This is an optimization exercise on Yosys and OpenROAD, whose aim is small area and a short achievable clock period, not a production implementation.
In this exercise RTL edits were held to simulation tests only and were not proved equivalent to the original.
The series may have gaps, and a smaller design here may also do less where the tests do not look.
Power is estimated from default activity; no workload was simulated.

<file path="flow/config.mk">
export PLATFORM = sky130hd
export DESIGN_NAME = fifo_sync
export DESIGN_NICKNAME = fifo_sync
export VERILOG_FILES = /design/flow/design.v
export SDC_FILE = /design/flow/constraint.sdc
export NUM_CORES = 4
export LEC_CHECK = 0
export CAP_MARGIN = 20
export CORE_MARGIN = 2
export CORE_UTILIZATION = 40
export SLEW_MARGIN = 20
</file>
<file path="flow/constraint.sdc">
create_clock -name core_clock -period 3.2 [get_ports {clk}]
set_input_delay 0.6400 -clock core_clock [delete_from_list [all_inputs] [get_ports {clk}]]
set_output_delay 0.6400 -clock core_clock [all_outputs]
set_load 0.01 [all_outputs]
</file>
<file path="flow/design.v">
`timescale 1ns / 1ps
module fifo_sync #(
    parameter DATA_WIDTH         = 32,                       
    parameter DEPTH              = 16,                       
    parameter ADDR_WIDTH         = $clog2(DEPTH),            
    parameter ALMOST_FULL_THRESH = DEPTH - 2,                
    parameter ALMOST_EMPTY_THRESH = 2                        
) (
    input  wire                    clk,        
    input  wire                    rst_n,      
    input  wire                    wr_en,      
    input  wire [DATA_WIDTH-1:0]   wr_data,    
    output reg                     full,       
    output reg                     almost_full,   
    output reg                     overflow,   
    input  wire                    rd_en,      
    output reg  [DATA_WIDTH-1:0]   rd_data,    
    output reg                     empty,      
    output reg                     almost_empty,  
    output reg                     underflow,  
    output reg  [ADDR_WIDTH:0]     data_count,   
    output reg  [ADDR_WIDTH:0]     peak_count    
);
    reg [DATA_WIDTH-1:0] mem [0:DEPTH-1];
    reg [ADDR_WIDTH:0] wr_ptr;     
    reg [ADDR_WIDTH:0] rd_ptr;     
    wire [ADDR_WIDTH:0] next_wr_ptr;   
    wire [ADDR_WIDTH:0] next_rd_ptr;   
    wire [ADDR_WIDTH:0] next_data_count;   
    wire full_cond;    
    wire empty_cond;   
    wire do_write;     
    wire do_read;      
    wire [ADDR_WIDTH-1:0] wr_addr = wr_ptr[ADDR_WIDTH-1:0];
    wire [ADDR_WIDTH-1:0] rd_addr = rd_ptr[ADDR_WIDTH-1:0];
    assign empty_cond = (wr_ptr == rd_ptr);
    assign full_cond = (wr_ptr[ADDR_WIDTH-1:0] == rd_ptr[ADDR_WIDTH-1:0]) &&
                       (wr_ptr[ADDR_WIDTH] != rd_ptr[ADDR_WIDTH]);
    assign do_write = wr_en && !full;     
    assign do_read  = rd_en && !empty;    
    assign next_wr_ptr = do_write ? (wr_ptr + 1'b1) : wr_ptr;
    assign next_rd_ptr = do_read  ? (rd_ptr + 1'b1) : rd_ptr;
    assign next_data_count = next_wr_ptr - next_rd_ptr;
    always @(posedge clk) begin
        if (!rst_n) begin
            wr_ptr <= {(ADDR_WIDTH+1){1'b0}};
        end
        else if (do_write) begin
            mem[wr_addr] <= wr_data;
            wr_ptr <= wr_ptr + 1'b1;
        end
    end
    always @(posedge clk) begin
        if (!rst_n) begin
            rd_ptr <= {(ADDR_WIDTH+1){1'b0}};
            rd_data <= {DATA_WIDTH{1'b0}};
        end
        else if (do_read) begin
            rd_data <= mem[rd_addr];
            rd_ptr <= rd_ptr + 1'b1;
        end
    end
    always @(posedge clk) begin
        if (!rst_n) begin
            full         <= 1'b0;
            empty        <= 1'b1;   
            almost_full  <= 1'b0;
            almost_empty <= 1'b1;   
            data_count   <= {(ADDR_WIDTH+1){1'b0}};
        end
        else begin
            data_count <= next_data_count;
            full <= (next_wr_ptr[ADDR_WIDTH-1:0] == next_rd_ptr[ADDR_WIDTH-1:0]) &&
                    (next_wr_ptr[ADDR_WIDTH] != next_rd_ptr[ADDR_WIDTH]);
            empty <= (next_wr_ptr == next_rd_ptr);
            almost_full <= (next_data_count >= ALMOST_FULL_THRESH);
            almost_empty <= (next_data_count <= ALMOST_EMPTY_THRESH);
        end
    end
    always @(posedge clk) begin
        if (!rst_n) begin
            overflow  <= 1'b0;
            underflow <= 1'b0;
        end
        else begin
            overflow <= wr_en && full;
            underflow <= rd_en && empty;
        end
    end
    always @(posedge clk) begin
        if (!rst_n) begin
            peak_count <= {(ADDR_WIDTH+1){1'b0}};
        end
        else if (next_data_count > peak_count) begin
            peak_count <= next_data_count;
        end
    end
endmodule
</file>
<file path="flow/run.sh">
#!/bin/bash
# synth_recipe.tcl (not shown) runs the flow's synth.tcl, then flattens the netlist and writes it again
# the make line also repeats each setting of config.mk as NAME=value (left out here)
make -C /OpenROAD-flow-scripts/flow DESIGN_CONFIG=/design/flow/config.mk WORK_HOME=/design/flow/orfs CLKGATE_MAP_FILE= SYNTH_SCRIPT=/design/flow/synth_recipe.tcl finish
</file>
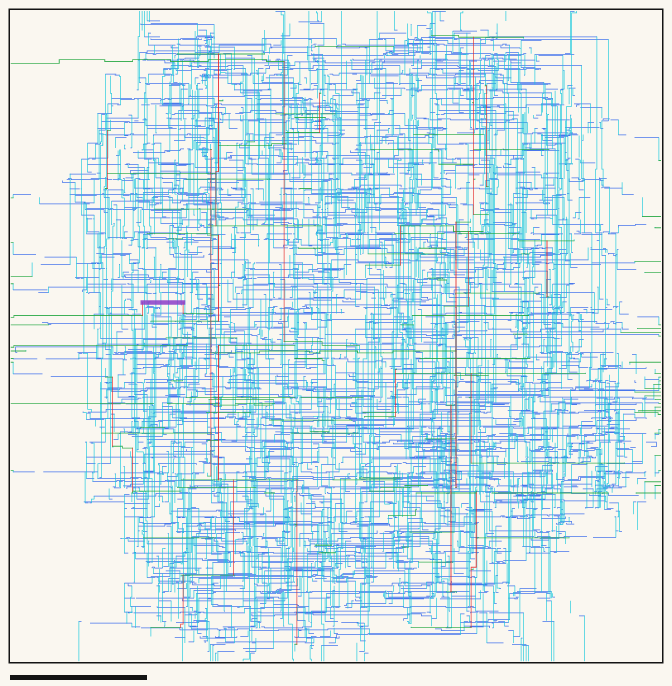
Fig. 1. Signal wires by layer (run 1).
Scale bar: 50 µm.
[metal 1] blue | wire length: 20.7 mm
[metal 3] green | wire length: 2260 µm
[metal 2] cyan | wire length: 23.5 mm
[metal 4] red | wire length: 992 µm
[metal 5] purple | wire length: 14.7 µm
routed vias: 10210
drt total wl: 47500 µm

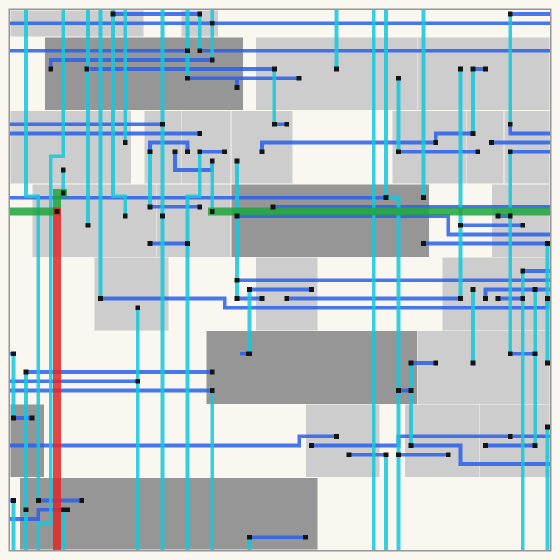
Fig. 2. Zoomed window (run 1).
Window x 168 to 188, y 49 to 69 µm. Cells in grey, sequential cells in the stronger grey; small squares are vias.
[metal 4] red
[metal 3] green
[metal 2] cyan
[metal 1] blue
sequential cells in the window: 4
most frequent: buf_4 (7)
netlist names of flops here include: wr_ptr (2)
cells with their middle in the window: 20

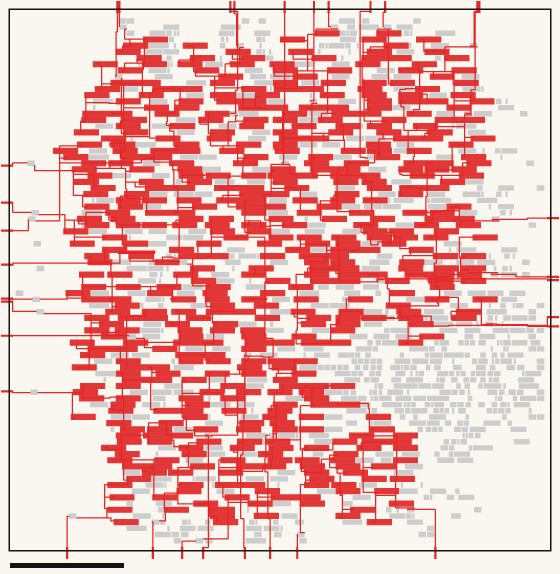
Fig. 3. Port wiring (run 1).
Scale bar: 50 µm.
[wr_data] red | direction: input | edge: 11 top, 8 left, 8 bottom, 5 right | end cells: 512 | buffers: 32 | wire: 5790 µm

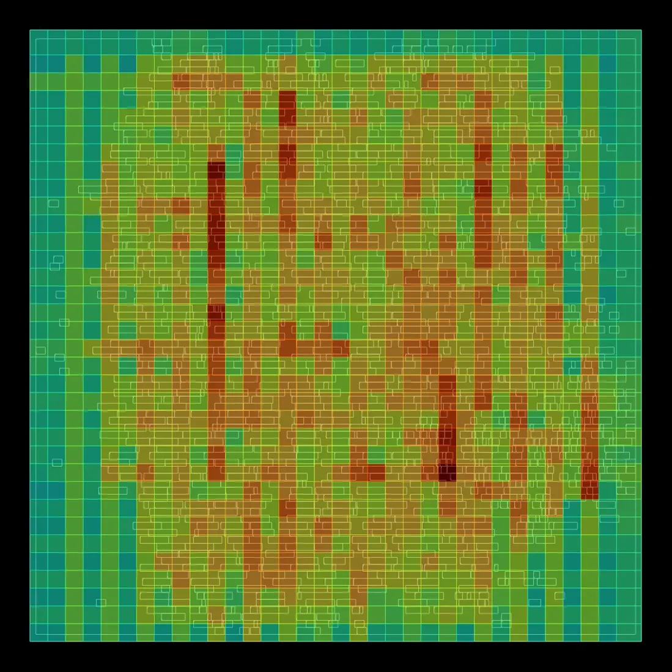
Fig. 4. Routing congestion map (run 1).
post-DR wirelength/cell: 24.91 µm
Final Core Density: 0.4816

-- run 1: state kept, by name, indices dropped and copies added (netlist names) --
register      flops
almost_empty      1
almost_full       1
data_count        5
empty             1
full              1
mem             512
overflow          1
peak_count        5
rd_data          32
rd_ptr            5
underflow         1
wr_ptr            5
-- run 1: cell type report --
class | count | area (µm²)
Clock buffer | 75 | 1587
Clock inverter | 29 | 195.2
Fill cell | 4374 | 27900
Inverter | 13 | 48.80
Multi-Input combinational cell | 371 | 5134
Sequential cell | 570 | 16550
Tap cell | 696 | 870.8
Timing Repair Buffer | 153 | 1535
-- run 1: logic make-up (layout without fill, tap and decap cells) --
| group | Yosys count | after routing | synth area share |
|---|---|---|---|
| AO/OA/AOI/OAI | 43 | 43 | 0.01459 |
| XOR/XNOR | 17 | 17 | 0.009017 |
| adder cells (fa/ha/maj) | 14 | 14 | 0.007926 |
| buffers and inverters | 64 | 270 | 0.01195 |
| flip-flops | 570 | 570 | 0.7591 |
| multiplexers | 166 | 166 | 0.1684 |
| AND/OR/NAND/NOR | 131 | 131 | 0.02906 |
-- run 1: repair_timing --
item	4_1_cts	5_1_grt
gates cloned	0	0
endpoints found under the setup margin	4	5
pin swaps	1	7
resized for setup	1	10
setup buffers	0	2
==> impl_metrics.toml, run 1 <==
[pwr]
power.leakage_nw = 8.118
pg_seq_w = 0.00833
pwr-share-clk = 0.380
pwr-share-comb = 0.117
powerDensity_nw_per_um2 = 639.0
p_int_w = 0.01279
swShare = 0.2274

[timing]
setup_ws_ns = 0.1904
final.setup.tns_ns = 0
slew_headroom = 0.3850
whs_ns = 0.3597

[setup_path]
critPathBufInv = 1
cp_cell_sequence = "ha_1 > mux2i_4 > xnor2_1 > ha_4 > nor2_4 > nor2_2 > a221oi_2 > xor2_1 > ha_1 > buf_4 > nand4_1 > o21ai_2 > mux2_4"
worstPathRequired_ns = 3.70
r2r-start = "rd_ptr[0]"
cp.arrival_ns = 3.51
cp-startpoint = "rd_ptr[0]"
worstSetupPathType = "flip-flop to flip-flop"
crit_top_cell = "ha_1"
reg2reg_depth = 13
start_kind = "flip-flop"

[route]
drt_iter0_drc = 834
wl_met1_um = 20730
viasPerCell = 5.356
wl_met3_um = 2256
ant_nets = 0

[global_routing]
antenna_found_initial = 1
top_usage_layer = "met2"

[clock_network]
clk-insertion-delay-late_ns = 0.62
clockBufferDepth = 3
root_buffer = "clkbuf_16"
h-tree-depth = 2
tritoncts = "yes"
path_clk_slew_ns = 0.06

[floorplanning]
core_um2 = 53810
dieArea_um2 = 56340
top_level_ports = 84
die_y_um = 237.4
initial_utilization = 0.4048

[synth]
synthesis.nets = 1054
yosys-top-cells-count = "512 x edfxtp_1, 160 x mux4_2, 73 x nand2_1"
synth_most_common_cell = "edfxtp_1"
ys_seq_area_frac = 0.7591
synthDistinctLibCells = 41
synth_edf_count = 512
synth_area_um2 = 21780
yosysTopAreaCell = "edfxtp_1"

[outcome]
status = "timing/DRC/antenna clean"

[placed_design]
routabilityCongestion = 0.7462
io_buffers = 83

[layout]
final_common_cell = "edfxtp_1"
area_delta_synth_final_pct = 18.96
final_nets = 1217

[hold_path]
min_path_cells = 2
min_to = "overflow"
Fig. 5: run 1, routed clock nets over the placement
Scale bar: 50 µm.
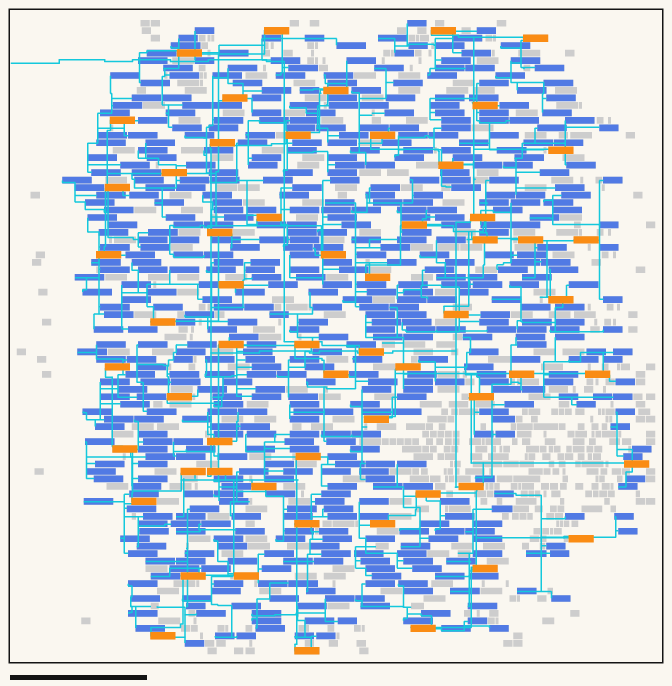

==> inputs of run 2 (changes only) <==
==> flow/design.v (replaced) <==
`timescale 1ns / 1ps
module fifo_sync #(
    parameter DATA_WIDTH          = 32,
    parameter DEPTH               = 16,
    parameter ADDR_WIDTH          = $clog2(DEPTH),
    parameter ALMOST_FULL_THRESH  = DEPTH - 2,
    parameter ALMOST_EMPTY_THRESH = 2
) (
    input  wire                    clk,
    input  wire                    rst_n,
    input  wire                    wr_en,
    input  wire [DATA_WIDTH-1:0]   wr_data,
    output reg                     full,
    output reg                     almost_full,
    output reg                     overflow,
    input  wire                    rd_en,
    output reg  [DATA_WIDTH-1:0]   rd_data,
    output reg                     empty,
    output reg                     almost_empty,
    output reg                     underflow,
    output reg  [ADDR_WIDTH:0]     data_count,
    output reg  [ADDR_WIDTH:0]     peak_count
);
    reg [DATA_WIDTH-1:0] mem [0:DEPTH-1];
    reg [ADDR_WIDTH-1:0] wr_ptr;      
    reg [DEPTH-1:0]      rd_sel;      
    reg [ADDR_WIDTH:0]   cnt_n;
    reg                  full_n;
    reg                  empty_n;
    wire [ADDR_WIDTH:0]  cnt = ~cnt_n;
    wire do_write = wr_en & full_n;
    wire do_read  = rd_en & empty_n;
    wire inc      = do_write & ~do_read;
    wire dec      = do_read & ~do_write;
    integer i;
    always @(posedge clk) begin
        for (i = 0; i < DEPTH; i = i + 1)
            if (full_n && wr_ptr == i)
                mem[i] <= wr_data;
    end
    reg [DATA_WIDTH-1:0] rd_word;
    always @(*) begin
        rd_word = {DATA_WIDTH{1'b0}};
        for (i = 0; i < DEPTH; i = i + 1)
            rd_word = rd_word | (mem[i] & {DATA_WIDTH{rd_sel[i]}});
    end
    always @(posedge clk) begin
        if (!rst_n) begin
            wr_ptr  <= {ADDR_WIDTH{1'b0}};
            rd_sel  <= {{(DEPTH-1){1'b0}}, 1'b1};
            rd_data <= {DATA_WIDTH{1'b0}};
        end else begin
            if (do_write) wr_ptr <= wr_ptr + 1'b1;
            if (do_read) begin
                rd_sel  <= {rd_sel[DEPTH-2:0], rd_sel[DEPTH-1]};
                rd_data <= rd_word;
            end
        end
    end
    wire [ADDR_WIDTH:0] cnt_up = cnt + 1'b1;
    wire [ADDR_WIDTH:0] cnt_dn = cnt - 1'b1;
    wire peak_hit = (peak_count == cnt);
    always @(posedge clk) begin
        if (!rst_n) begin
            full         <= 1'b0;
            empty        <= 1'b1;
            almost_full  <= 1'b0;
            almost_empty <= 1'b1;
            data_count   <= {(ADDR_WIDTH+1){1'b0}};
            peak_count   <= {(ADDR_WIDTH+1){1'b0}};
            overflow     <= 1'b0;
            underflow    <= 1'b0;
            cnt_n        <= {(ADDR_WIDTH+1){1'b1}};
            full_n       <= 1'b1;
            empty_n      <= 1'b0;
        end else begin
            overflow  <= wr_en & ~full_n;
            underflow <= rd_en & ~empty_n;
            if (inc) begin
                data_count   <= cnt_up;
                cnt_n        <= ~cnt_up;
                full         <= (cnt_up == DEPTH);
                full_n       <= (cnt_up != DEPTH);
                empty        <= 1'b0;
                empty_n      <= 1'b1;
                almost_full  <= (cnt_up >= ALMOST_FULL_THRESH);
                almost_empty <= (cnt_up <= ALMOST_EMPTY_THRESH);
                if (peak_hit) peak_count <= cnt_up;
            end else if (dec) begin
                data_count   <= cnt_dn;
                cnt_n        <= ~cnt_dn;
                full         <= 1'b0;
                full_n       <= 1'b1;
                empty        <= (cnt_dn == 0);
                empty_n      <= (cnt_dn != 0);
                almost_full  <= (cnt_dn >= ALMOST_FULL_THRESH);
                almost_empty <= (cnt_dn <= ALMOST_EMPTY_THRESH);
            end
        end
    end
endmodule
--- a/flow/config.mk
+++ b/flow/config.mk
@@ -10,2 +10,3 @@
 export CORE_UTILIZATION = 40
+export SETUP_SLACK_MARGIN = 1.6
 export SLEW_MARGIN = 20
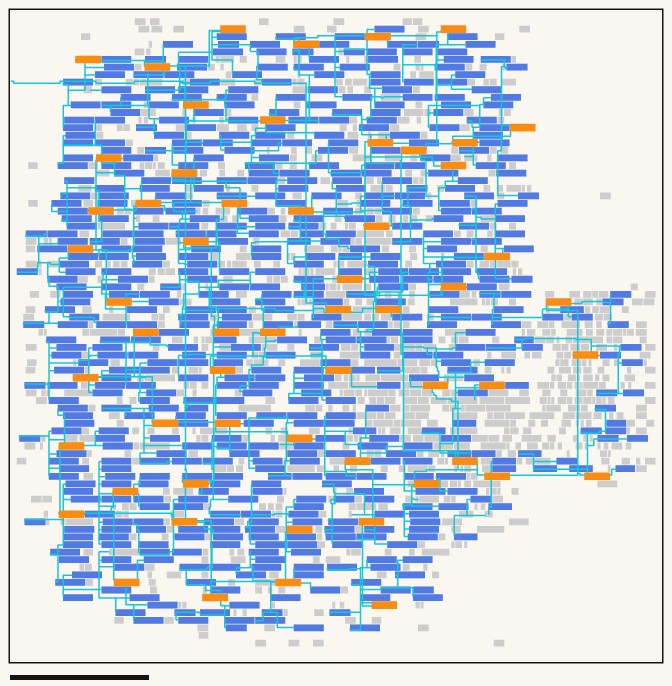
Fig. 6. Routed clock nets over the placement (run 2).
Scale bar: 50 µm.
[flip-flops] blue | count: 587
[clock wires] cyan | length: 6420 µm
[clock drivers] orange | count: 57
routed clock nets: 58

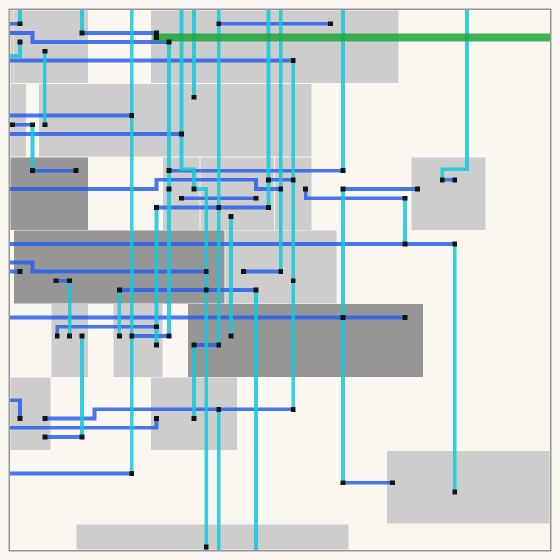
Fig. 7. Zoomed window (run 2).
Window x 165 to 185, y 48 to 68 µm. Cells in grey, sequential cells in the stronger grey; small squares are vias.
[metal 2] cyan
[metal 1] blue
[metal 3] green
netlist names of flops here include: rd_data (1), rd_sel (1)
most frequent: nand2_1 (2), buf_4 (2)
cells with their middle in the window: 14
sequential cells in the window: 2

==> run 2 against run 1 <==
  * Critical path depth is 12 lower
  * Global-route usage is 6.2 points higher
  * Flip-flop and latch count is 17 higher
  * Die area is 2.8% lower
  * Largest power group unchanged
  * Clock-buffer cell count is 9 higher
  * Synthesized area is 2.9% lower
  * Routed wire length is 37% higher
  * Still clean
  * Total power is 4.8% higher
  * Highest routed layer unchanged
  * Synthesized cell count is 25% higher
==> impl_metrics.toml, run 2 <==
[outcome]
status = "timing/DRC/antenna clean"

[timing]
finalSetupViolations = 0
slew_headroom = 0.5832
final.setup.tns_ns = 0
fmax_ghz = 0.5649

[setup_path]
worstSetupPathType = "flip-flop to output pin"
reg2reg_depth = 6
cp.arrival_ns = 1.13
worstPathRequired_ns = 2.56
critPathBufInv = 1
start_kind = "flip-flop"
cp_cell_sequence = "buf_6"
cp-startpoint = "rd_data[22]"
r2r-start = "wr_ptr[0]"

[pwr]
swShare = 0.2340
power.leakage_nw = 8.854
powerDensity_nw_per_um2 = 638.5
p_int_w = 0.01330
power_leader = "sequential cells"
pwr-share-clk = 0.391
pg_seq_w = 0.00884
pwr-share-comb = 0.100
pg_clk_w = 0.00678
switchingPower_w = 0.004063

[layout]
final_nets = 1507
nClkBuffers = 84
regArea_um2 = 17040
largest_reg_flops = 512
area_delta_synth_final_pct = 28.52
reg_top3 = "mem (512), rd_data (32), rd_sel (16)"
n_fill_cell = 4130
buffers = 238
largest_class = "flip-flops and latches"
clk_share = 0.07026
sh_seq_area = 0.6266
final_common_cell = "edfxtp_1"
n_all_inverters = 14
multi_input_area_um2 = 4503
regMostFlops = "mem"
multi_input_comb_cells = 564
multi_input_area_share = 0.1656
seq_cells = 587
buf_share = 0.1033

[synth]
ys_async_sr_fraction = 0
yosys-top-cells-count = "512 x edfxtp_1, 192 x a22oi_1, 75 x dfxtp_1"
yosysTopAreaCell = "edfxtp_1"
synthSimpleGateAreaFrac = 0.04583
ys_seq_area_frac = 0.7976
yosysWarnings = 2
synth_edf_count = 512
netlist_instances = 1259
synth_area_um2 = 21160
synthMuxAreaShare = 0.004731
synth_most_common_cell = "edfxtp_1"
synth-adder-area-share = 0.005322
synth_top_family_by_area = "compound AO/OA/AOI/OAI gates"
synthDistinctLibCells = 38
synth_compound_area_frac = 0.1170
synthesis.nets = 1304
synthXorXnorAreaFrac = 0.007451

[route]
drt_iter0_drc = 1738
drt-total-wl_um = 64880
viasPerCell = 5.978
wire_per_inst_um = 29.50
vias = 13150
wl_met1_um = 26010
wl_met3_um = 6485
ant_nets = 0

[clock_network]
clockBufferDepth = 3
clk-insertion-delay-late_ns = 0.65
root_buffer = "clkbuf_16"
path_clk_slew_ns = 0.06
tritoncts = "yes"
h-tree-depth = 2

[global_routing]
antenna_found_initial = 1
top_usage_layer = "met2"

[floorplanning]
initial_utilization = 0.4034
die_y_um = 234.0
top_level_ports = 84
dieArea_um2 = 54750
n_tap_cell = 688
core_um2 = 52450

[placed_design]
routabilityCongestion = 0.7819
io_buffers = 83

[hold_path]
hp-class = "primary input to flip-flop"
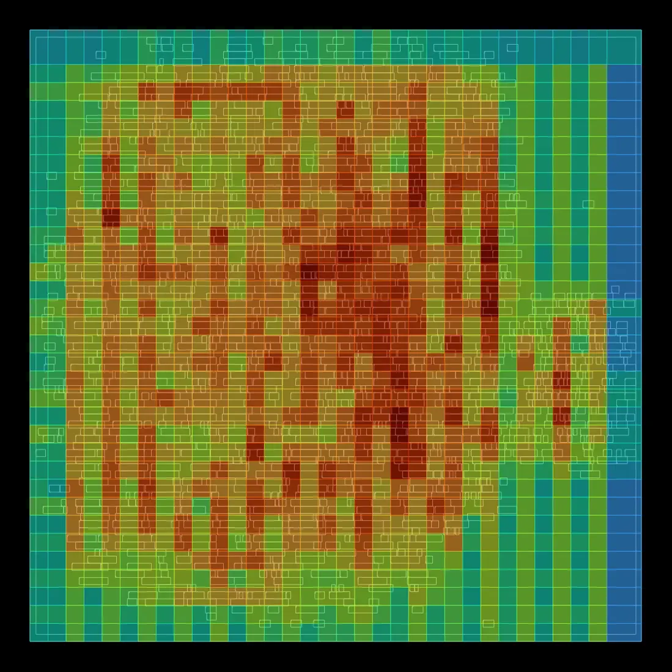
Fig. 8. Routing congestion map (run 2).
total track usage: 0.2344
Final Core Density: 0.5185
met3 Use GR: 0.03952

[run 2: stage by stage]
stage / setup slack [ns] / cell area (µm²) / total power, W / hold WS [ns]
2_1_floorplan: 1.140 / 21500 / 0.009702 / 0.4427
3_3_place_gp: 0.6743 / 23140 / 0.01029 / 0.4469
3_5_place_dp: 0.6736 / 23140 / 0.01031 / 0.4474
4_1_cts: 1.284 / 26460 / 0.01723 / 0.2835
5_1_grt: 1.418 / 27190 / 0.01787 / 0.3219
6_report: 1.430 / 27190 / 0.01736 / 0.3034
[run 2: how the worst min path moves through the flow]
| stage | slack [ns] | cells past startpoint | end |
|---|---|---|---|
| final | 0.30 | 3 | overflow |
| after global routing | 0.32 | 3 | overflow |
| after CTS | 0.28 | 3 | overflow |
| after detailed placement | 0.45 | 2 | full |
| after global placement | 0.45 | 1 | empty |
| after floorplan | 0.44 | 2 | empty_n |
[run 2: what timing repair did]
item                       CTS  global route
pin swaps                   21            39
cloned                       2             4
setup buffers               72            32
resized for setup          401            66
setup endpoints to repair  611           174
[run 2: worst register-to-register path: stages (launching register included)]
cell and delay, ns:
dfxtp_4 0.38, inv_4 0.09, ha_4 0.14, nand2_4 0.10, nor3_4 0.18, buf_12 0.16, buf_6 0.30
Fig. 9: run 2, port wiring
Scale bar: 50 µm.
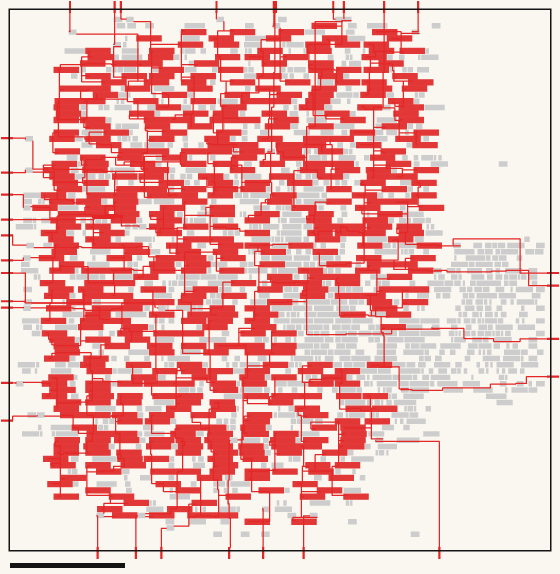

==> inputs of run 3 (changes only) <==
--- a/flow/config.mk
+++ b/flow/config.mk
@@ -10,3 +10,2 @@
 export CORE_UTILIZATION = 40
-export SETUP_SLACK_MARGIN = 1.6
 export SLEW_MARGIN = 20
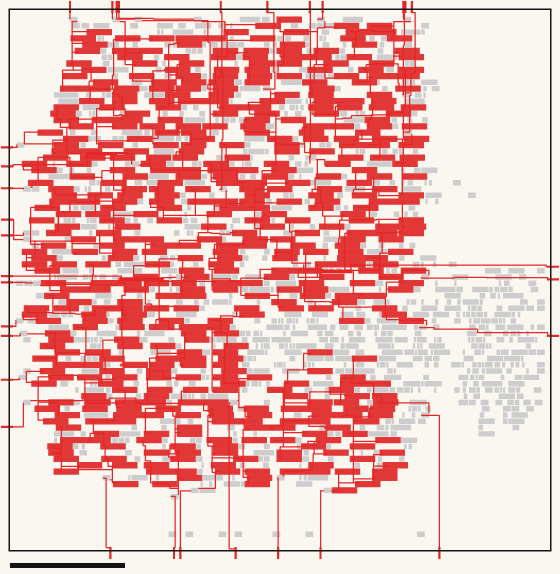
Fig. 10. Port wiring (run 3).
Scale bar: 50 µm.
[wr_data] red | direction: input | edge: 11 top, 11 left, 7 bottom, 3 right | end cells: 512 | buffers: 32 | wire: 5520 µm
I/O Pins: 84
PortBufs: 83

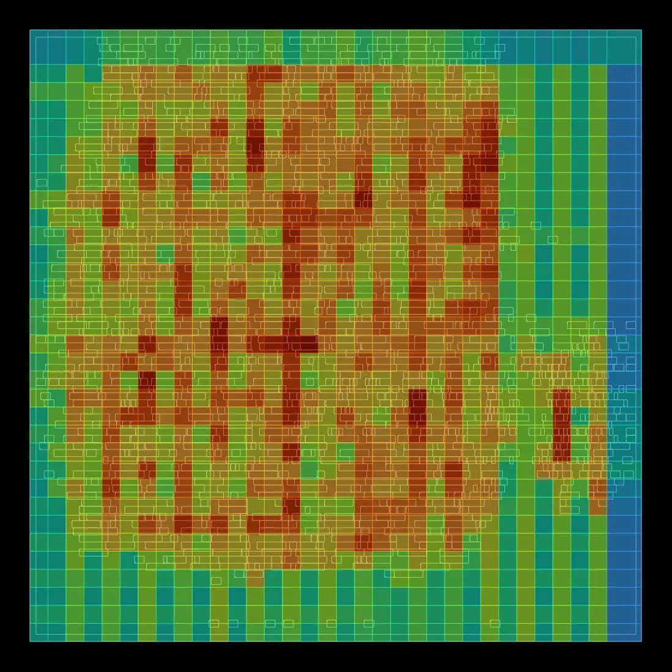
Fig. 11. Routing congestion map (run 3).
M2 GR Usage: 0.3421
Final Core Density: 0.4729

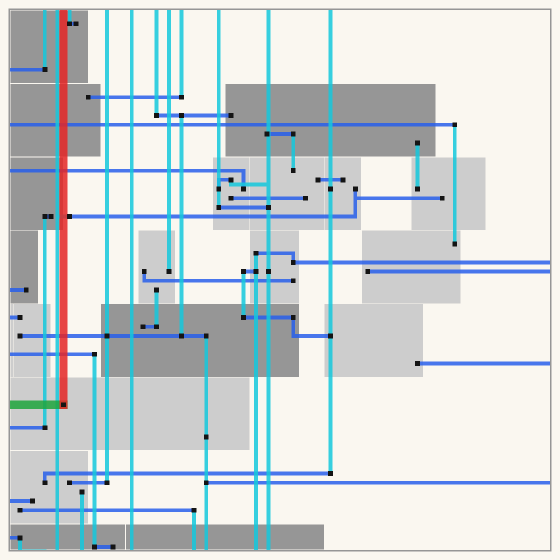
Fig. 12. Zoomed window (run 3).
Window x 165 to 185, y 48 to 68 µm. Cells in grey, sequential cells in the stronger grey; small squares are vias.
[metal 4] red
[metal 3] green
[metal 2] cyan
[metal 1] blue
netlist names of flops here include: rd_data (1), rd_sel (1)
cells with their middle in the window: 13
sequential cells in the window: 2
most frequent: nand2_1 (2), clkdlybuf4s50_1 (2)

==> run 3 against run 2 <==
  * Core utilization is 4.6 points lower
  * Total power is 4.7% lower
  * First-iteration DRC count is 10% lower
  * Cell count is 5.4% lower
  * Routed wire length is 10% lower
  * Clock power is 4.7% lower
  * Non-clock buffer count is 117 lower
  * Critical path depth is 2 higher
  * Clock-buffer cell count is 9 lower
  * Critical endpoint is now mem[8][29]
  * Largest power group unchanged
==> impl_metrics.toml, run 3 <==
[outcome]
status = "timing/DRC/antenna clean"

[synth]
yosysTopAreaCell = "edfxtp_1"
synth_edf_count = 512
yosys-top-cells-count = "512 x edfxtp_1, 192 x a22oi_1, 75 x dfxtp_1"
ys_async_sr_fraction = 0
synth_area_um2 = 21160
yosysWarnings = 2

[setup_path]
worstSetupPathType = "flip-flop to flip-flop"
worstPathRequired_ns = 3.51
r2r-start = "wr_ptr[3]"
reg2reg_depth = 3

[clock_network]
clockBufferDepth = 3
tritoncts = "yes"
clk-insertion-delay-late_ns = 0.63
root_buffer = "clkbuf_16"
post_cts_resized = 0

[timing]
fmax_ghz = 0.4248
finalSetupViolations = 0
slew_headroom = 0.2208

[pwr]
swShare = 0.2278
pwr-share-clk = 0.390
powerDensity_nw_per_um2 = 666.9
p_int_w = 0.01277

[layout]
n_all_inverters = 14
finalInstanceArea_um2 = 24800
seq_cells = 587
final_nets = 1389
largest_reg_flops = 512
regMostFlops = "mem"
largest_class = "flip-flops and latches"
multi_input_area_share = 0.1594
clk_share = 0.07295
area_delta_synth_final_pct = 17.23
nClkBuffers = 75

[hold_path]
hp-class = "flip-flop to flip-flop"
min_path_cells = 2

[placed_design]
routabilityCongestion = 0.8031
placed_cell_area_um2 = 22990
place_ws_ns = 0.3541

[global_routing]
antenna_found_initial = 4
grt_util_all_layers = 0.2129

[floorplanning]
core_um2 = 52450
initial_utilization = 0.4034
n_tap_cell = 688
run 3: cell counts after synthesis:
Identical to the previous run, type by type.
run 3: layer usage:
layer,vias up,track usage,share of wire
met1,6325,0.2963,0.41
met3,102,0.03928,0.091
met4,6,0.06349,0.022
li1,5268,-,-
met2,620,0.3421,0.48
met5,-,0,0.00070
run 3: cells by family (layout without fill, tap and decap cells):
group / Yosys count / count (layout) / synth area share
xor+xnor: 18 / 18 / 0.007451
mux: 10 / 10 / 0.004731
buf+inv: 108 / 240 / 0.02200
fa+ha+maj: 9 / 9 / 0.005322
compound gates: 329 / 329 / 0.1170
simple gates: 198 / 198 / 0.04583
other cells: 0 / 1 / 0
flops: 587 / 587 / 0.7976
run 3: power groups by stage:
stage / clock network (W) / logic [W] / registers [W]
final: 0.00646 / 0.00126 / 0.00883
after CTS: 0.00656 / 0.00126 / 0.00883
after floorplan: 0 / 0.000678 / 0.00894
after detailed placement: 0 / 0.00126 / 0.00899
after global placement: 0 / 0.00125 / 0.00899
after global routing: 0.00685 / 0.00136 / 0.00886
run 3: worst max-delay path, cell delays in order (launching register included):
cell      delay [ns]
dfxtp_1         0.69
nand2b_1        0.37
nor2_4          0.60
buf_4           0.39
Fig. 13: run 3, signal wires by layer
Scale bar: 50 µm.
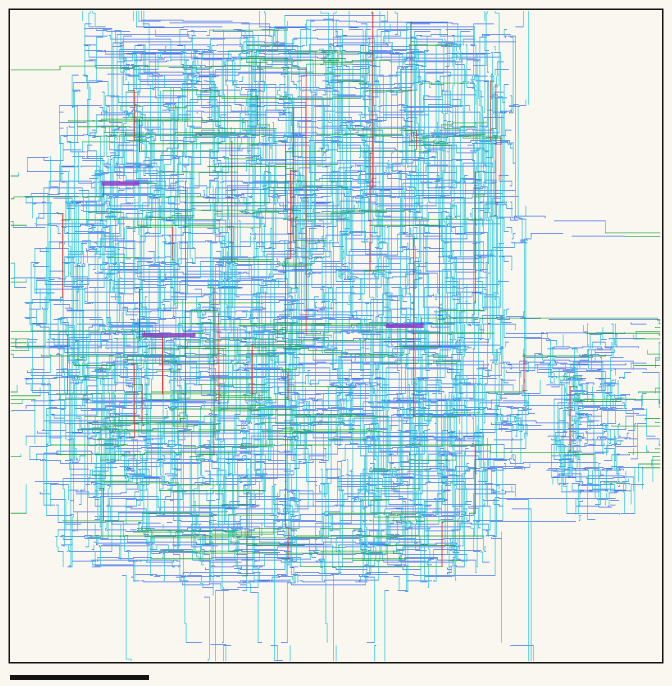

==> inputs of run 4 (changes only) <==
--- a/flow/config.mk
+++ b/flow/config.mk
@@ -9,3 +9,5 @@
 export CORE_MARGIN = 2
-export CORE_UTILIZATION = 40
+export CORE_UTILIZATION = 65
+export PLACE_DENSITY = 0.75
+export SETUP_SLACK_MARGIN = 1.4
 export SLEW_MARGIN = 20
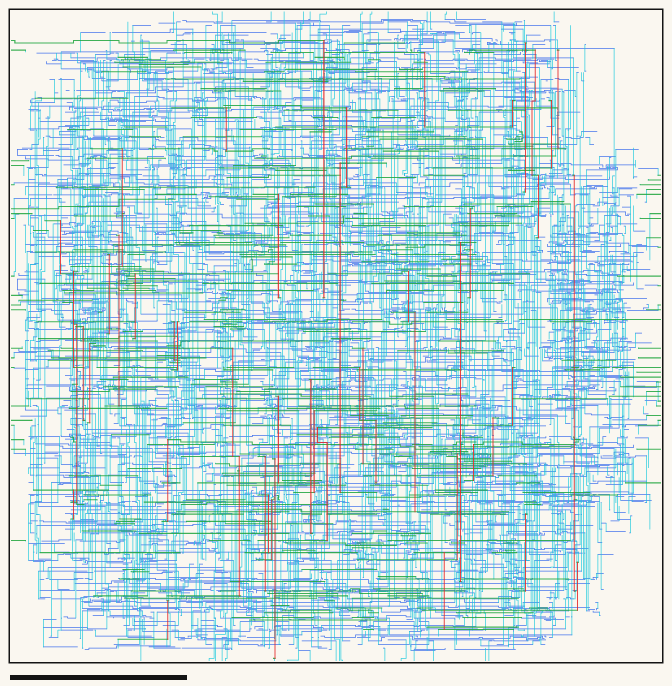
Fig. 14. Signal wires by layer (run 4).
Scale bar: 50 µm.
[metal 1] blue | wire length: 20.3 mm
[metal 3] green | wire length: 7130 µm
[metal 4] red | wire length: 1560 µm
[metal 2] cyan | wire length: 26.1 mm

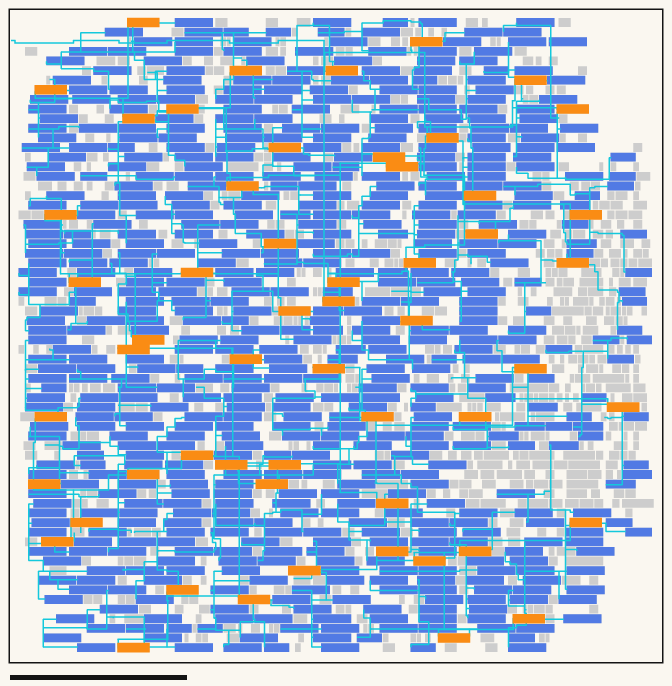
Fig. 15. Routed clock nets over the placement (run 4).
Scale bar: 50 µm.
[clock wires] cyan | length: 5800 µm
[flip-flops] blue | count: 587
[clock drivers] orange | count: 55
routed clock nets: 56
flops lie: spread over the die
Clk. pwr: 0.00636 W
Clock Power Share: 0.385
Clock Latency Late Sink: 0.58 ns

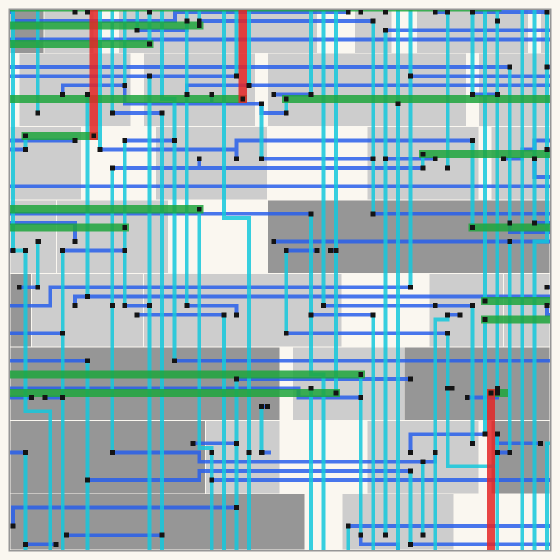
Fig. 16. Zoomed window (run 4).
Window x 128 to 148, y 36 to 56 µm. Cells in grey, sequential cells in the stronger grey; small squares are vias.
[metal 2] cyan
[metal 3] green
[metal 1] blue
[metal 4] red
cells with their middle in the window: 25
sequential cells in the window: 4
netlist names of flops here include: mem (4)
most frequent: nor2_4 (7), edfxtp_1 (4)

==> run 4 against run 3 <==
  * Critical path type unchanged
  * Clock skew fell by 0.026 ns
  * Highest routed layer is now met4
  * Still clean
  * Global-route usage rose by 11 points
  * Largest power group unchanged
  * Register-to-register slack improved by 0.50 ns
  * Clock-buffer cell count rose by 3
  * First-iteration DRC count rose by 11%
  * Worst setup slack improved by 0.50 ns
  * Die area fell by 38%
==> impl_metrics.toml, run 4 <==
[synth]
synth_top_family_by_area = "compound AO/OA/AOI/OAI gates"
synth_edf_count = 512
yosys-top-cells-count = "512 x edfxtp_1, 192 x a22oi_1, 75 x dfxtp_1"
synthesis.nets = 1304
synth-adder-area-share = 0.005322
synthXorXnorAreaFrac = 0.007451
synthMuxAreaShare = 0.004731
synthDistinctLibCells = 38
synthSimpleGateAreaFrac = 0.04583
netlist_instances = 1259

[setup_path]
cp.arrival_ns = 2.30
worstPathRequired_ns = 3.64
worstSetupPathType = "flip-flop to flip-flop"

[pwr]
pwr-share-comb = 0.078
powerDensity_nw_per_um2 = 667.6
power.total_w = 0.01651
pg_seq_w = 0.00887
p_int_w = 0.01281
swShare = 0.2241

[route]
wire_per_inst_um = 29.94
drt-total-wl_um = 55060
wl_met3_um = 7134
dr.max_layer_used = "met4"
ant_nets = 0
viasPerCell = 6.849
wl_met2_um = 26070
vias = 12600

[outcome]
status = "timing/DRC/antenna clean"

[timing]
setup_ws_ns = 1.345

[layout]
multi_input_area_um2 = 4154
regMostFlops = "mem"
finalInstanceArea_um2 = 24730
area_delta_synth_final_pct = 16.89
largest_reg_flops = 512
n_fill_cell = 1822

[floorplanning]
initial_utilization = 0.6553
dieArea_um2 = 34010
top_level_ports = 84

[global_routing]
use_met2 = 0.5174
grt_use_met3 = 0.05335
antenna_found_initial = 1

[clock_network]
tritoncts = "yes"
clockBufferDepth = 3
root_buffer = "clkbuf_16"
path_clk_slew_ns = 0.06
h-tree-depth = 2

[placed_design]
place_ws_ns = 0.6729
routabilityCongestion = 0.8158

[hold_path]
hp-class = "flip-flop to flip-flop"
-- run 4: cell counts after synthesis --
No cell type changed its count.
-- run 4: final timing paths --
path,start,end,slack (ns),cells after the start
worst max register to register,rd_sel[9],rd_data[1],1.35,4
worst min-delay path,empty,empty,0.45,1
worst min register to register,empty,empty,0.45,1
worst max-delay path,rd_sel[9],rd_data[1],1.35,4
-- run 4: worst max-delay path, stage by stage, from the launching register on --
cell and delay (ns):
dfxtp_4 0.52, a222oi_1 0.47, nand3_1 0.12, a2111oi_0 0.47
nor2_1 0.10
-- run 4: layout make-up --
class	instances	area share
Sequential cell	587	0.6870
Multi-Input combinational cell	564	0.1680
Clock buffer	78	0.06491
Timing Repair Buffer	128	0.04801
Tap cell	442	0.02236
Clock inverter	25	0.007285
Inverter	14	0.002327
Antenna cell	1	0.0001012
-- run 4: metrics by stage --
stage / utilization / cells
floorplan: - / 1259
global placement: 0.7024 / 1714
detailed placement: 0.7024 / 1714
CTS: 0.7660 / 1830
global route: 0.7659 / 1839
finish: 0.7659 / 1839
-- run 4: what timing repair did --
item	in CTS	in global routing
buffers inserted	13	8
endpoints found under the setup margin	601	89
cloned	0	0
endpoints found under the hold margin	0	0
pin swaps	6	2
gates resized for setup	200	55
Fig. 17: run 4, routing congestion map
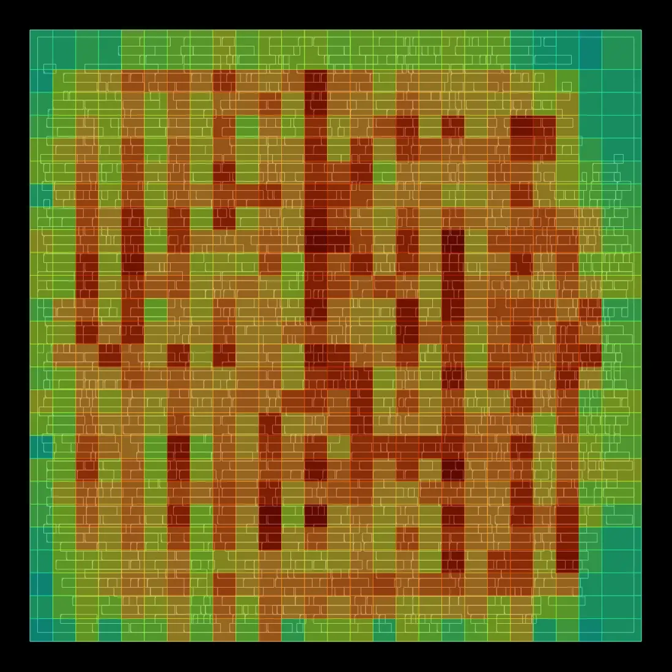

==> inputs of run 5 (changes only) <==
--- a/flow/config.mk
+++ b/flow/config.mk
@@ -10,2 +10,4 @@
 export CORE_UTILIZATION = 65
+export CTS_CLUSTER_DIAMETER = 100
+export CTS_CLUSTER_SIZE = 25
 export PLACE_DENSITY = 0.75
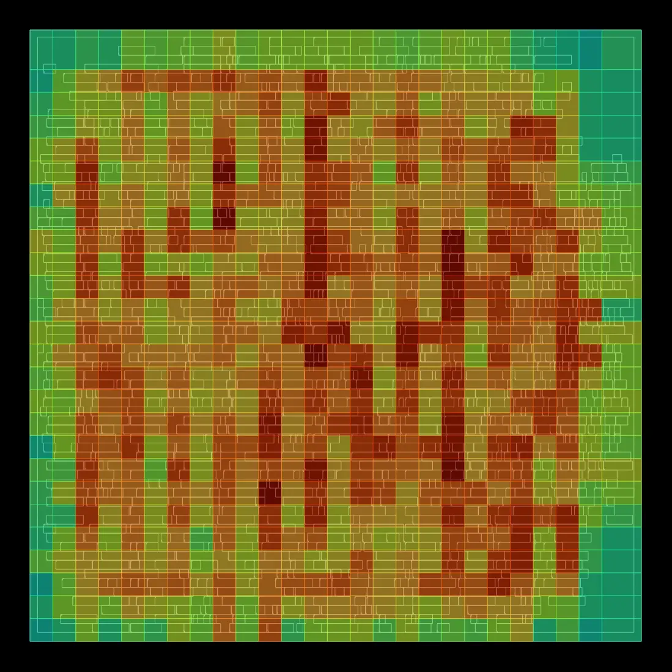
Fig. 18. Routing congestion map (run 5).
layer with the highest usage: met2
post-DR wirelength/cell: 30.49 µm
Final Core Density: 0.7357

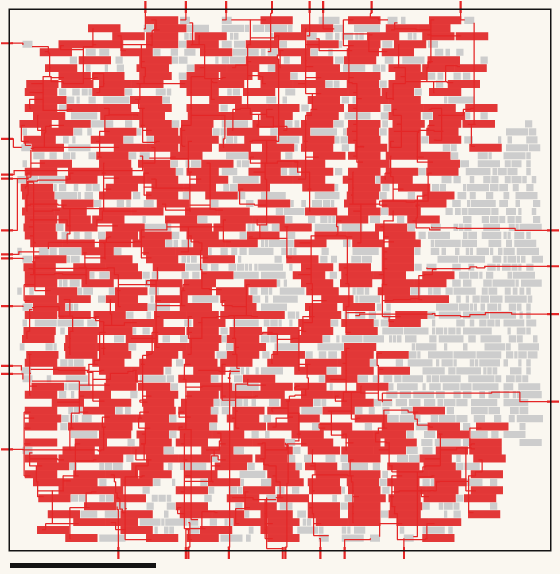
Fig. 19. Port wiring (run 5).
Scale bar: 50 µm.
[wr_data] red | direction: input | edge: 11 left, 9 bottom, 8 top, 4 right | end cells: 512 | buffers: 32 | wire: 4530 µm

==> run 5 against run 4 <==
  * Clock power decreased by about 40%
  * Critical endpoint is now cnt_n[4]
  * Cell area shrank 4.0%
  * Total power decreased by 15%
  * Routed wire length fell by 0.94%
  * Flip-flop and latch count unchanged
==> impl_metrics.toml, run 5 <==
[global_routing]
grt_pass1_wl_um = 77120
grt_max_degree = 49
use_met1 = 0.4664
antenna_found_initial = 1
first_global_vias = 11830
grt_use_met3 = 0.03932
use_met2 = 0.5146

[clock_network]
path_clk_slew_ns = 0.10
numCtsBuffers = 27
hold_buffers = 0
cts.sinks = 587
h-tree-depth = 1
cts_setup_buffers = 13
root_buffer = "clkbuf_16"
clockBufferDepth = 3
post_cts_resized = 235
tritoncts = "yes"
clk-insertion-delay-late_ns = 0.59

[synth]
synth_area_um2 = 21160
syn_area_per_cell_um2 = 16.81
synth_most_common_cell = "edfxtp_1"
yosys-top-cells-count = "512 x edfxtp_1, 192 x a22oi_1, 75 x dfxtp_1"
synth-adder-area-share = 0.005322
yosysWarnings = 2
synthXorXnorAreaFrac = 0.007451
synthMuxAreaShare = 0.004731
yosysTopAreaCell = "edfxtp_1"
synthDistinctLibCells = 38
synthSimpleGateAreaFrac = 0.04583
synth_top_area_frac = 0.7267
synthesis.nets = 1304
netlist_instances = 1259
ys_ff_latch = 587
synth_edf_count = 512
ys_seq_area_frac = 0.7976
synthTopCellsByArea = "edfxtp_1 73%, dfxtp_1 7.1%, a22oi_1 6.8%"
synth_top_family_by_area = "compound AO/OA/AOI/OAI gates"
ys_async_sr_fraction = 0
synth_compound_area_frac = 0.1170
ys.flop_type = "edfxtp_1"

[setup_path]
slowest_delay_ns = 0.48
critPathBufInv = 3
end_kind = "flip-flop"
worstSetupPathType = "primary input to flip-flop"
cp_cell_sequence = "clkdlybuf4s50_1 > and2_4 > ha_4 > clkbuf_2 > buf_4 > mux2i_1 > o21ai_1 > a21o_1"
r2r_end = "cnt_n[4]"
r2r-start = "full_n"
rrSetupSlack_ns = 1.38
cp_slowest_cell = "clkdlybuf4s50_1"
reg2reg_depth = 7
cpLargestDelayFamily = "buffers and inverters"
worstPathRequired_ns = 3.69
crit_path_max_fanout = 6
cp.arrival_ns = 2.34
start_kind = "primary input"
path_depth = 8

[timing]
fmax_ghz = 0.5404
slew_headroom = 0.5245
rsz0062_at_grt = "yes"
finalSetupViolations = 0
hold_violations = 0
worst_slew_pin_slew_ns = 0.7133
setup_ws_ns = 1.350
final.setup.tns_ns = 0
drv_slew = 0
fin_worst_skew_ns = 0.02361

[floorplanning]
die_w_um = 184.4
initial_utilization = 0.6553
core_um2 = 32290
die_y_um = 184.4
dieArea_um2 = 34010
top_level_ports = 84

[outcome]
status = "timing/DRC/antenna clean"

[hold_path]
min_to = "empty"
hp-class = "flip-flop to flip-flop"
min_path_cells = 1
min_from = "empty"

[pwr]
powerDensity_nw_per_um2 = 589.4
swShare = 0.2294
p_seq_frac = 0.632
p_comb_w = 0.00131
pwr-share-clk = 0.274
power.leakage_nw = 7.428
pg_clk_w = 0.00384
pg_seq_w = 0.00885
power_leader = "sequential cells"
p_int_w = 0.01079
switchingPower_w = 0.003212
pwr-share-comb = 0.093

[route]
drc = 0
dr.max_layer_used = "met4"
viasPerCell = 6.942
wl_met1_um = 20170
drt_iter0_drc = 1857
wl_met2_um = 26070
ant_nets = 0
wl_met3_um = 6602

[layout]
final_common_cell = "edfxtp_1"
final_cell_mix = "512 x edfxtp_1, 192 x a22oi_1, 44 x dfxtp_2, 40 x nand2_1"
reg_top3 = "mem (512), rd_data (32), rd_sel (16)"
drive_above_1_share = 0.1790
final_nets = 1371
regMostFlops = "mem"
area_delta_synth_final_pct = 12.27
largest_reg_flops = 512

[placed_design]
io_buffers = 83
routabilityCongestion = 0.8158
place_ws_ns = 0.6729
place_hpwl_um = 24970

[flow_run]
maxCapViolations = 0
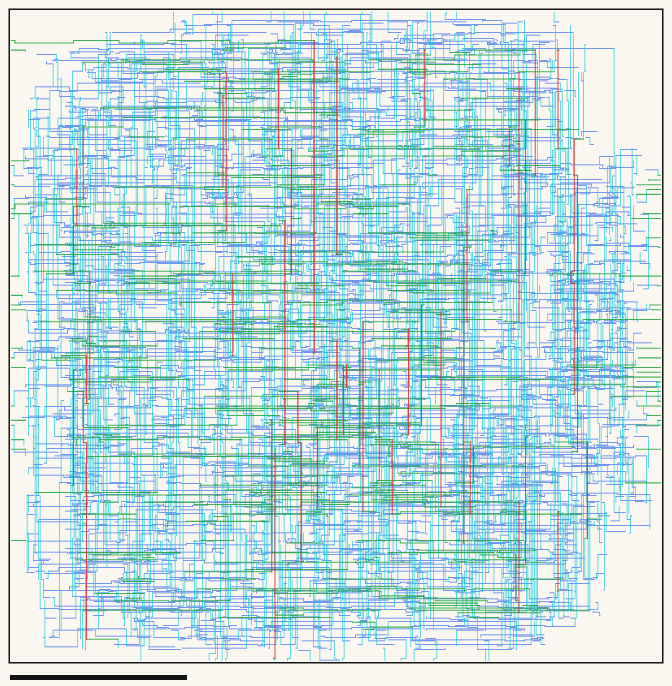
Fig. 20. Signal wires by layer (run 5).
Scale bar: 50 µm.
[metal 1] blue | wire length: 20.2 mm
[metal 4] red | wire length: 1710 µm
[metal 2] cyan | wire length: 26.1 mm
[metal 3] green | wire length: 6600 µm
drt total wl: 54550 µm
routed vias: 12420
total track usage: 0.3200

## run 5: cell counts after synthesis
Identical to the previous run, type by type.
## run 5: area by class of cell
cell class | count | area, µm²
Fill cell | 1938 | 8534
Clock buffer | 48 | 754.5
Antenna cell | 1 | 2.502
Clock inverter | 1 | 16.27
Tap cell | 442 | 553.0
Multi-Input combinational cell | 564 | 4145
Inverter | 14 | 57.56
Sequential cell | 587 | 17010
Timing Repair Buffer | 132 | 1215
## run 5: metrics by stage
stage               utilization  power (W)  hold WS, ns  std cells  cell area [µm²]
detailed placement       0.7024    0.01026       0.4465       1714            22680
global placement         0.7024    0.01022       0.4391       1714            22680
finish                   0.7357    0.01400       0.4553       1789            23750
floorplan                     -   0.009701       0.4427       1259            21460
global route             0.7357    0.01441       0.4785       1789            23750
CTS                      0.7338    0.01397       0.4569       1776            23690
## run 5: worst max-delay path by stage
stage | from | slack, ns | to
finish | wr_en | 1.35 | cnt_n[4]
global route | wr_en | 1.29 | cnt_n[4]
CTS | rd_sel[1] | 1.35 | rd_data[2]
detailed placement | wr_en | 0.67 | almost_empty
global placement | wr_en | 0.70 | almost_empty
floorplan | rd_en | 1.14 | almost_empty
Fig. 21: run 5, zoomed window
Window x 128 to 148, y 36 to 56 µm. Cells in grey, sequential cells in the stronger grey; small squares are vias.
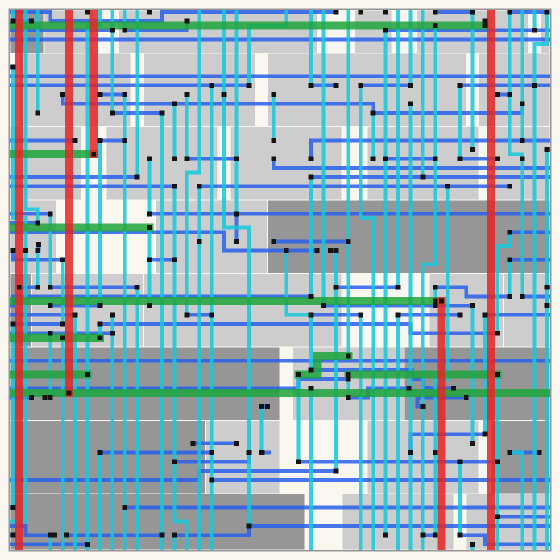

==> inputs of run 6 (changes only) <==
--- a/flow/config.mk
+++ b/flow/config.mk
@@ -9,6 +9,5 @@
 export CORE_MARGIN = 2
-export CORE_UTILIZATION = 65
-export CTS_CLUSTER_DIAMETER = 100
-export CTS_CLUSTER_SIZE = 25
-export PLACE_DENSITY = 0.75
+export CORE_UTILIZATION = 40
+export CTS_BUF_LIST = sky130_fd_sc_hd__clkbuf_8
+export CTS_CLUSTER_SIZE = 30
 export SETUP_SLACK_MARGIN = 1.4
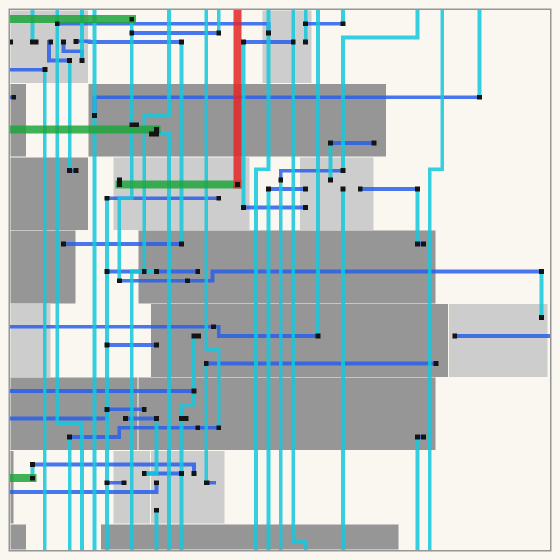
Fig. 22. Zoomed window (run 6).
Window x 165 to 185, y 48 to 68 µm. Cells in grey, sequential cells in the stronger grey; small squares are vias.
[metal 1] blue
[metal 3] green
[metal 2] cyan
[metal 4] red
netlist names of flops here include: mem (4)
cells with their middle in the window: 11
sequential cells in the window: 4
most frequent: edfxtp_1 (4), a22oi_1 (2)

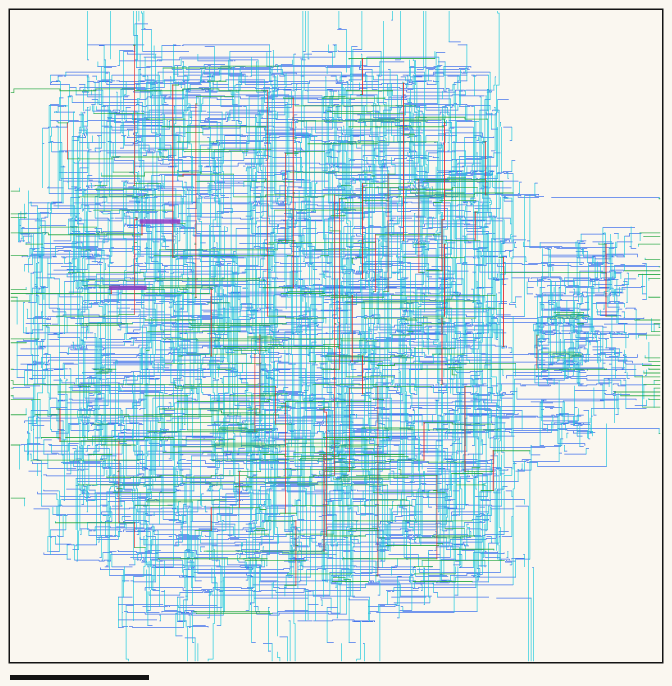
Fig. 23. Signal wires by layer (run 6).
Scale bar: 50 µm.
[metal 5] purple | wire length: 24.8 µm
[metal 2] cyan | wire length: 28.8 mm
[metal 4] red | wire length: 1520 µm
[metal 3] green | wire length: 5870 µm
[metal 1] blue | wire length: 25.5 mm
drt total wl: 61680 µm
routed vias: 12800
post-DR wirelength/cell: 28.23 µm

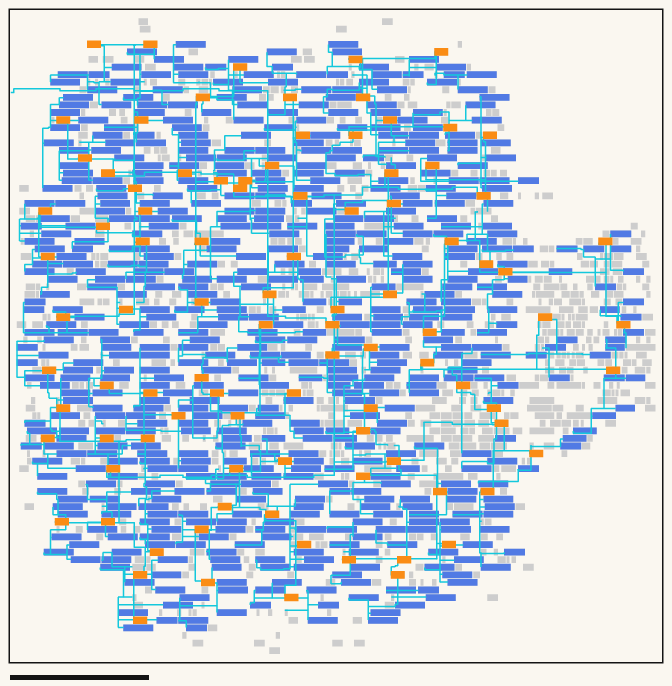
Fig. 24. Routed clock nets over the placement (run 6).
Scale bar: 50 µm.
[flip-flops] blue | count: 587
[clock wires] cyan | length: 6890 µm
[clock drivers] orange | count: 95
flops lie: spread over the die

==> run 6 against run 5 <==
  * Still clean
  * Fmax is 2.2% higher
  * First-iteration DRC count down 16%
  * Largest power group unchanged
  * Synthesized cell count stayed put
  * Hold slack got worse by 0.0099 ns
  * Clock skew rose by 0.0097 ns
  * Global-route usage is 9.8 points lower
  * Die area grew 61%
  * Cell count is 22% higher
  * Via count up 3.0%
  * Cell area up 7.7%
  * Clock-buffer cell count rose by 52
==> impl_metrics.toml, run 6 <==
[outcome]
status = "timing/DRC/antenna clean"

[global_routing]
use_met2 = 0.3549
grt_pass1_wl_um = 86960
top_usage_layer = "met2"
antenna_found_initial = 3
grt_use_met3 = 0.04195
grt_max_degree = 49

[setup_path]
cp_slowest_cell = "dfxtp_2"
slowest_delay_ns = 0.36
crit_path_max_fanout = 2
worstSetupPathType = "flip-flop to output pin"
reg2reg_depth = 5
cp.arrival_ns = 1.17
cp_cell_sequence = "clkbuf_2"
critPathBufInv = 1
r2r-start = "rd_sel[7]"

[synth]
ys.flop_type = "edfxtp_1"
synth_most_common_cell = "edfxtp_1"
synthesis.nets = 1304
ys_seq_area_frac = 0.7976
ys_ff_latch = 587
synthTopCellsByArea = "edfxtp_1 73%, dfxtp_1 7.1%, a22oi_1 6.8%"
synthDistinctLibCells = 38
syn_area_per_cell_um2 = 16.81
yosysWarnings = 2

[pwr]
switchingPower_w = 0.003946
pg_seq_w = 0.00887
powerDensity_nw_per_um2 = 637.9
pg_clk_w = 0.00608
swShare = 0.2418
power.total_w = 0.01632
pwr-share-comb = 0.084
p_int_w = 0.01237

[route]
drc = 0

[timing]
fmax_ghz = 0.5525
fin_worst_skew_ns = 0.03328
hold_violations = 0
setup_ws_ns = 1.390
rsz0062_at_grt = "yes"

[clock_network]
clockBufferDepth = 3
cts_setup_buffers = 16
cts.sinks = 587
post_cts_resized = 302
path_clk_slew_ns = 0.05
numCtsBuffers = 95

[layout]
area_delta_synth_final_pct = 20.92
largest_reg_flops = 512
final_common_cell = "edfxtp_1"
drive_above_1_share = 0.2406
final_nets = 1460
finalInstanceArea_um2 = 25580
reg_top3 = "mem (512), rd_data (32), rd_sel (16)"
fin_cells = 2185

[floorplanning]
die_y_um = 234.0
core_um2 = 52450

[placed_design]
dp_cells = 1974
routabilityCongestion = 0.7712

[flow_run]
maxCapViolations = 0

[hold_path]
min_to = "data_count[3]"
[run 6: logic make-up after synthesis]
group / share of synthesized area
flip-flops: 0.7976
AO/OA/AOI/OAI: 0.1170
AND/OR/NAND/NOR: 0.04583
buffers and inverters: 0.02200
XOR/XNOR: 0.007451
multiplexers: 0.004731
adder cells (fa/ha/maj): 0.005322
[run 6: worst max-delay path by stage]
stage,depth (start not counted),end,start
after floorplan,10,almost_empty,rd_en
after global placement,7,empty,wr_en
after detailed placement,7,empty,wr_en
after CTS,1,rd_data[13],rd_data[13]
after global routing,1,rd_data[13],rd_data[13]
final,1,rd_data[13],rd_data[13]
[run 6: final cells by class]
type / count / area [µm²] / area share
Clock inverter: 78 / 419.2 / 0.01638
Sequential cell: 587 / 17020 / 0.6652
Antenna cell: 1 / 2.502 / 0.00009781
Inverter: 14 / 57.56 / 0.002250
Timing Repair Buffer: 153 / 1663 / 0.06499
Tap cell: 688 / 860.8 / 0.03365
Clock buffer: 100 / 1376 / 0.05380
Multi-Input combinational cell: 564 / 4187 / 0.1636
Fig. 25: run 6, port wiring
Scale bar: 50 µm.
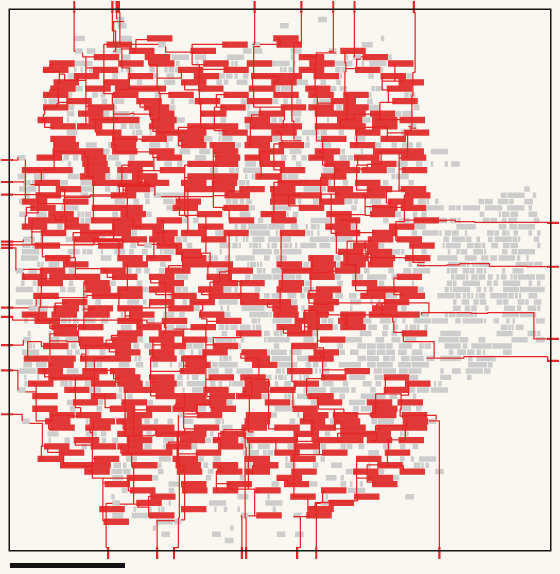

==> inputs of run 7 (changes only) <==
==> flow/flow/run.sh (new file) <==
#!/bin/bash
# Standard ORFS layout, with the port buffers made from plain buffers
# (sky130_fd_sc_hd__buf_4) instead of the default choice.
set -euo pipefail
export BUFFER_PORTS_ARGS="-buffer_cell sky130_fd_sc_hd__buf_4"
bash standard.sh > standard.log 2>&1
==> flow/standard.sh (new file) <==
#!/bin/bash
# synth_recipe.tcl (not shown) runs the flow's synth.tcl, then flattens the netlist and writes it again
# the make line also repeats each setting of config.mk as NAME=value (left out here)
make -C /OpenROAD-flow-scripts/flow DESIGN_CONFIG=/design/flow/config.mk WORK_HOME=/design/flow/orfs CLKGATE_MAP_FILE= SYNTH_SCRIPT=/design/flow/synth_recipe.tcl "${@:-finish}"
--- a/flow/config.mk
+++ b/flow/config.mk
@@ -9,5 +9,6 @@
 export CORE_MARGIN = 2
-export CORE_UTILIZATION = 40
-export CTS_BUF_LIST = sky130_fd_sc_hd__clkbuf_8
-export CTS_CLUSTER_SIZE = 30
+export CORE_UTILIZATION = 65
+export CTS_CLUSTER_DIAMETER = 100
+export CTS_CLUSTER_SIZE = 25
+export PLACE_DENSITY = 0.75
 export SETUP_SLACK_MARGIN = 1.4
removed: flow/run.sh
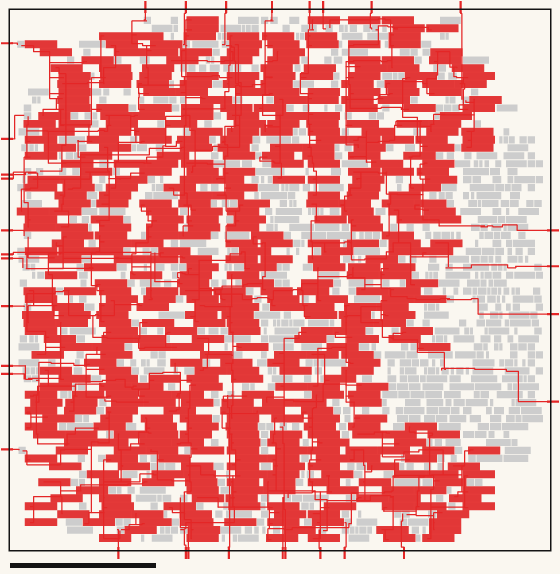
Fig. 26. Port wiring (run 7).
Scale bar: 50 µm.
[wr_data] red | direction: input | edge: 11 left, 9 bottom, 8 top, 4 right | end cells: 512 | buffers: 32 | wire: 5120 µm

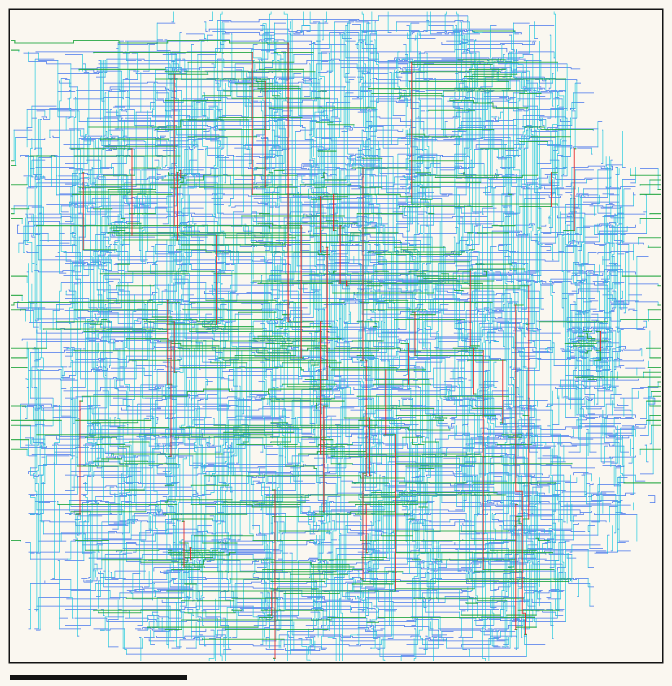
Fig. 27. Signal wires by layer (run 7).
Scale bar: 50 µm.
[metal 3] green | wire length: 6790 µm
[metal 1] blue | wire length: 20.0 mm
[metal 4] red | wire length: 1260 µm
[metal 2] cyan | wire length: 25.5 mm
post-DR wirelength/cell: 30.01 µm
routed vias: 12410
total track usage: 0.3206
drt total wl: 53540 µm

==> run 7 against run 6 <==
  * Still clean
  * Flip-flop and latch count stayed put
  * Hold slack lost 0.15 ns
  * First-iteration DRC count rose by 18%
  * Sequential power barely moved
  * Via count fell by 3.0%
  * Cell count is 18% lower
  * Die area is 38% lower
  * Non-clock buffer count decreased by 25
  * Register-to-register slack got worse by 0.06 ns
  * Synthesized cell count unchanged
  * Cell area decreased by 7.5%
  * Combinational power fell by 7%
  * Critical path type unchanged
==> impl_metrics.toml, run 7 <==
[timing]
setup_ws_ns = 1.390
final.setup.tns_ns = 0
hold_violations = 0
whs_ns = 0.2913

[setup_path]
path_depth = 1
r2r-start = "rd_sel[4]"
cpLargestDelayFamily = "flip-flops"
cp_slowest_cell = "dfxtp_1"
reg2reg_depth = 5
cp_cell_sequence = "buf_4"
slowest_delay_ns = 0.43

[pwr]
pg_seq_w = 0.00885
power.leakage_nw = 7.451
p_comb_w = 0.00128

[placed_design]
place_hpwl_um = 26350
routabilityCongestion = 0.8262

[layout]
area_delta_synth_final_pct = 11.84
final_nets = 1367
n_fill_cell = 1920
utilization = 0.7329
final_common_cell = "edfxtp_1"

[global_routing]
antenna_found_initial = 0
grt_use_met3 = 0.06639
grt_max_degree = 49
first_global_vias = 12080
grt_pass1_wl_um = 78160

[synth]
synthesis.nets = 1304
netlist_instances = 1259
yosysWarnings = 2
ys.flop_type = "edfxtp_1"
synth_top_area_frac = 0.7267
ys_ff_latch = 587

[route]
drt_iter0_drc = 1850
viasPerCell = 6.957

[clock_network]
clk-insertion-delay-late_ns = 0.57
hold_buffers = 0
cts.sinks = 587

[outcome]
status = "timing/DRC/antenna clean"

[hold_path]
min_to = "overflow"
min_from = "wr_en"

[floorplanning]
dieArea_um2 = 34010

[flow_run]
maxCapViolations = 0
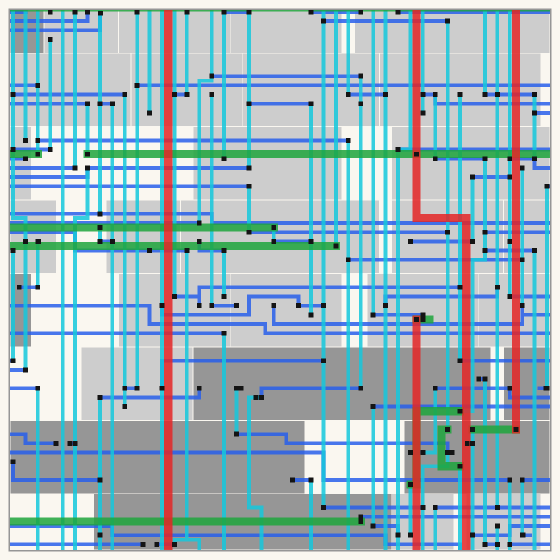
Fig. 28. Zoomed window (run 7).
Window x 128 to 148, y 36 to 56 µm. Cells in grey, sequential cells in the stronger grey; small squares are vias.
[metal 1] blue
[metal 4] red
[metal 3] green
[metal 2] cyan
cells with their middle in the window: 24
most frequent: nor2_4 (6)
netlist names of flops here include: mem (3)
sequential cells in the window: 3

## run 7: metal layers
layer,wire length [µm],vias up
met5,0,-
met4,1262,0
met3,6789,100
met2,25460,924
met1,20030,6195
li1,-,5192
## run 7: area by class of cell
type                       count  area share
inverter                      14    0.002432
timing repair buffer         128     0.04902
clock inverter                 1   0.0006874
clock buffer                  48     0.03188
multi-input combinational    564      0.1759
tap                          442     0.02337
sequential                   587      0.7167
## run 7: what timing repair did
action	4_1_cts	5_1_grt
gates resized for setup	48	27
pin swaps	4	4
gates cloned	0	0
endpoints found under the setup margin	544	125
setup buffers	9	7
hold endpoints to repair	0	0
## run 7: stage by stage
stage / std cells / instance area, µm²
finish: 1784 / 23660
global route: 1784 / 23660
CTS: 1777 / 23510
detailed placement: 1719 / 22470
global placement: 1719 / 22470
floorplan: 1259 / 21460
## run 7: cells by family after synthesis
| group | Yosys count | share of synthesized area |
|---|---|---|
| mux | 10 | 0.004731 |
| compound gates | 329 | 0.1170 |
| simple gates | 198 | 0.04583 |
| flops | 587 | 0.7976 |
| buf+inv | 108 | 0.02200 |
| fa+ha+maj | 9 | 0.005322 |
| xor+xnor | 18 | 0.007451 |
Fig. 29: run 7, routed clock nets over the placement
Scale bar: 50 µm.
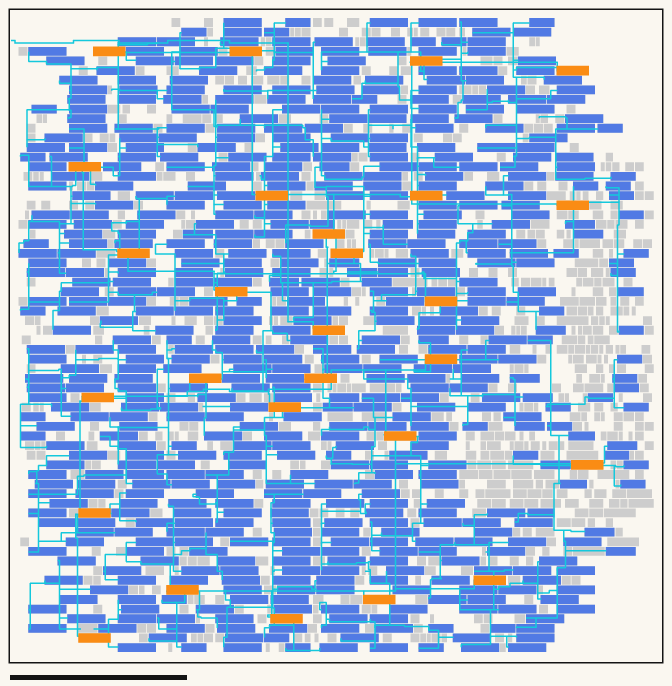

==> inputs of run 8 (changes only) <==
==> flow/flow/run.sh (replaced) <==
#!/bin/bash
# Standard ORFS layout, with the port buffers made from plain buffers
# (sky130_fd_sc_hd__buf_2) instead of the default choice.
set -euo pipefail
export BUFFER_PORTS_ARGS="-buffer_cell sky130_fd_sc_hd__buf_2"
bash standard.sh > standard.log 2>&1
--- a/flow/config.mk
+++ b/flow/config.mk
@@ -9,6 +9,6 @@
 export CORE_MARGIN = 2
-export CORE_UTILIZATION = 65
+export CORE_UTILIZATION = 80
 export CTS_CLUSTER_DIAMETER = 100
 export CTS_CLUSTER_SIZE = 25
-export PLACE_DENSITY = 0.75
+export PLACE_DENSITY = 0.85
 export SETUP_SLACK_MARGIN = 1.4
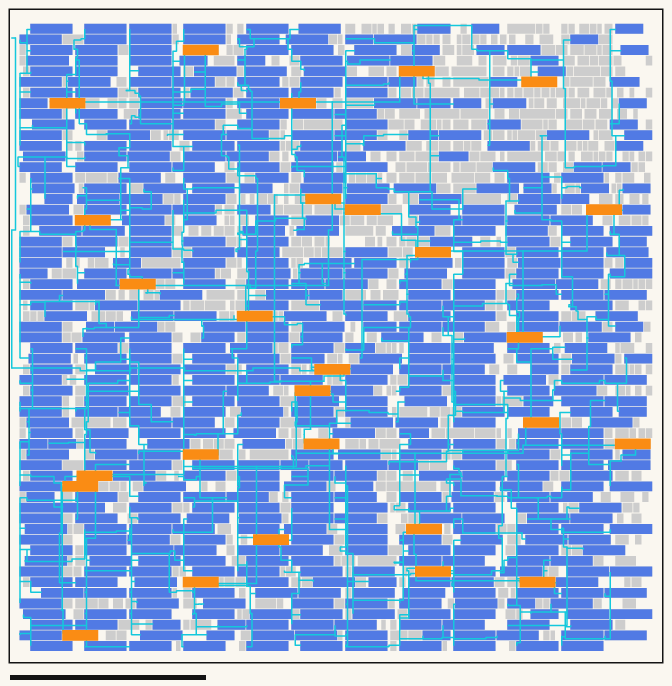
Fig. 30. Routed clock nets over the placement (run 8).
Scale bar: 50 µm.
[flip-flops] blue | count: 587
[clock wires] cyan | length: 5410 µm
[clock drivers] orange | count: 27
flops lie: spread over the die
routed clock nets: 28
Clock Latency Late Sink: 0.61 ns
Clk. pwr: 0.00394 W
Worst Skew: 0.05041 ns
Clock Power Share: 0.278

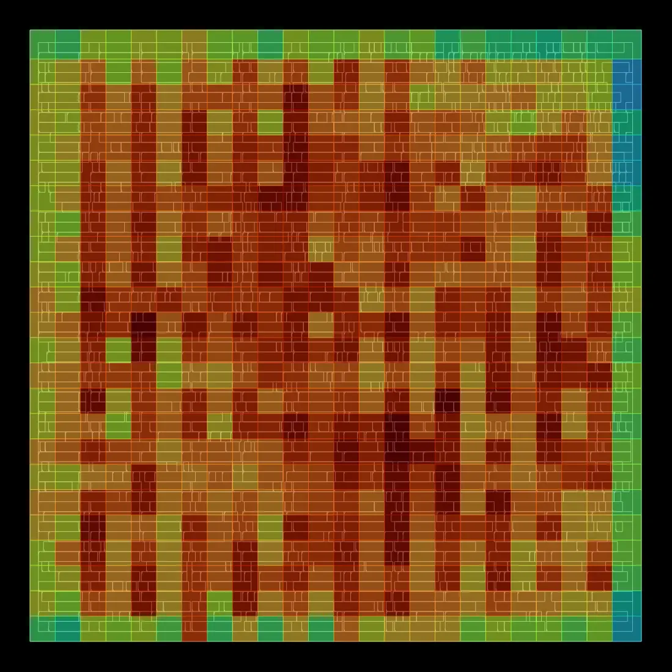
Fig. 31. Routing congestion map (run 8).
M2 GR Usage: 0.6728
total track usage: 0.4312
post-DR wirelength/cell: 36.55 µm
Final Core Density: 0.9122

==> run 8 against run 7 <==
  * Still clean
  * Synthesized area is the same
  * Register-to-register slack lost 0.14 ns
  * Total power increased by 1.5%
  * Sequential power about the same
  * Non-clock buffer count grew 29
  * Sequential share of layout area shrank 0.15 points
  * Die area decreased by 18%
  * Largest cell class unchanged
  * Largest power group unchanged
==> impl_metrics.toml, run 8 <==
[synth]
synthesis.nets = 1304
netlist_instances = 1259
synth_top_area_frac = 0.7267
yosysTopAreaCell = "edfxtp_1"
ys_seq_area_frac = 0.7976
syn_area_per_cell_um2 = 16.81
synthTopCellsByArea = "edfxtp_1 73%, dfxtp_1 7.1%, a22oi_1 6.8%"
synth_most_common_cell = "edfxtp_1"

[global_routing]
grt_max_degree = 49
use_met1 = 0.5756
top_usage_layer = "met2"

[pwr]
p_int_w = 0.01074
power_leader = "sequential cells"
p_comb_w = 0.00137
p_seq_frac = 0.625
switchingPower_w = 0.003427
pg_seq_w = 0.00885
powerDensity_nw_per_um2 = 597.5
power.leakage_nw = 7.582
pwr-share-comb = 0.097

[timing]
slew_headroom = 0.5114
worst_slew_pin_slew_ns = 0.7329
fmax_ghz = 0.5119
rsz0062_at_grt = "yes"

[layout]
regMostFlops = "mem"
drive_above_1_share = 0.2013
final_nets = 1396
reg_top3 = "mem (512), rd_data (32), rd_sel (16)"
fin_cells = 1707
final_common_cell = "edfxtp_1"
largest_reg_flops = 512
area_delta_synth_final_pct = 12.03

[route]
drt_iter0_drc = 2716
viasPerCell = 8.097
wl_met3_um = 10520
wl_met2_um = 29600
drt-total-wl_um = 62400

[setup_path]
reg2reg_depth = 5
cpLargestDelayFamily = "compound AO/OA/AOI/OAI gates"
cp.arrival_ns = 2.45
cp_slowest_cell = "dfxtp_4"
start_kind = "flip-flop"
slowest_delay_ns = 0.52
critPathBufInv = 1
path_depth = 5
r2r_end = "rd_data[3]"
worstSetupPathType = "flip-flop to flip-flop"
end_kind = "flip-flop"

[clock_network]
cts.sinks = 587
clockBufferDepth = 3
tritoncts = "yes"

[floorplanning]
dieArea_um2 = 27760
core_um2 = 25980
initial_utilization = 0.8142

[placed_design]
place_hpwl_um = 28620
io_buffers = 83
dp_cells = 1630

[outcome]
status = "timing/DRC/antenna clean"
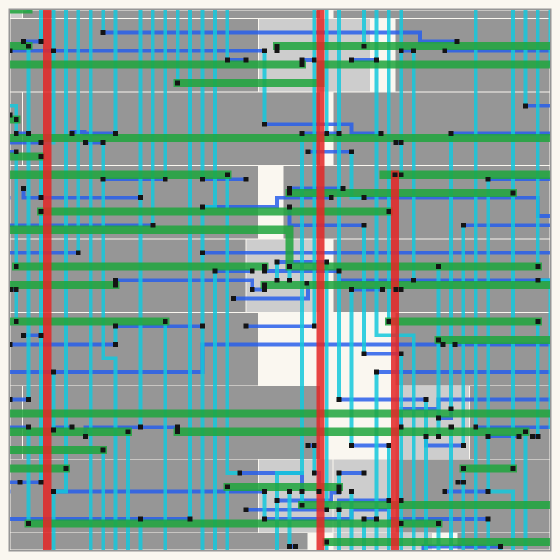
Fig. 32. Zoomed window (run 8).
Window x 115 to 135, y 32 to 52 µm. Cells in grey, sequential cells in the stronger grey; small squares are vias.
[metal 3] green
[metal 4] red
[metal 1] blue
[metal 2] cyan
most frequent: edfxtp_1 (13), a22oi_1 (3)
cells with their middle in the window: 18
sequential cells in the window: 13
netlist names of flops here include: mem (13)

## run 8: final cells by class
cell class	count	area (µm²)
diodes	1	2.502
clock buffers	48	754.5
clock inverters	1	16.27
fillers	833	2282
inverters	14	62.56
multi-input cells	564	4329
flip-flops and latches	587	16950
well taps	335	419.2
repair buffers	157	1166
## run 8: kinds of logic after synthesis
logic type | Yosys count | synth area share
flip-flops | 587 | 0.7976
adder cells (fa/ha/maj) | 9 | 0.005322
AO/OA/AOI/OAI | 329 | 0.1170
buffers and inverters | 108 | 0.02200
multiplexers | 10 | 0.004731
XOR/XNOR | 18 | 0.007451
AND/OR/NAND/NOR | 198 | 0.04583
## run 8: metrics by stage
step / util / hold WS (ns) / instance area, µm² / power, W / setup slack (ns)
after floorplan: - / 0.4427 / 21460 / 0.009701 / 1.140
after global placement: 0.8584 / 0.4344 / 22310 / 0.01009 / 0.8409
after detailed placement: 0.8584 / 0.4403 / 22310 / 0.01015 / 0.8264
after CTS: 0.8986 / 0.2742 / 23350 / 0.01383 / 1.402
after global routing: 0.9121 / 0.2726 / 23700 / 0.01442 / 1.173
final: 0.9122 / 0.2558 / 23700 / 0.01416 / 1.246
Fig. 33: run 8, signal wires by layer
Scale bar: 50 µm.
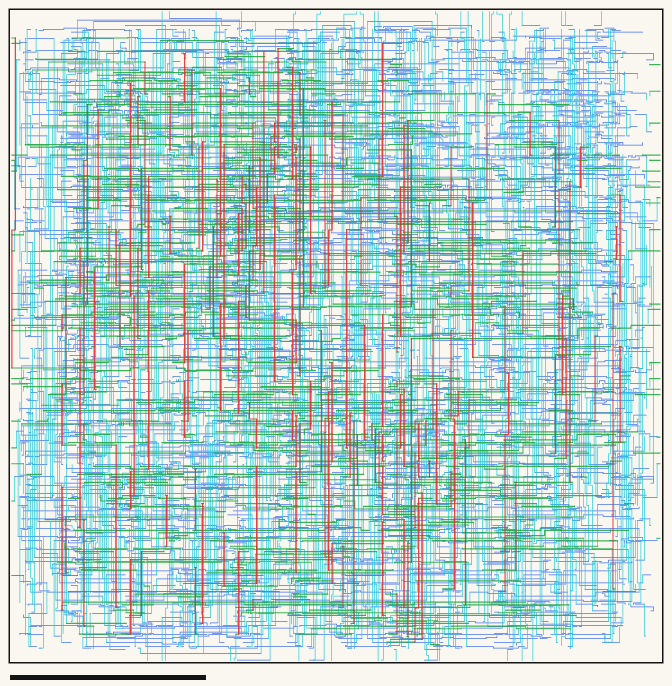

==> inputs of run 9 (changes only) <==
--- a/flow/config.mk
+++ b/flow/config.mk
@@ -9,7 +9,7 @@
 export CORE_MARGIN = 2
-export CORE_UTILIZATION = 80
+export CORE_UTILIZATION = 65
 export CTS_CLUSTER_DIAMETER = 100
 export CTS_CLUSTER_SIZE = 25
-export PLACE_DENSITY = 0.85
-export SETUP_SLACK_MARGIN = 1.4
+export PLACE_DENSITY = 0.75
+export SETUP_SLACK_MARGIN = 1.55
 export SLEW_MARGIN = 20
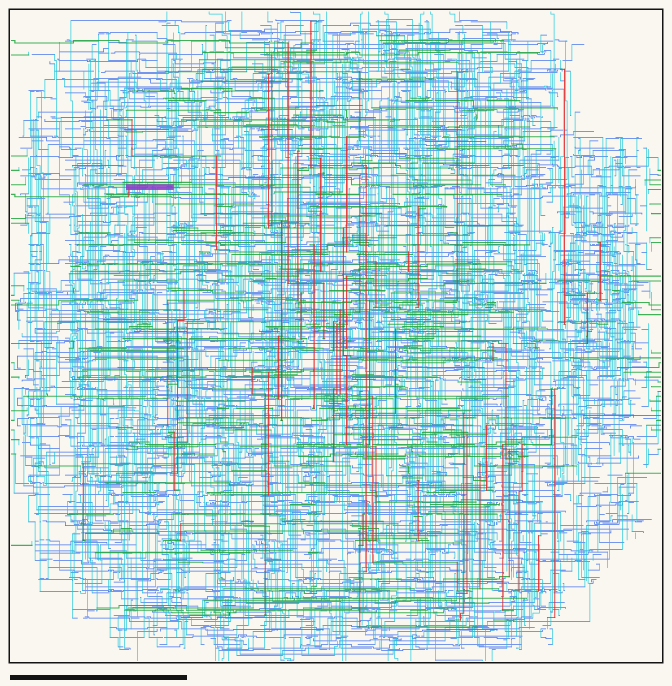
Fig. 34. Signal wires by layer (run 9).
Scale bar: 50 µm.
[metal 5] purple | wire length: 12.0 µm
[metal 2] cyan | wire length: 27.9 mm
[metal 3] green | wire length: 7700 µm
[metal 4] red | wire length: 1920 µm
[metal 1] blue | wire length: 20.9 mm

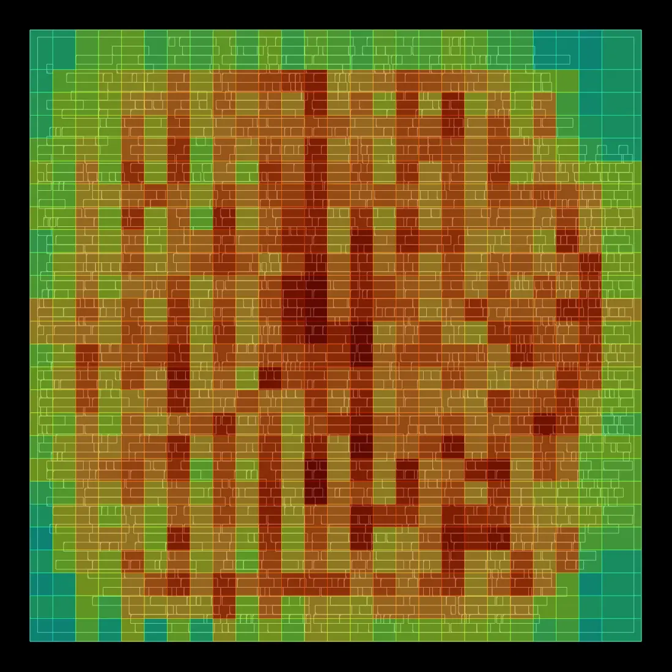
Fig. 35. Routing congestion map (run 9).
M2 GR Usage: 0.5370
Final Core Density: 0.7701
post-DR wirelength/cell: 31.56 µm

==> run 9 against run 8 <==
  * Cell area up 4.9%
  * Die area increased by 22%
  * Sequential share of layout area down 3.0 points
  * Via count decreased by 5.7%
  * Clock-buffer cell count did not move
  * Largest power group unchanged
  * Clock power decreased by 2%
  * Fmax increased by 13%
  * Worst setup slack better by 0.22 ns
==> impl_metrics.toml, run 9 <==
[synth]
synthMuxAreaShare = 0.004731
ys_async_sr_fraction = 0
synth_top_family_by_area = "compound AO/OA/AOI/OAI gates"
synth_area_um2 = 21160
synth_edf_count = 512
synth_most_common_cell = "edfxtp_1"
synthTopCellsByArea = "edfxtp_1 73%, dfxtp_1 7.1%, a22oi_1 6.8%"
ys.flop_type = "edfxtp_1"
synth_compound_area_frac = 0.1170
syn_area_per_cell_um2 = 16.81
ys_seq_area_frac = 0.7976
yosys-top-cells-count = "512 x edfxtp_1, 192 x a22oi_1, 75 x dfxtp_1"
synth-adder-area-share = 0.005322
ys_ff_latch = 587
synthDistinctLibCells = 38
synthSimpleGateAreaFrac = 0.04583
synthesis.nets = 1304
yosysTopAreaCell = "edfxtp_1"
synthXorXnorAreaFrac = 0.007451
yosysWarnings = 2
synth_top_area_frac = 0.7267
netlist_instances = 1259

[hold_path]
min_path_cells = 3
hp-class = "primary input to flip-flop"
min_to = "overflow"
min_from = "wr_en"

[setup_path]
cpLargestDelayFamily = "buffers and inverters"
worstPathRequired_ns = 3.67
slowest_delay_ns = 0.55
end_kind = "flip-flop"
cp-startpoint = "empty_n"
rrSetupSlack_ns = 1.46
worstSetupPathType = "flip-flop to flip-flop"
reg2reg_depth = 4
start_kind = "flip-flop"
path_depth = 4
cp.arrival_ns = 2.20
crit_path_max_fanout = 48
crit_end = "rd_sel[7]"
cp_cell_sequence = "and2_4 > buf_4 > nand2_1 > a21boi_0"
r2r_end = "rd_sel[7]"
cp_slowest_cell = "buf_4"
critPathBufInv = 1
r2r-start = "empty_n"

[route]
drc = 0
drt-total-wl_um = 58420
vias = 13040
drt_iter0_drc = 2399
first_pass_iters = 9
wl_met3_um = 7700
wl_met2_um = 27880
ant_nets = 0
wl_met1_um = 20910
viasPerCell = 7.044
dr.max_layer_used = "met5"

[layout]
fin_cells = 1851
final_nets = 1433
reg_top3 = "mem (512), rd_data (32), rd_sel (16)"
final_common_cell = "edfxtp_1"
regMostFlops = "mem"
area_delta_synth_final_pct = 17.52
largest_reg_flops = 512
final_cell_mix = "512 x edfxtp_1, 192 x a22oi_1, 63 x buf_4, 60 x buf_6, 46 x dfxtp_2"
finalInstanceArea_um2 = 24870
drive_above_1_share = 0.2692

[placed_design]
place_hpwl_um = 25720
place_ws_ns = 0.8906
placed_cell_area_um2 = 22280
dp_cells = 1718
routabilityCongestion = 0.8422
io_buffers = 83

[floorplanning]
core_um2 = 32290
die_y_um = 184.4
dieArea_um2 = 34010
rows = 66
top_level_ports = 84
initial_utilization = 0.6553
die_w_um = 184.4

[clock_network]
cts.sinks = 587
clockBufferDepth = 3
clk-insertion-delay-late_ns = 0.58
hold_buffers = 0
root_buffer = "clkbuf_16"
path_clk_slew_ns = 0.10
numCtsBuffers = 27
h-tree-depth = 1
tritoncts = "yes"

[timing]
finalSetupViolations = 0
fmax_ghz = 0.5761
whs_ns = 0.2803
drv_slew = 0
worst_slew_pin_slew_ns = 0.6906
hold_violations = 0
rsz0062_at_grt = "yes"
slew_headroom = 0.5396
setup_ws_ns = 1.464
final.setup.tns_ns = 0

[pwr]
power.leakage_nw = 7.919
ir_worst_vdd_uv = 445.4
powerDensity_nw_per_um2 = 575.5
power.total_w = 0.01431

[global_routing]
first_global_vias = 12300
grt_max_degree = 49
grt_util_all_layers = 0.3327
antenna_found_initial = 1
grt_pass1_wl_um = 80780

[flow_run]
maxCapViolations = 0

[outcome]
status = "timing/DRC/antenna clean"
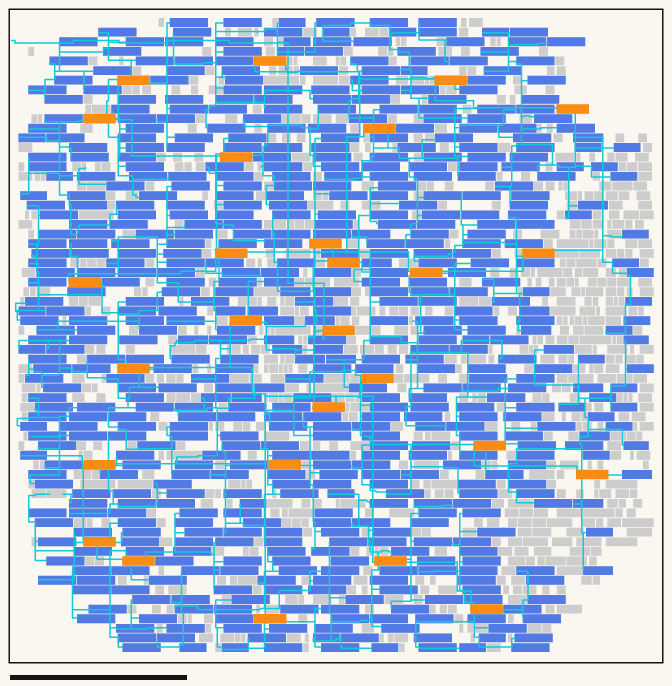
Fig. 36. Routed clock nets over the placement (run 9).
Scale bar: 50 µm.
[flip-flops] blue | count: 587
[clock drivers] orange | count: 27
[clock wires] cyan | length: 5240 µm
routed clock nets: 28
Worst Skew: 0.01686 ns
Clock Power Share: 0.270

-- run 9: worst min-delay path: stages --
cell and delay, ns:
buf_2 0.10, nand2_1 0.05, nor2_1 0.03
-- run 9: power by group --
part           total [W]  internal [W]  leakage [nW]  switching [W]
logic            0.00160      0.000671          2.26       0.000927
clock network    0.00387       0.00162         0.365        0.00224
registers        0.00885       0.00864          5.29       0.000205
total             0.0143        0.0109          7.92        0.00338
-- run 9: layout make-up --
cell class	instances	area (µm²)
antenna	1	2.502
clock buffer	48	754.5
clock inverter	1	16.27
fill	1721	7423
inverter	14	72.57
multi-input combinational	564	4413
sequential	587	17040
tap	442	553.0
timing repair buffer	194	2018
-- run 9: timing repair --
item	in CTS	in global routing
endpoints found under the hold margin	0	0
pin swaps	6	15
buffers inserted	38	45
endpoints found under the setup margin	603	308
resized for setup	190	66
-- run 9: per-layer routing --
metal | track usage | up-vias
met2 | 0.5370 | 1055
li1 | - | 5322
met3 | 0.06520 | 149
met5 | 0 | -
met1 | 0.4702 | 6511
met4 | 0.09504 | 2
Fig. 37: run 9, port wiring
Scale bar: 50 µm.
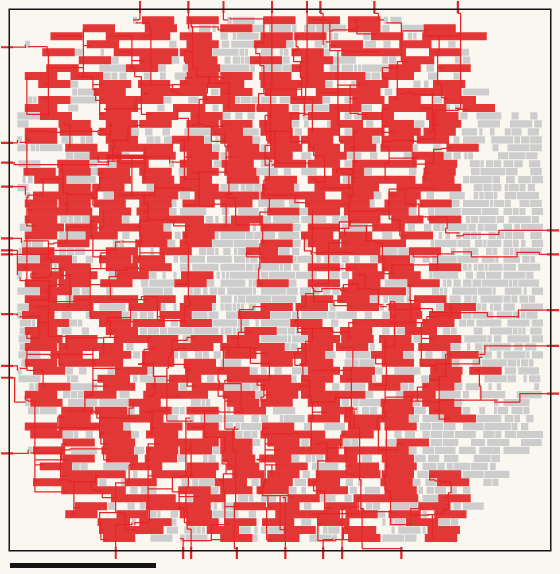

==> inputs of run 10 (changes only) <==
--- a/flow/config.mk
+++ b/flow/config.mk
@@ -13,3 +13,3 @@
 export PLACE_DENSITY = 0.75
-export SETUP_SLACK_MARGIN = 1.55
+export SETUP_SLACK_MARGIN = 1.25
 export SLEW_MARGIN = 20
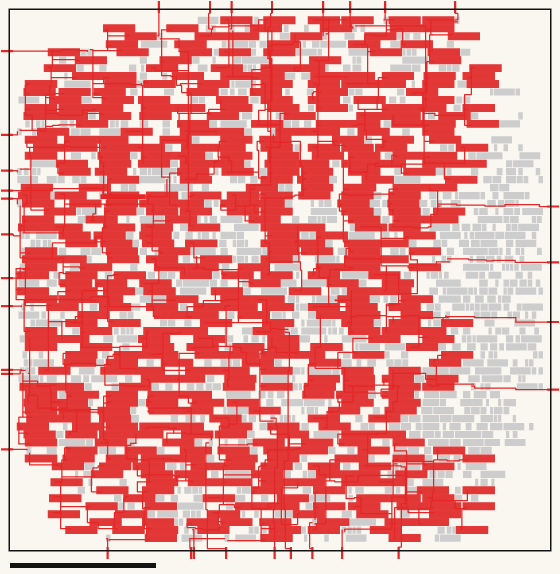
Fig. 38. Port wiring (run 10).
Scale bar: 50 µm.
[wr_data] red | direction: input | edge: 11 left, 9 bottom, 8 top, 4 right | end cells: 512 | buffers: 32 | wire: 5050 µm

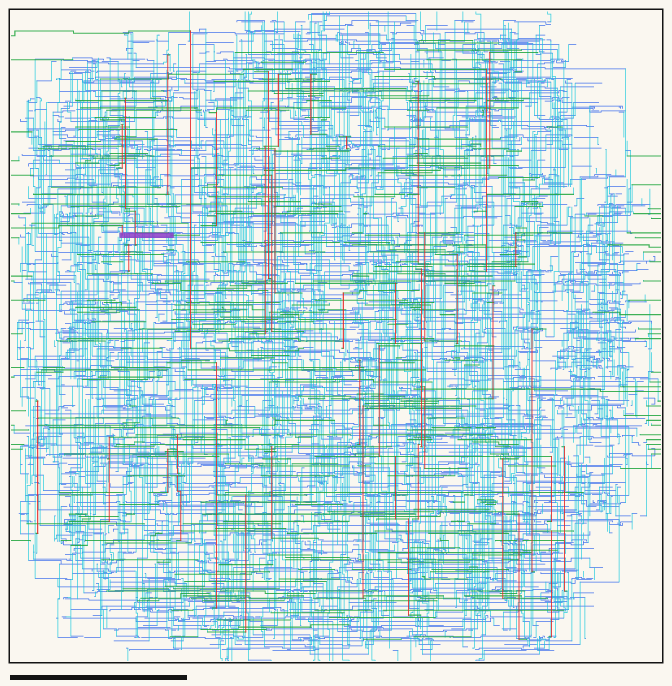
Fig. 39. Signal wires by layer (run 10).
Scale bar: 50 µm.
[metal 4] red | wire length: 1450 µm
[metal 2] cyan | wire length: 25.5 mm
[metal 3] green | wire length: 6860 µm
[metal 5] purple | wire length: 13.8 µm
[metal 1] blue | wire length: 19900 µm
drt total wl: 53660 µm
post-DR wirelength/cell: 30.15 µm

==> run 10 against run 9 <==
  * Clock skew is 0.0076 ns higher
  * Global-route usage shrank 1.5 points
  * Critical endpoint is now rd_data[11]
  * Core utilization shrank 5.0 points
  * Critical path type unchanged
  * Sequential power about the same
  * Synthesized cell count stayed put
==> impl_metrics.toml, run 10 <==
[layout]
drive_above_1_share = 0.1517
reg_top3 = "mem (512), rd_data (32), rd_sel (16)"
final_common_cell = "edfxtp_1"
largest_reg_flops = 512
final_cell_mix = "512 x edfxtp_1, 192 x a22oi_1, 83 x buf_2, 54 x dfxtp_1, 45 x nand2_1"
antenna_cells = 0
regMostFlops = "mem"

[clock_network]
numCtsBuffers = 27
clockBufferDepth = 3
cts.sinks = 587
hold_buffers = 0
clk-insertion-delay-late_ns = 0.60
root_buffer = "clkbuf_16"
tritoncts = "yes"
h-tree-depth = 1

[pwr]
p_comb_w = 0.00117
ir_worst_vdd_uv = 592.5
pwr-share-comb = 0.084
p_seq_frac = 0.637
powerDensity_nw_per_um2 = 596.5
pwr-share-clk = 0.279
power.total_w = 0.01386
power.leakage_nw = 7.364
power_leader = "sequential cells"
switchingPower_w = 0.003183
pg_seq_w = 0.00882
p_int_w = 0.01068
pg_clk_w = 0.00387

[synth]
ys_ff_latch = 587
netlist_instances = 1259
synth_area_um2 = 21160
synth_compound_area_frac = 0.1170
synth_top_family_by_area = "compound AO/OA/AOI/OAI gates"
synthMuxAreaShare = 0.004731
yosysWarnings = 2
synth-adder-area-share = 0.005322
ys.flop_type = "edfxtp_1"
synthTopCellsByArea = "edfxtp_1 73%, dfxtp_1 7.1%, a22oi_1 6.8%"
yosys-top-cells-count = "512 x edfxtp_1, 192 x a22oi_1, 75 x dfxtp_1"
yosysTopAreaCell = "edfxtp_1"
syn_area_per_cell_um2 = 16.81
synthDistinctLibCells = 38
synthesis.nets = 1304
synthSimpleGateAreaFrac = 0.04583
synth_edf_count = 512
synthXorXnorAreaFrac = 0.007451

[timing]
fmax_ghz = 0.5066
final.setup.tns_ns = 0
rsz0062_at_grt = "yes"
drv_slew = 0
finalSetupViolations = 0
worst_slew_pin_slew_ns = 0.9963
hold_violations = 0
fin_worst_skew_ns = 0.02445
slew_headroom = 0.3358

[setup_path]
worstPathRequired_ns = 3.66
critPathBufInv = 1
end_kind = "flip-flop"
cp_slowest_cell = "dfxtp_4"
cpLargestDelayFamily = "compound AO/OA/AOI/OAI gates"
rrSetupSlack_ns = 1.23
cp-startpoint = "rd_sel[11]"
cp_cell_sequence = "buf_4 > a22oi_1 > nand4_1 > a2111oi_2 > nor2_1"
cp.arrival_ns = 2.44
slowest_delay_ns = 0.54
r2r_end = "rd_data[11]"
worstSetupPathType = "flip-flop to flip-flop"
path_depth = 5
crit_end = "rd_data[11]"
reg2reg_depth = 5

[global_routing]
top_usage_layer = "met2"
grt_use_met3 = 0.05453
first_global_vias = 11840
grt_max_degree = 50
grt_pass1_wl_um = 77590
grt_util_all_layers = 0.3175
use_met2 = 0.5104
antenna_found_initial = 1

[floorplanning]
die_w_um = 184.4
top_level_ports = 84
core_um2 = 32290
die_y_um = 184.4
dieArea_um2 = 34010
initial_utilization = 0.6553

[hold_path]
hp-class = "primary input to flip-flop"

[route]
wl_met3_um = 6858
dr.max_layer_used = "met5"
first_pass_iters = 6
wl_met1_um = 19860
vias = 12350
drt_iter0_drc = 1862
viasPerCell = 6.939
wl_met2_um = 25480
ant_nets = 0

[outcome]
status = "timing/DRC/antenna clean"

[flow_run]
maxCapViolations = 0

[placed_design]
io_buffers = 83
place_hpwl_um = 26700
routabilityCongestion = 0.8284
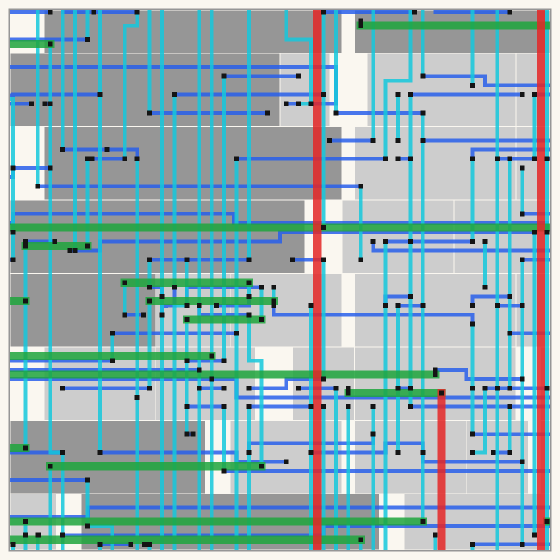
Fig. 40. Zoomed window (run 10).
Window x 128 to 148, y 36 to 56 µm. Cells in grey, sequential cells in the stronger grey; small squares are vias.
[metal 2] cyan
[metal 1] blue
[metal 4] red
[metal 3] green
most frequent: edfxtp_1 (7), nor3_4 (3), nor2_4 (3)
netlist names of flops here include: mem (7)
sequential cells in the window: 7
cells with their middle in the window: 24

==> run 10: layout make-up <==
type | instances | area, µm²
Inverter | 14 | 55.05
Tap cell | 442 | 553.0
Timing Repair Buffer | 123 | 875.8
Fill cell | 2003 | 9051
Clock inverter | 2 | 25.02
Clock buffer | 48 | 754.5
Multi-Input combinational cell | 564 | 4031
Sequential cell | 587 | 16940
==> run 10: what timing repair did <==
item / CTS / global route
setup buffers: 4 / 3
gates resized for setup: 29 / 38
endpoints found under the setup margin: 476 / 205
pin swaps: 2 / 1
==> run 10: metrics by stage <==
step                        util  instance area (µm²)  hold slack [ns]  cells  setup slack [ns]
final                     0.7197                23240           0.2711   1780             1.226
after global routing      0.7197                23240           0.2589   1780             1.153
after CTS                 0.7151                23090           0.2552   1777            0.9634
after floorplan                -                21350           0.4427   1259             1.116
after global placement    0.6871                22190           0.4384   1723            0.7538
after detailed placement  0.6871                22190           0.4378   1723            0.7452
==> run 10: worst min path at each step <==
stage | startpoint | end | cells after the start
2_1_floorplan | empty_n | empty_n | 2
3_3_place_gp | full | full | 2
3_5_place_dp | full | full | 2
4_1_cts | wr_en | overflow | 3
5_1_grt | wr_en | overflow | 3
6_report | wr_en | overflow | 3
Fig. 41: run 10, routing congestion map
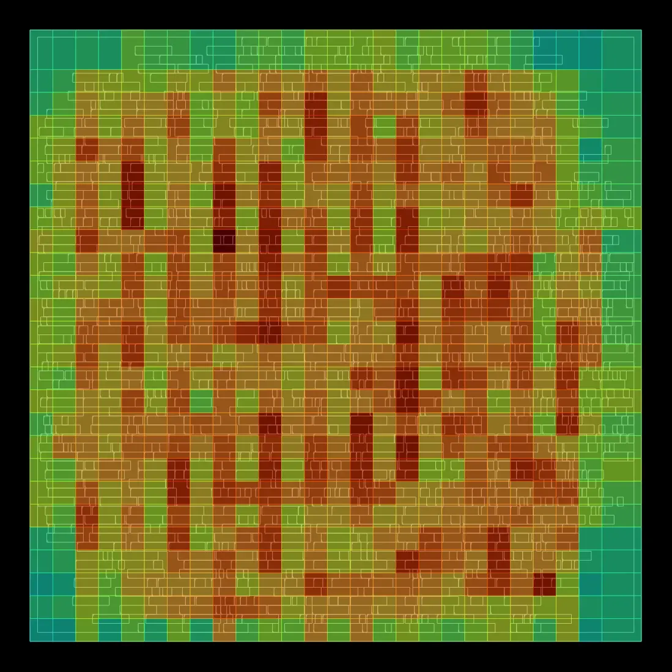

==> inputs of run 11 (changes only) <==
--- a/flow/config.mk
+++ b/flow/config.mk
@@ -13,3 +13,3 @@
 export PLACE_DENSITY = 0.75
-export SETUP_SLACK_MARGIN = 1.25
+export SETUP_SLACK_MARGIN = 1.4
 export SLEW_MARGIN = 20
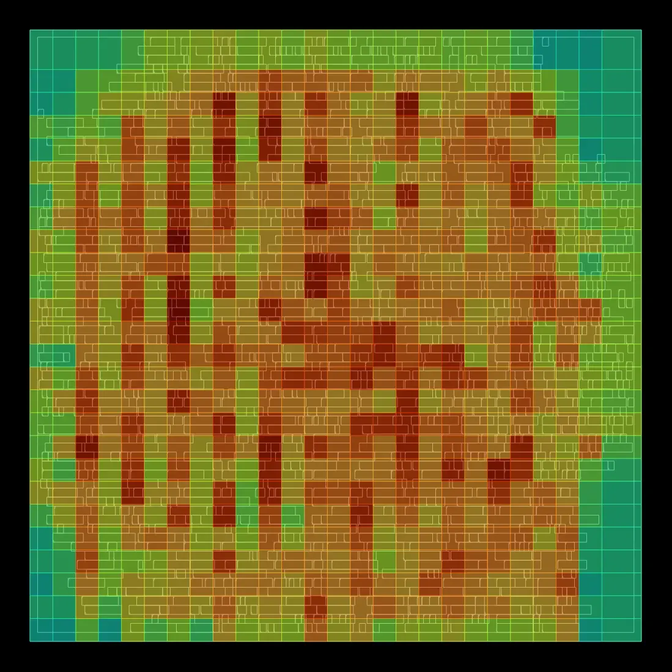
Fig. 42. Routing congestion map (run 11).
post-DR wirelength/cell: 30.52 µm
Final Core Density: 0.7346

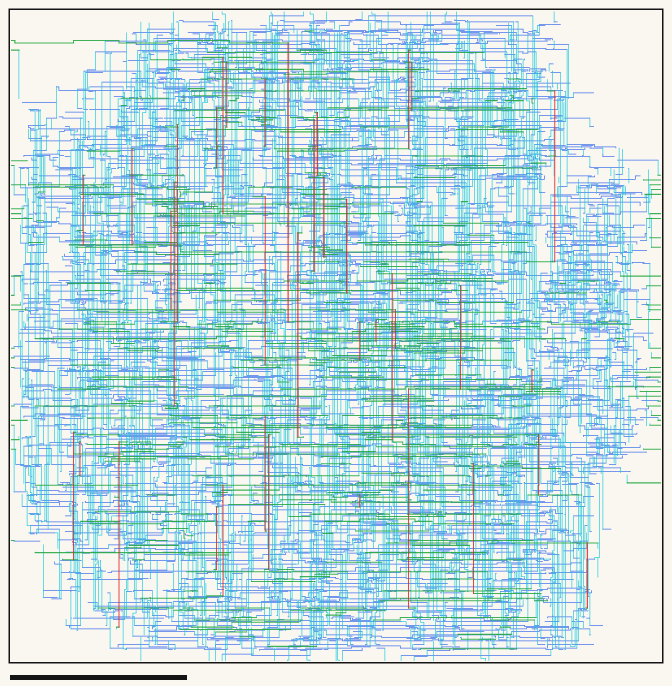
Fig. 43. Signal wires by layer (run 11).
Scale bar: 50 µm.
[metal 4] red | wire length: 1140 µm
[metal 3] green | wire length: 6770 µm
[metal 2] cyan | wire length: 26.5 mm
[metal 1] blue | wire length: 20.7 mm
routed vias: 12670
drt total wl: 55080 µm
total track usage: 0.3207

==> run 11 against run 10 <==
  * Total power grew 0.74%
  * Non-clock buffer count grew 23
  * Global-route usage grew 0.31 points
  * Hold slack gained 0.0014 ns
  * Largest power group unchanged
  * Highest routed layer is now met4
==> impl_metrics.toml, run 11 <==
[outcome]
status = "timing/DRC/antenna clean"

[synth]
yosys-top-cells-count = "512 x edfxtp_1, 192 x a22oi_1, 75 x dfxtp_1"
ys_ff_latch = 587
synth_edf_count = 512
synth_top_area_frac = 0.7267
netlist_instances = 1259
synth_area_um2 = 21160
yosysTopAreaCell = "edfxtp_1"
ys_async_sr_fraction = 0
synthDistinctLibCells = 38
syn_area_per_cell_um2 = 16.81
synthesis.nets = 1304
yosysWarnings = 2
ys_seq_area_frac = 0.7976
ys.flop_type = "edfxtp_1"
synth_most_common_cell = "edfxtp_1"

[timing]
finalSetupViolations = 0
fin_worst_skew_ns = 0.02002
whs_ns = 0.2725
hold_violations = 0
final.setup.tns_ns = 0
fmax_ghz = 0.5657
rsz0062_at_grt = "yes"
setup_ws_ns = 1.432
slew_headroom = 0.5392
worst_slew_pin_slew_ns = 0.6912
drv_slew = 0

[clock_network]
path_clk_slew_ns = 0.10
tritoncts = "yes"
numCtsBuffers = 27
hold_buffers = 0
clk-insertion-delay-late_ns = 0.59
h-tree-depth = 1
clockBufferDepth = 3
cts_setup_buffers = 13
cts.sinks = 587
root_buffer = "clkbuf_16"

[flow_run]
maxCapViolations = 0

[pwr]
pwr-share-clk = 0.277
p_comb_w = 0.00126
ir_worst_vdd_uv = 517.1
pg_seq_w = 0.00883
power.leakage_nw = 7.522
p_int_w = 0.01072
switchingPower_w = 0.003247
power.total_w = 0.01396
pwr-share-comb = 0.091
swShare = 0.2326
power_leader = "sequential cells"
p_seq_frac = 0.633
powerDensity_nw_per_um2 = 588.7
pg_clk_w = 0.00387

[placed_design]
dp_cells = 1722
place_ws_ns = 0.8423
place_hpwl_um = 28510
placed_cell_area_um2 = 22330
routabilityCongestion = 0.8168
io_buffers = 83

[hold_path]
min_from = "wr_en"
hp-class = "primary input to flip-flop"

[global_routing]
grt_pass1_wl_um = 78630
first_global_vias = 12090
grt_use_met3 = 0.04327
use_met1 = 0.4774
top_usage_layer = "met2"
use_met2 = 0.5075
grt_max_degree = 49
antenna_found_initial = 1

[floorplanning]
die_y_um = 184.4
initial_utilization = 0.6553
rows = 66
dieArea_um2 = 34010
core_um2 = 32290
top_level_ports = 84
die_w_um = 184.4

[setup_path]
critPathBufInv = 1
cp.arrival_ns = 2.23
crit_path_max_fanout = 18
cp_slowest_cell = "dfxtp_4"
cpLargestDelayFamily = "compound AO/OA/AOI/OAI gates"
worstPathRequired_ns = 3.67
worstSetupPathType = "flip-flop to flip-flop"
r2r-start = "rd_sel[3]"
cp-startpoint = "rd_sel[3]"
end_kind = "flip-flop"
start_kind = "flip-flop"
cp_cell_sequence = "buf_4 > a22oi_1 > nand4_1 > a2111oi_1 > nor2_1"
slowest_delay_ns = 0.47

[layout]
regMostFlops = "mem"
final_nets = 1386
fin_cells = 1805
largest_reg_flops = 512
final_common_cell = "edfxtp_1"
drive_above_1_share = 0.1931
finalInstanceArea_um2 = 23720
final_cell_mix = "512 x edfxtp_1, 192 x a22oi_1, 83 x buf_2, 48 x dfxtp_1, 41 x buf_4"
reg_top3 = "mem (512), rd_data (32), rd_sel (16)"
area_delta_synth_final_pct = 12.11

[route]
wl_met1_um = 20710
drt_iter0_drc = 1982
drc = 0
wl_met2_um = 26460
ant_nets = 0
dr.max_layer_used = "met4"
viasPerCell = 7.017
wl_met3_um = 6771
first_pass_iters = 6
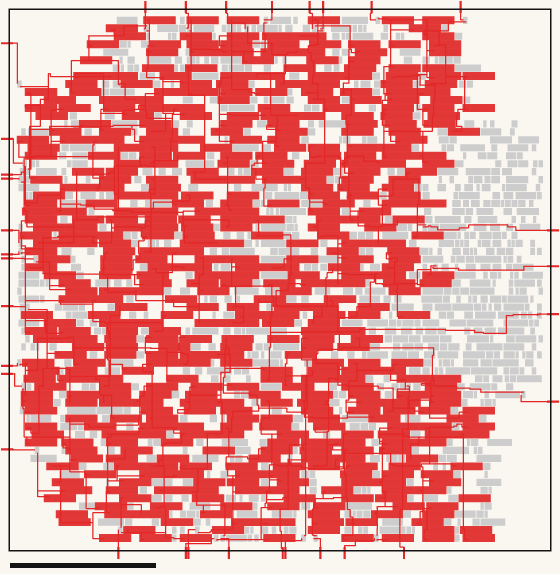
Fig. 44. Port wiring (run 11).
Scale bar: 50 µm.
[wr_data] red | direction: input | edge: 11 left, 9 bottom, 8 top, 4 right | end cells: 512 | buffers: 32 | wire: 5360 µm

## run 11: cell counts after synthesis
Identical to the previous run, type by type.
## run 11: cell families (layout without fill, tap and decap cells)
| family | Yosys count | count (layout) | share of synthesized area |
|---|---|---|---|
| XOR/XNOR | 18 | 18 | 0.007451 |
| adder cells (fa/ha/maj) | 9 | 9 | 0.005322 |
| AO/OA/AOI/OAI | 329 | 329 | 0.1170 |
| other | 0 | 1 | 0 |
| AND/OR/NAND/NOR | 198 | 199 | 0.04583 |
| buffers and inverters | 108 | 210 | 0.02200 |
| flip-flops | 587 | 587 | 0.7976 |
| multiplexers | 10 | 10 | 0.004731 |
## run 11: final cells by class
cell class                      instances  area [µm²]
Inverter                               14       65.06
Clock inverter                          2       25.02
Multi-Input combinational cell        565        4249
Tap cell                              442       553.0
Fill cell                            1923        8568
Clock buffer                           48       754.5
Timing Repair Buffer                  146        1109
Sequential cell                       587       16960
Antenna cell                            1       2.502
## run 11: final timing paths
| kind | endpoint | slack [ns] | depth (start not counted) |
|---|---|---|---|
| setup / recovery | rd_data[0] | 1.43 | 5 |
| hold / removal | overflow | 0.27 | 3 |
| setup reg to reg | rd_data[0] | 1.43 | 5 |
| hold reg to reg | data_count[4] | 0.46 | 2 |
Fig. 45: run 11, zoomed window
Window x 128 to 148, y 36 to 56 µm. Cells in grey, sequential cells in the stronger grey; small squares are vias.
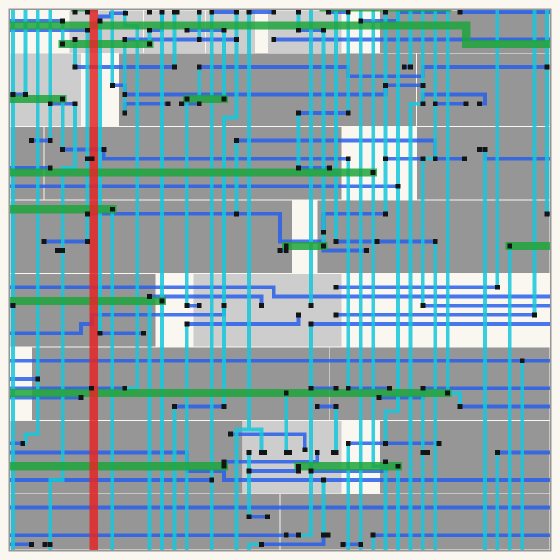

==> inputs of run 12 (changes only) <==
--- a/flow/config.mk
+++ b/flow/config.mk
@@ -10,4 +10,4 @@
 export CORE_UTILIZATION = 65
-export CTS_CLUSTER_DIAMETER = 100
-export CTS_CLUSTER_SIZE = 25
+export CTS_CLUSTER_DIAMETER = 60
+export CTS_CLUSTER_SIZE = 40
 export PLACE_DENSITY = 0.75
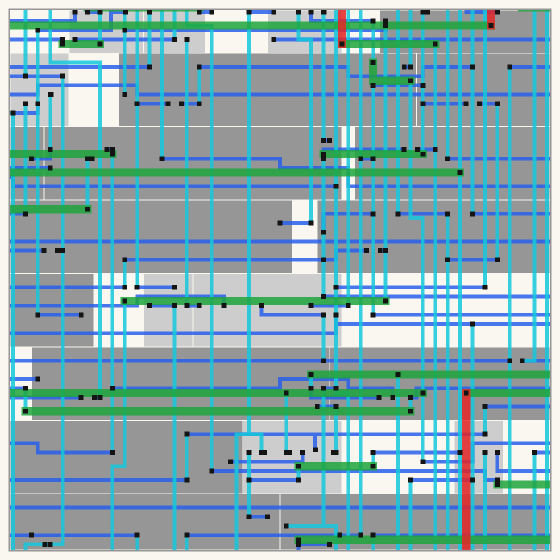
Fig. 46. Zoomed window (run 12).
Window x 128 to 148, y 36 to 56 µm. Cells in grey, sequential cells in the stronger grey; small squares are vias.
[metal 4] red
[metal 1] blue
[metal 3] green
[metal 2] cyan
cells with their middle in the window: 19
most frequent: edfxtp_1 (11), a22oi_1 (3)
netlist names of flops here include: mem (11)
sequential cells in the window: 11

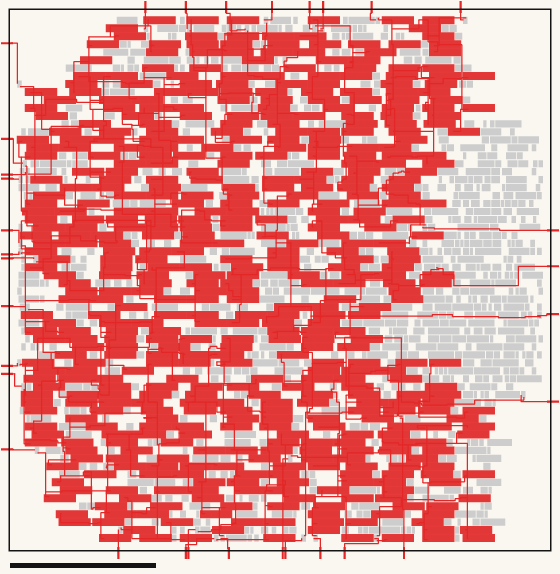
Fig. 47. Port wiring (run 12).
Scale bar: 50 µm.
[wr_data] red | direction: input | edge: 11 left, 9 bottom, 8 top, 4 right | end cells: 512 | buffers: 32 | wire: 5310 µm

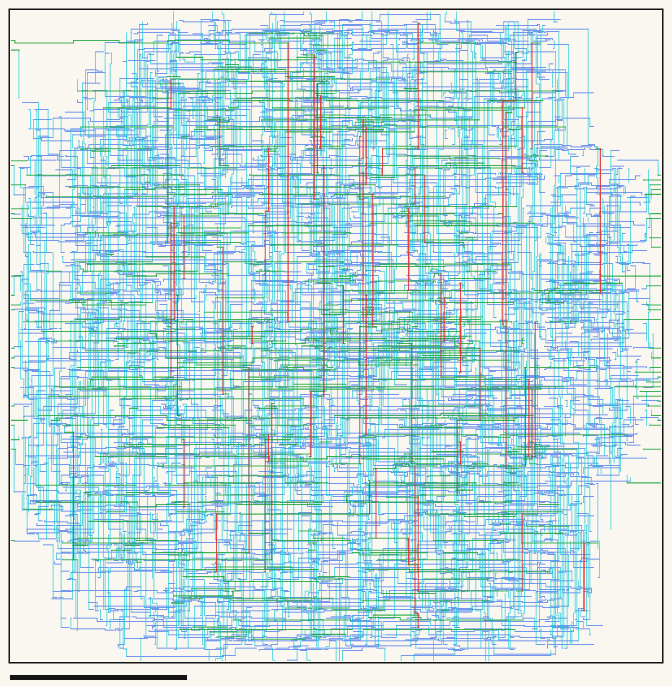
Fig. 48. Signal wires by layer (run 12).
Scale bar: 50 µm.
[metal 1] blue | wire length: 20.5 mm
[metal 2] cyan | wire length: 26.6 mm
[metal 3] green | wire length: 7230 µm
[metal 4] red | wire length: 1720 µm
routed vias: 12840
drt total wl: 55980 µm
post-DR wirelength/cell: 30.86 µm
total track usage: 0.3258

==> run 12 against run 11 <==
  * Still clean on timing, DRC and antenna
  * Cell count up 0.50%
  * Combinational power about the same
  * Cell area up 2.4%
  * Non-clock buffer count down 2
  * Synthesized area unchanged
  * First-iteration DRC count up 6.6%
  * Routed wire length up 1.6%
  * Critical endpoint is now rd_data[7]
  * Largest cell class unchanged
==> impl_metrics.toml, run 12 <==
[synth]
yosysWarnings = 2
synth_area_um2 = 21160
ys_async_sr_fraction = 0
synth_edf_count = 512
synthTopCellsByArea = "edfxtp_1 73%, dfxtp_1 7.1%, a22oi_1 6.8%"
synth_most_common_cell = "edfxtp_1"
yosysTopAreaCell = "edfxtp_1"
syn_area_per_cell_um2 = 16.81
ys_ff_latch = 587
netlist_instances = 1259
synthDistinctLibCells = 38
synthesis.nets = 1304
ys_seq_area_frac = 0.7976
ys.flop_type = "edfxtp_1"
synth_top_area_frac = 0.7267
yosys-top-cells-count = "512 x edfxtp_1, 192 x a22oi_1, 75 x dfxtp_1"

[setup_path]
cp_slowest_cell = "dfxtp_4"
cp.arrival_ns = 2.24
cp-startpoint = "rd_sel[3]"
worstPathRequired_ns = 3.62
crit_path_max_fanout = 18
reg2reg_depth = 5
path_depth = 5
crit_end = "rd_data[7]"
rrSetupSlack_ns = 1.38
cpLargestDelayFamily = "compound AO/OA/AOI/OAI gates"
start_kind = "flip-flop"
r2r-start = "rd_sel[3]"
worstSetupPathType = "flip-flop to flip-flop"
r2r_end = "rd_data[7]"
end_kind = "flip-flop"
slowest_delay_ns = 0.46
cp_cell_sequence = "buf_4 > a222oi_1 > nand3_1 > a2111oi_1 > nor2_1"
critPathBufInv = 1

[global_routing]
use_met1 = 0.4734
first_global_vias = 12300
grt_use_met3 = 0.05137
grt_pass1_wl_um = 79320
top_usage_layer = "met2"
antenna_found_initial = 0
use_met2 = 0.5158
grt_max_degree = 49

[clock_network]
root_buffer = "clkbuf_16"
clk-insertion-delay-late_ns = 0.56
path_clk_slew_ns = 0.09
h-tree-depth = 2
hold_buffers = 0
numCtsBuffers = 34
clockBufferDepth = 3
cts.sinks = 587
tritoncts = "yes"

[layout]
n_fill_cell = 1789
fin_cells = 1814
regMostFlops = "mem"
final_nets = 1391
area_delta_synth_final_pct = 14.75
final_common_cell = "edfxtp_1"
final_cell_mix = "512 x edfxtp_1, 192 x a22oi_1, 83 x buf_2, 51 x dfxtp_1, 40 x nand2_1"
multi_input_area_um2 = 4237
antenna_cells = 0
drive_above_1_share = 0.2092
largest_reg_flops = 512
utilization = 0.7519
regArea_um2 = 16960
reg_top3 = "mem (512), rd_data (32), rd_sel (16)"

[flow_run]
maxCapViolations = 0

[timing]
fmax_ghz = 0.5497
fin_crit_ns = 1.819
final.setup.tns_ns = 0
worst_slew_pin_slew_ns = 0.6854
drv_slew = 0
finalSetupViolations = 0
fin_worst_skew_ns = 0.03062
rsz0062_at_grt = "yes"
slew_headroom = 0.5431
hold_violations = 0
setup_ws_ns = 1.381

[route]
dr.max_layer_used = "met4"
ant_nets = 0
wl_met3_um = 7229
viasPerCell = 7.077
wl_met2_um = 26560
drc = 0
drt_iter0_drc = 2113
wl_met1_um = 20460
first_pass_iters = 8

[hold_path]
hp-class = "primary input to flip-flop"
min_to = "overflow"
min_path_cells = 3
min_from = "wr_en"

[floorplanning]
die_w_um = 184.4
core_um2 = 32290
initial_utilization = 0.6553
dieArea_um2 = 34010
die_y_um = 184.4
rows = 66
top_level_ports = 84

[placed_design]
dp_cells = 1722
routabilityCongestion = 0.8168
place_hpwl_um = 28510
place_ws_ns = 0.8423
io_buffers = 83

[outcome]
status = "timing/DRC/antenna clean"

[pwr]
power.total_w = 0.01541
powerDensity_nw_per_um2 = 634.6
power.leakage_nw = 7.789
ir_worst_vdd_uv = 601.3
-- run 12: power by group --
part	switching (W)	leakage [nW]	internal (W)
Combinational	0.000823	1.87	0.000465
Sequential	0.000198	5.27	0.00862
Clock	0.00280	0.642	0.00250
-- run 12: timing repair --
action / in CTS / in global routing
setup buffers: 13 / 16
endpoints found under the setup margin: 444 / 179
pin swaps: 8 / 5
cloned: 1 / 0
gates resized for setup: 47 / 41
-- run 12: cells by family after synthesis --
logic type	Yosys count	synth area share
adder cells (fa/ha/maj)	9	0.005322
AND/OR/NAND/NOR	198	0.04583
flip-flops	587	0.7976
multiplexers	10	0.004731
XOR/XNOR	18	0.007451
buffers and inverters	108	0.02200
AO/OA/AOI/OAI	329	0.1170
-- run 12: per-stage QoR --
step	cell area, µm²	hold slack (ns)
6_report	24280	0.3148
5_1_grt	24280	0.3142
4_1_cts	23960	0.3076
3_5_place_dp	22330	0.4534
3_3_place_gp	22330	0.4514
2_1_floorplan	21460	0.4427
-- run 12: area by class of cell --
type                            count  area share
Sequential cell                   587      0.6985
Multi-Input combinational cell    565      0.1745
Timing Repair Buffer              144     0.04597
Clock buffer                       37     0.03814
Tap cell                          442     0.02278
Clock inverter                     25     0.01742
Inverter                           14    0.002680
Fig. 49: run 12, routed clock nets over the placement
Scale bar: 50 µm.
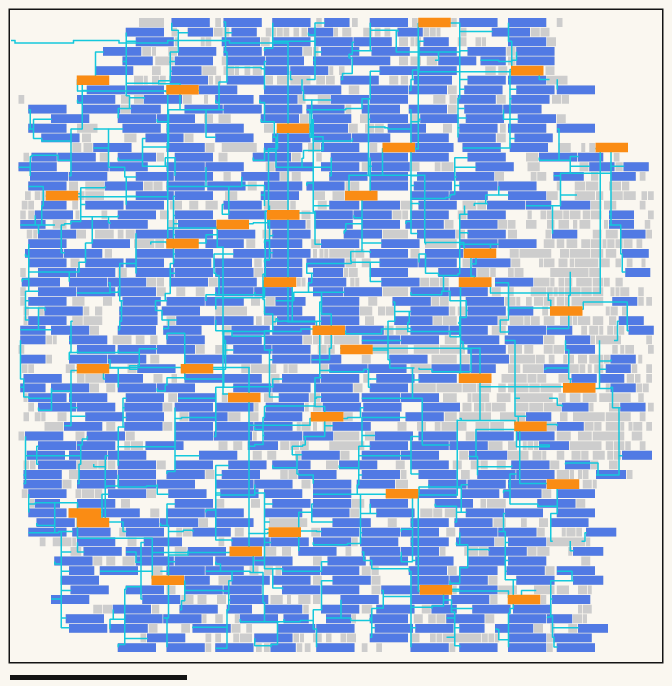

==> inputs of run 13 (changes only) <==
--- a/flow/config.mk
+++ b/flow/config.mk
@@ -10,4 +10,4 @@
 export CORE_UTILIZATION = 65
-export CTS_CLUSTER_DIAMETER = 60
-export CTS_CLUSTER_SIZE = 40
+export CTS_CLUSTER_DIAMETER = 80
+export CTS_CLUSTER_SIZE = 32
 export PLACE_DENSITY = 0.75
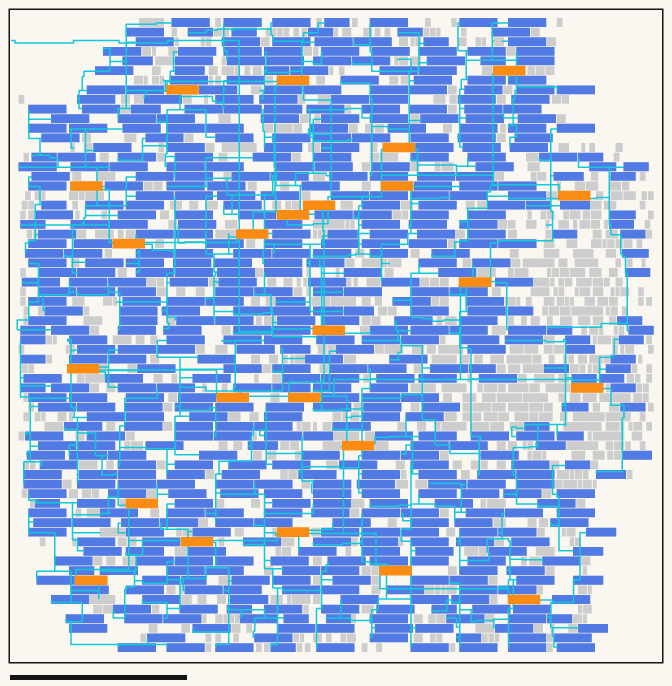
Fig. 50. Routed clock nets over the placement (run 13).
Scale bar: 50 µm.
[flip-flops] blue | count: 587
[clock drivers] orange | count: 24
[clock wires] cyan | length: 5110 µm
routed clock nets: 25

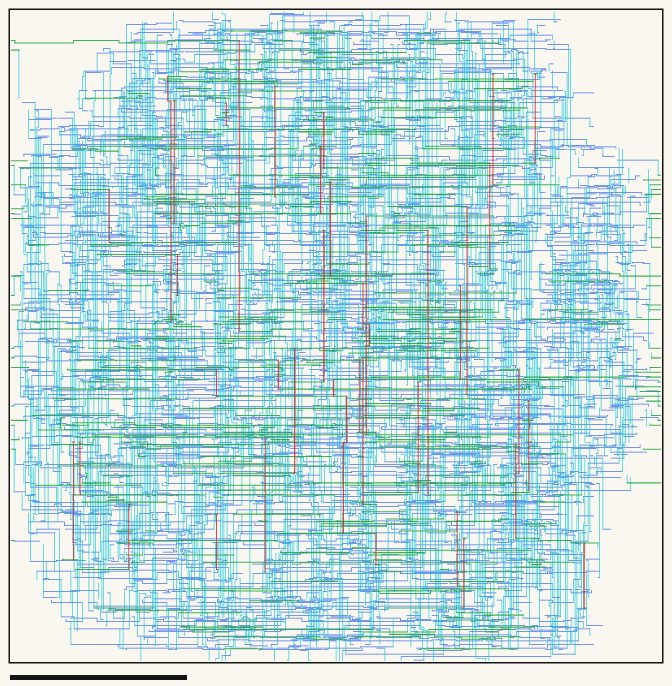
Fig. 51. Signal wires by layer (run 13).
Scale bar: 50 µm.
[metal 1] blue | wire length: 20.7 mm
[metal 2] cyan | wire length: 26.4 mm
[metal 4] red | wire length: 1130 µm
[metal 3] green | wire length: 6660 µm

==> run 13 against run 12 <==
  * Routed wire length fell by 1.9%
  * Sequential share of layout area rose by 1.7 points
  * Still clean on timing, DRC and antenna
  * Clock-buffer cell count fell by 2
  * Combinational power barely moved
  * Fmax fell by 0.13%
  * Total power fell by 9.0%
  * Via count fell by 1.5%
  * Core utilization fell by 1.7 points
==> impl_metrics.toml, run 13 <==
[layout]
reg_top3 = "mem (512), rd_data (32), rd_sel (16)"
final_nets = 1383
antenna_cells = 0
final_common_cell = "edfxtp_1"

[setup_path]
r2r_end = "rd_data[2]"
cp.arrival_ns = 2.26
r2r-start = "rd_sel[5]"
slowest_delay_ns = 0.54
rrSetupSlack_ns = 1.38
cp_cell_sequence = "a222oi_1 > nand3_1 > a2111oi_2 > nor2_1"
cp_slowest_cell = "dfxtp_4"
crit_end = "rd_data[2]"
critPathBufInv = 0
path_depth = 4
cp-startpoint = "rd_sel[5]"
crit_path_max_fanout = 34
cpLargestDelayFamily = "compound AO/OA/AOI/OAI gates"

[route]
wl_met1_um = 20700
wl_met3_um = 6658
ant_nets = 0
first_pass_iters = 6

[floorplanning]
top_level_ports = 84
rows = 66
die_y_um = 184.4
core_um2 = 32290

[pwr]
pwr-share-comb = 0.090
ir_worst_vdd_uv = 462.6
pwr-share-clk = 0.280
p_int_w = 0.01071
power.leakage_nw = 7.534
switchingPower_w = 0.003319
powerDensity_nw_per_um2 = 591.3

[hold_path]
min_to = "overflow"
min_from = "wr_en"

[global_routing]
top_usage_layer = "met2"
grt_use_met3 = 0.04347
grt_max_degree = 49
grt_pass1_wl_um = 78840

[clock_network]
tritoncts = "yes"
post_cts_resized = 51
clk-insertion-delay-late_ns = 0.58
cts.sinks = 587
clockBufferDepth = 3

[synth]
ys.flop_type = "edfxtp_1"
yosys-top-cells-count = "512 x edfxtp_1, 192 x a22oi_1, 75 x dfxtp_1"
ys_ff_latch = 587
synth_edf_count = 512
yosysTopAreaCell = "edfxtp_1"
synth-adder-area-share = 0.005322
synth_most_common_cell = "edfxtp_1"
ys_seq_area_frac = 0.7976

[outcome]
status = "timing/DRC/antenna clean"

[timing]
finalSetupViolations = 0
fmax_ghz = 0.5489
final.setup.tns_ns = 0

[flow_run]
maxCapViolations = 0
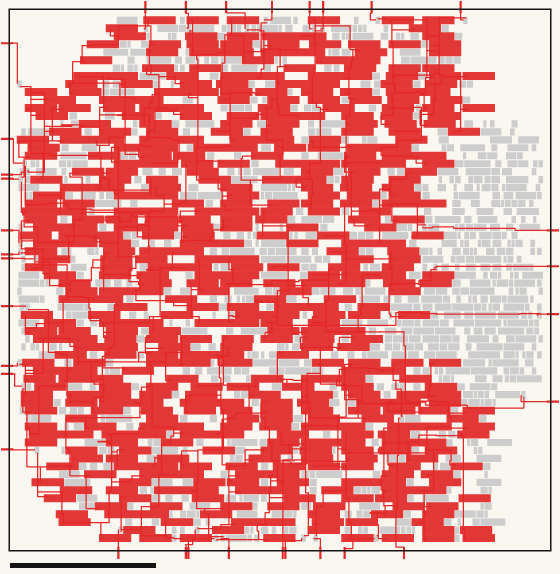
Fig. 52. Port wiring (run 13).
Scale bar: 50 µm.
[wr_data] red | direction: input | edge: 11 left, 9 bottom, 8 top, 4 right | end cells: 512 | buffers: 32 | wire: 5370 µm

-- run 13: power by group through the flow --
stage	clock network, W	registers, W	logic, W
final	0.00393	0.00883	0.00127
after global routing	0.00418	0.00886	0.00137
after floorplan	0	0.00894	0.000756
after global placement	0	0.00899	0.00114
after CTS	0.00391	0.00883	0.00120
after detailed placement	0	0.00901	0.00117
-- run 13: through the flow --
stage	util	setup WS [ns]	hold WS (ns)	instance area (µm²)	cells
3_3_place_gp	0.6916	0.8895	0.4514	22330	1722
2_1_floorplan	-	1.140	0.4427	21460	1259
5_1_grt	0.7346	1.338	0.2633	23720	1798
3_5_place_dp	0.6916	0.8423	0.4534	22330	1722
6_report	0.7346	1.378	0.2785	23720	1798
4_1_cts	0.7261	1.358	0.2612	23440	1787
-- run 13: layout make-up --
cell class	instances	area (µm²)
flip-flops and latches	587	16960
fillers	1899	8568
multi-input cells	565	4245
repair buffers	146	1107
clock buffers	35	663.1
well taps	442	553.0
clock inverters	9	123.9
inverters	14	65.06
-- run 13: tightest hold or removal path, cell delays in order --
cell	delay, ns
buf_2	0.11
nand2_1	0.05
nor2_1	0.03

static timing again, ports no longer ideal:
No port has a modelled driver above. Below, the same layouts with a new extraction and two added sets of constraints.
Step 1 sets driving cells, clkbuf_16 on the clock port and buf_2 on the other inputs (assumed; they add their load-dependent delay and slew).
Step 2, shift: input delay + t, output delay - t, t = (earliest + latest rising clock arrival at the registers) / 2. This alone moves slack from input paths to output paths.
a / b / c = ideal / step 1 / step 2; a / b = the first two.
run | t (ns) | setup slack, ns
run 1 | 0.678 | 0.190 / 0.190 / -0.248
run 2 | 0.682 | 1.430 / 1.372 / 1.029
run 3 | 0.666 | 0.846 / 0.846 / 0.305
run 4 | 0.622 | 1.345 / 1.345 / 0.820
run 5 | 0.631 | 1.350 / 1.372 / 0.748
run 6 | 0.718 | 1.390 / 1.334 / 0.782
run 7 | 0.620 | 1.390 / 1.338 / 1.131
run 8 | 0.635 | 1.246 / 1.246 / 0.973
run 9 | 0.626 | 1.464 / 1.432 / 1.078
run 10 | 0.635 | 1.226 / 1.226 / 0.909
run 11 | 0.633 | 1.432 / 1.393 / 1.071
run 12 | 0.595 | 1.381 / 1.381 / 0.944
run 13 | 0.621 | 1.378 / 1.378 / 1.068
With both steps, setup timing fails in run 1, where it was met with ideal ports.
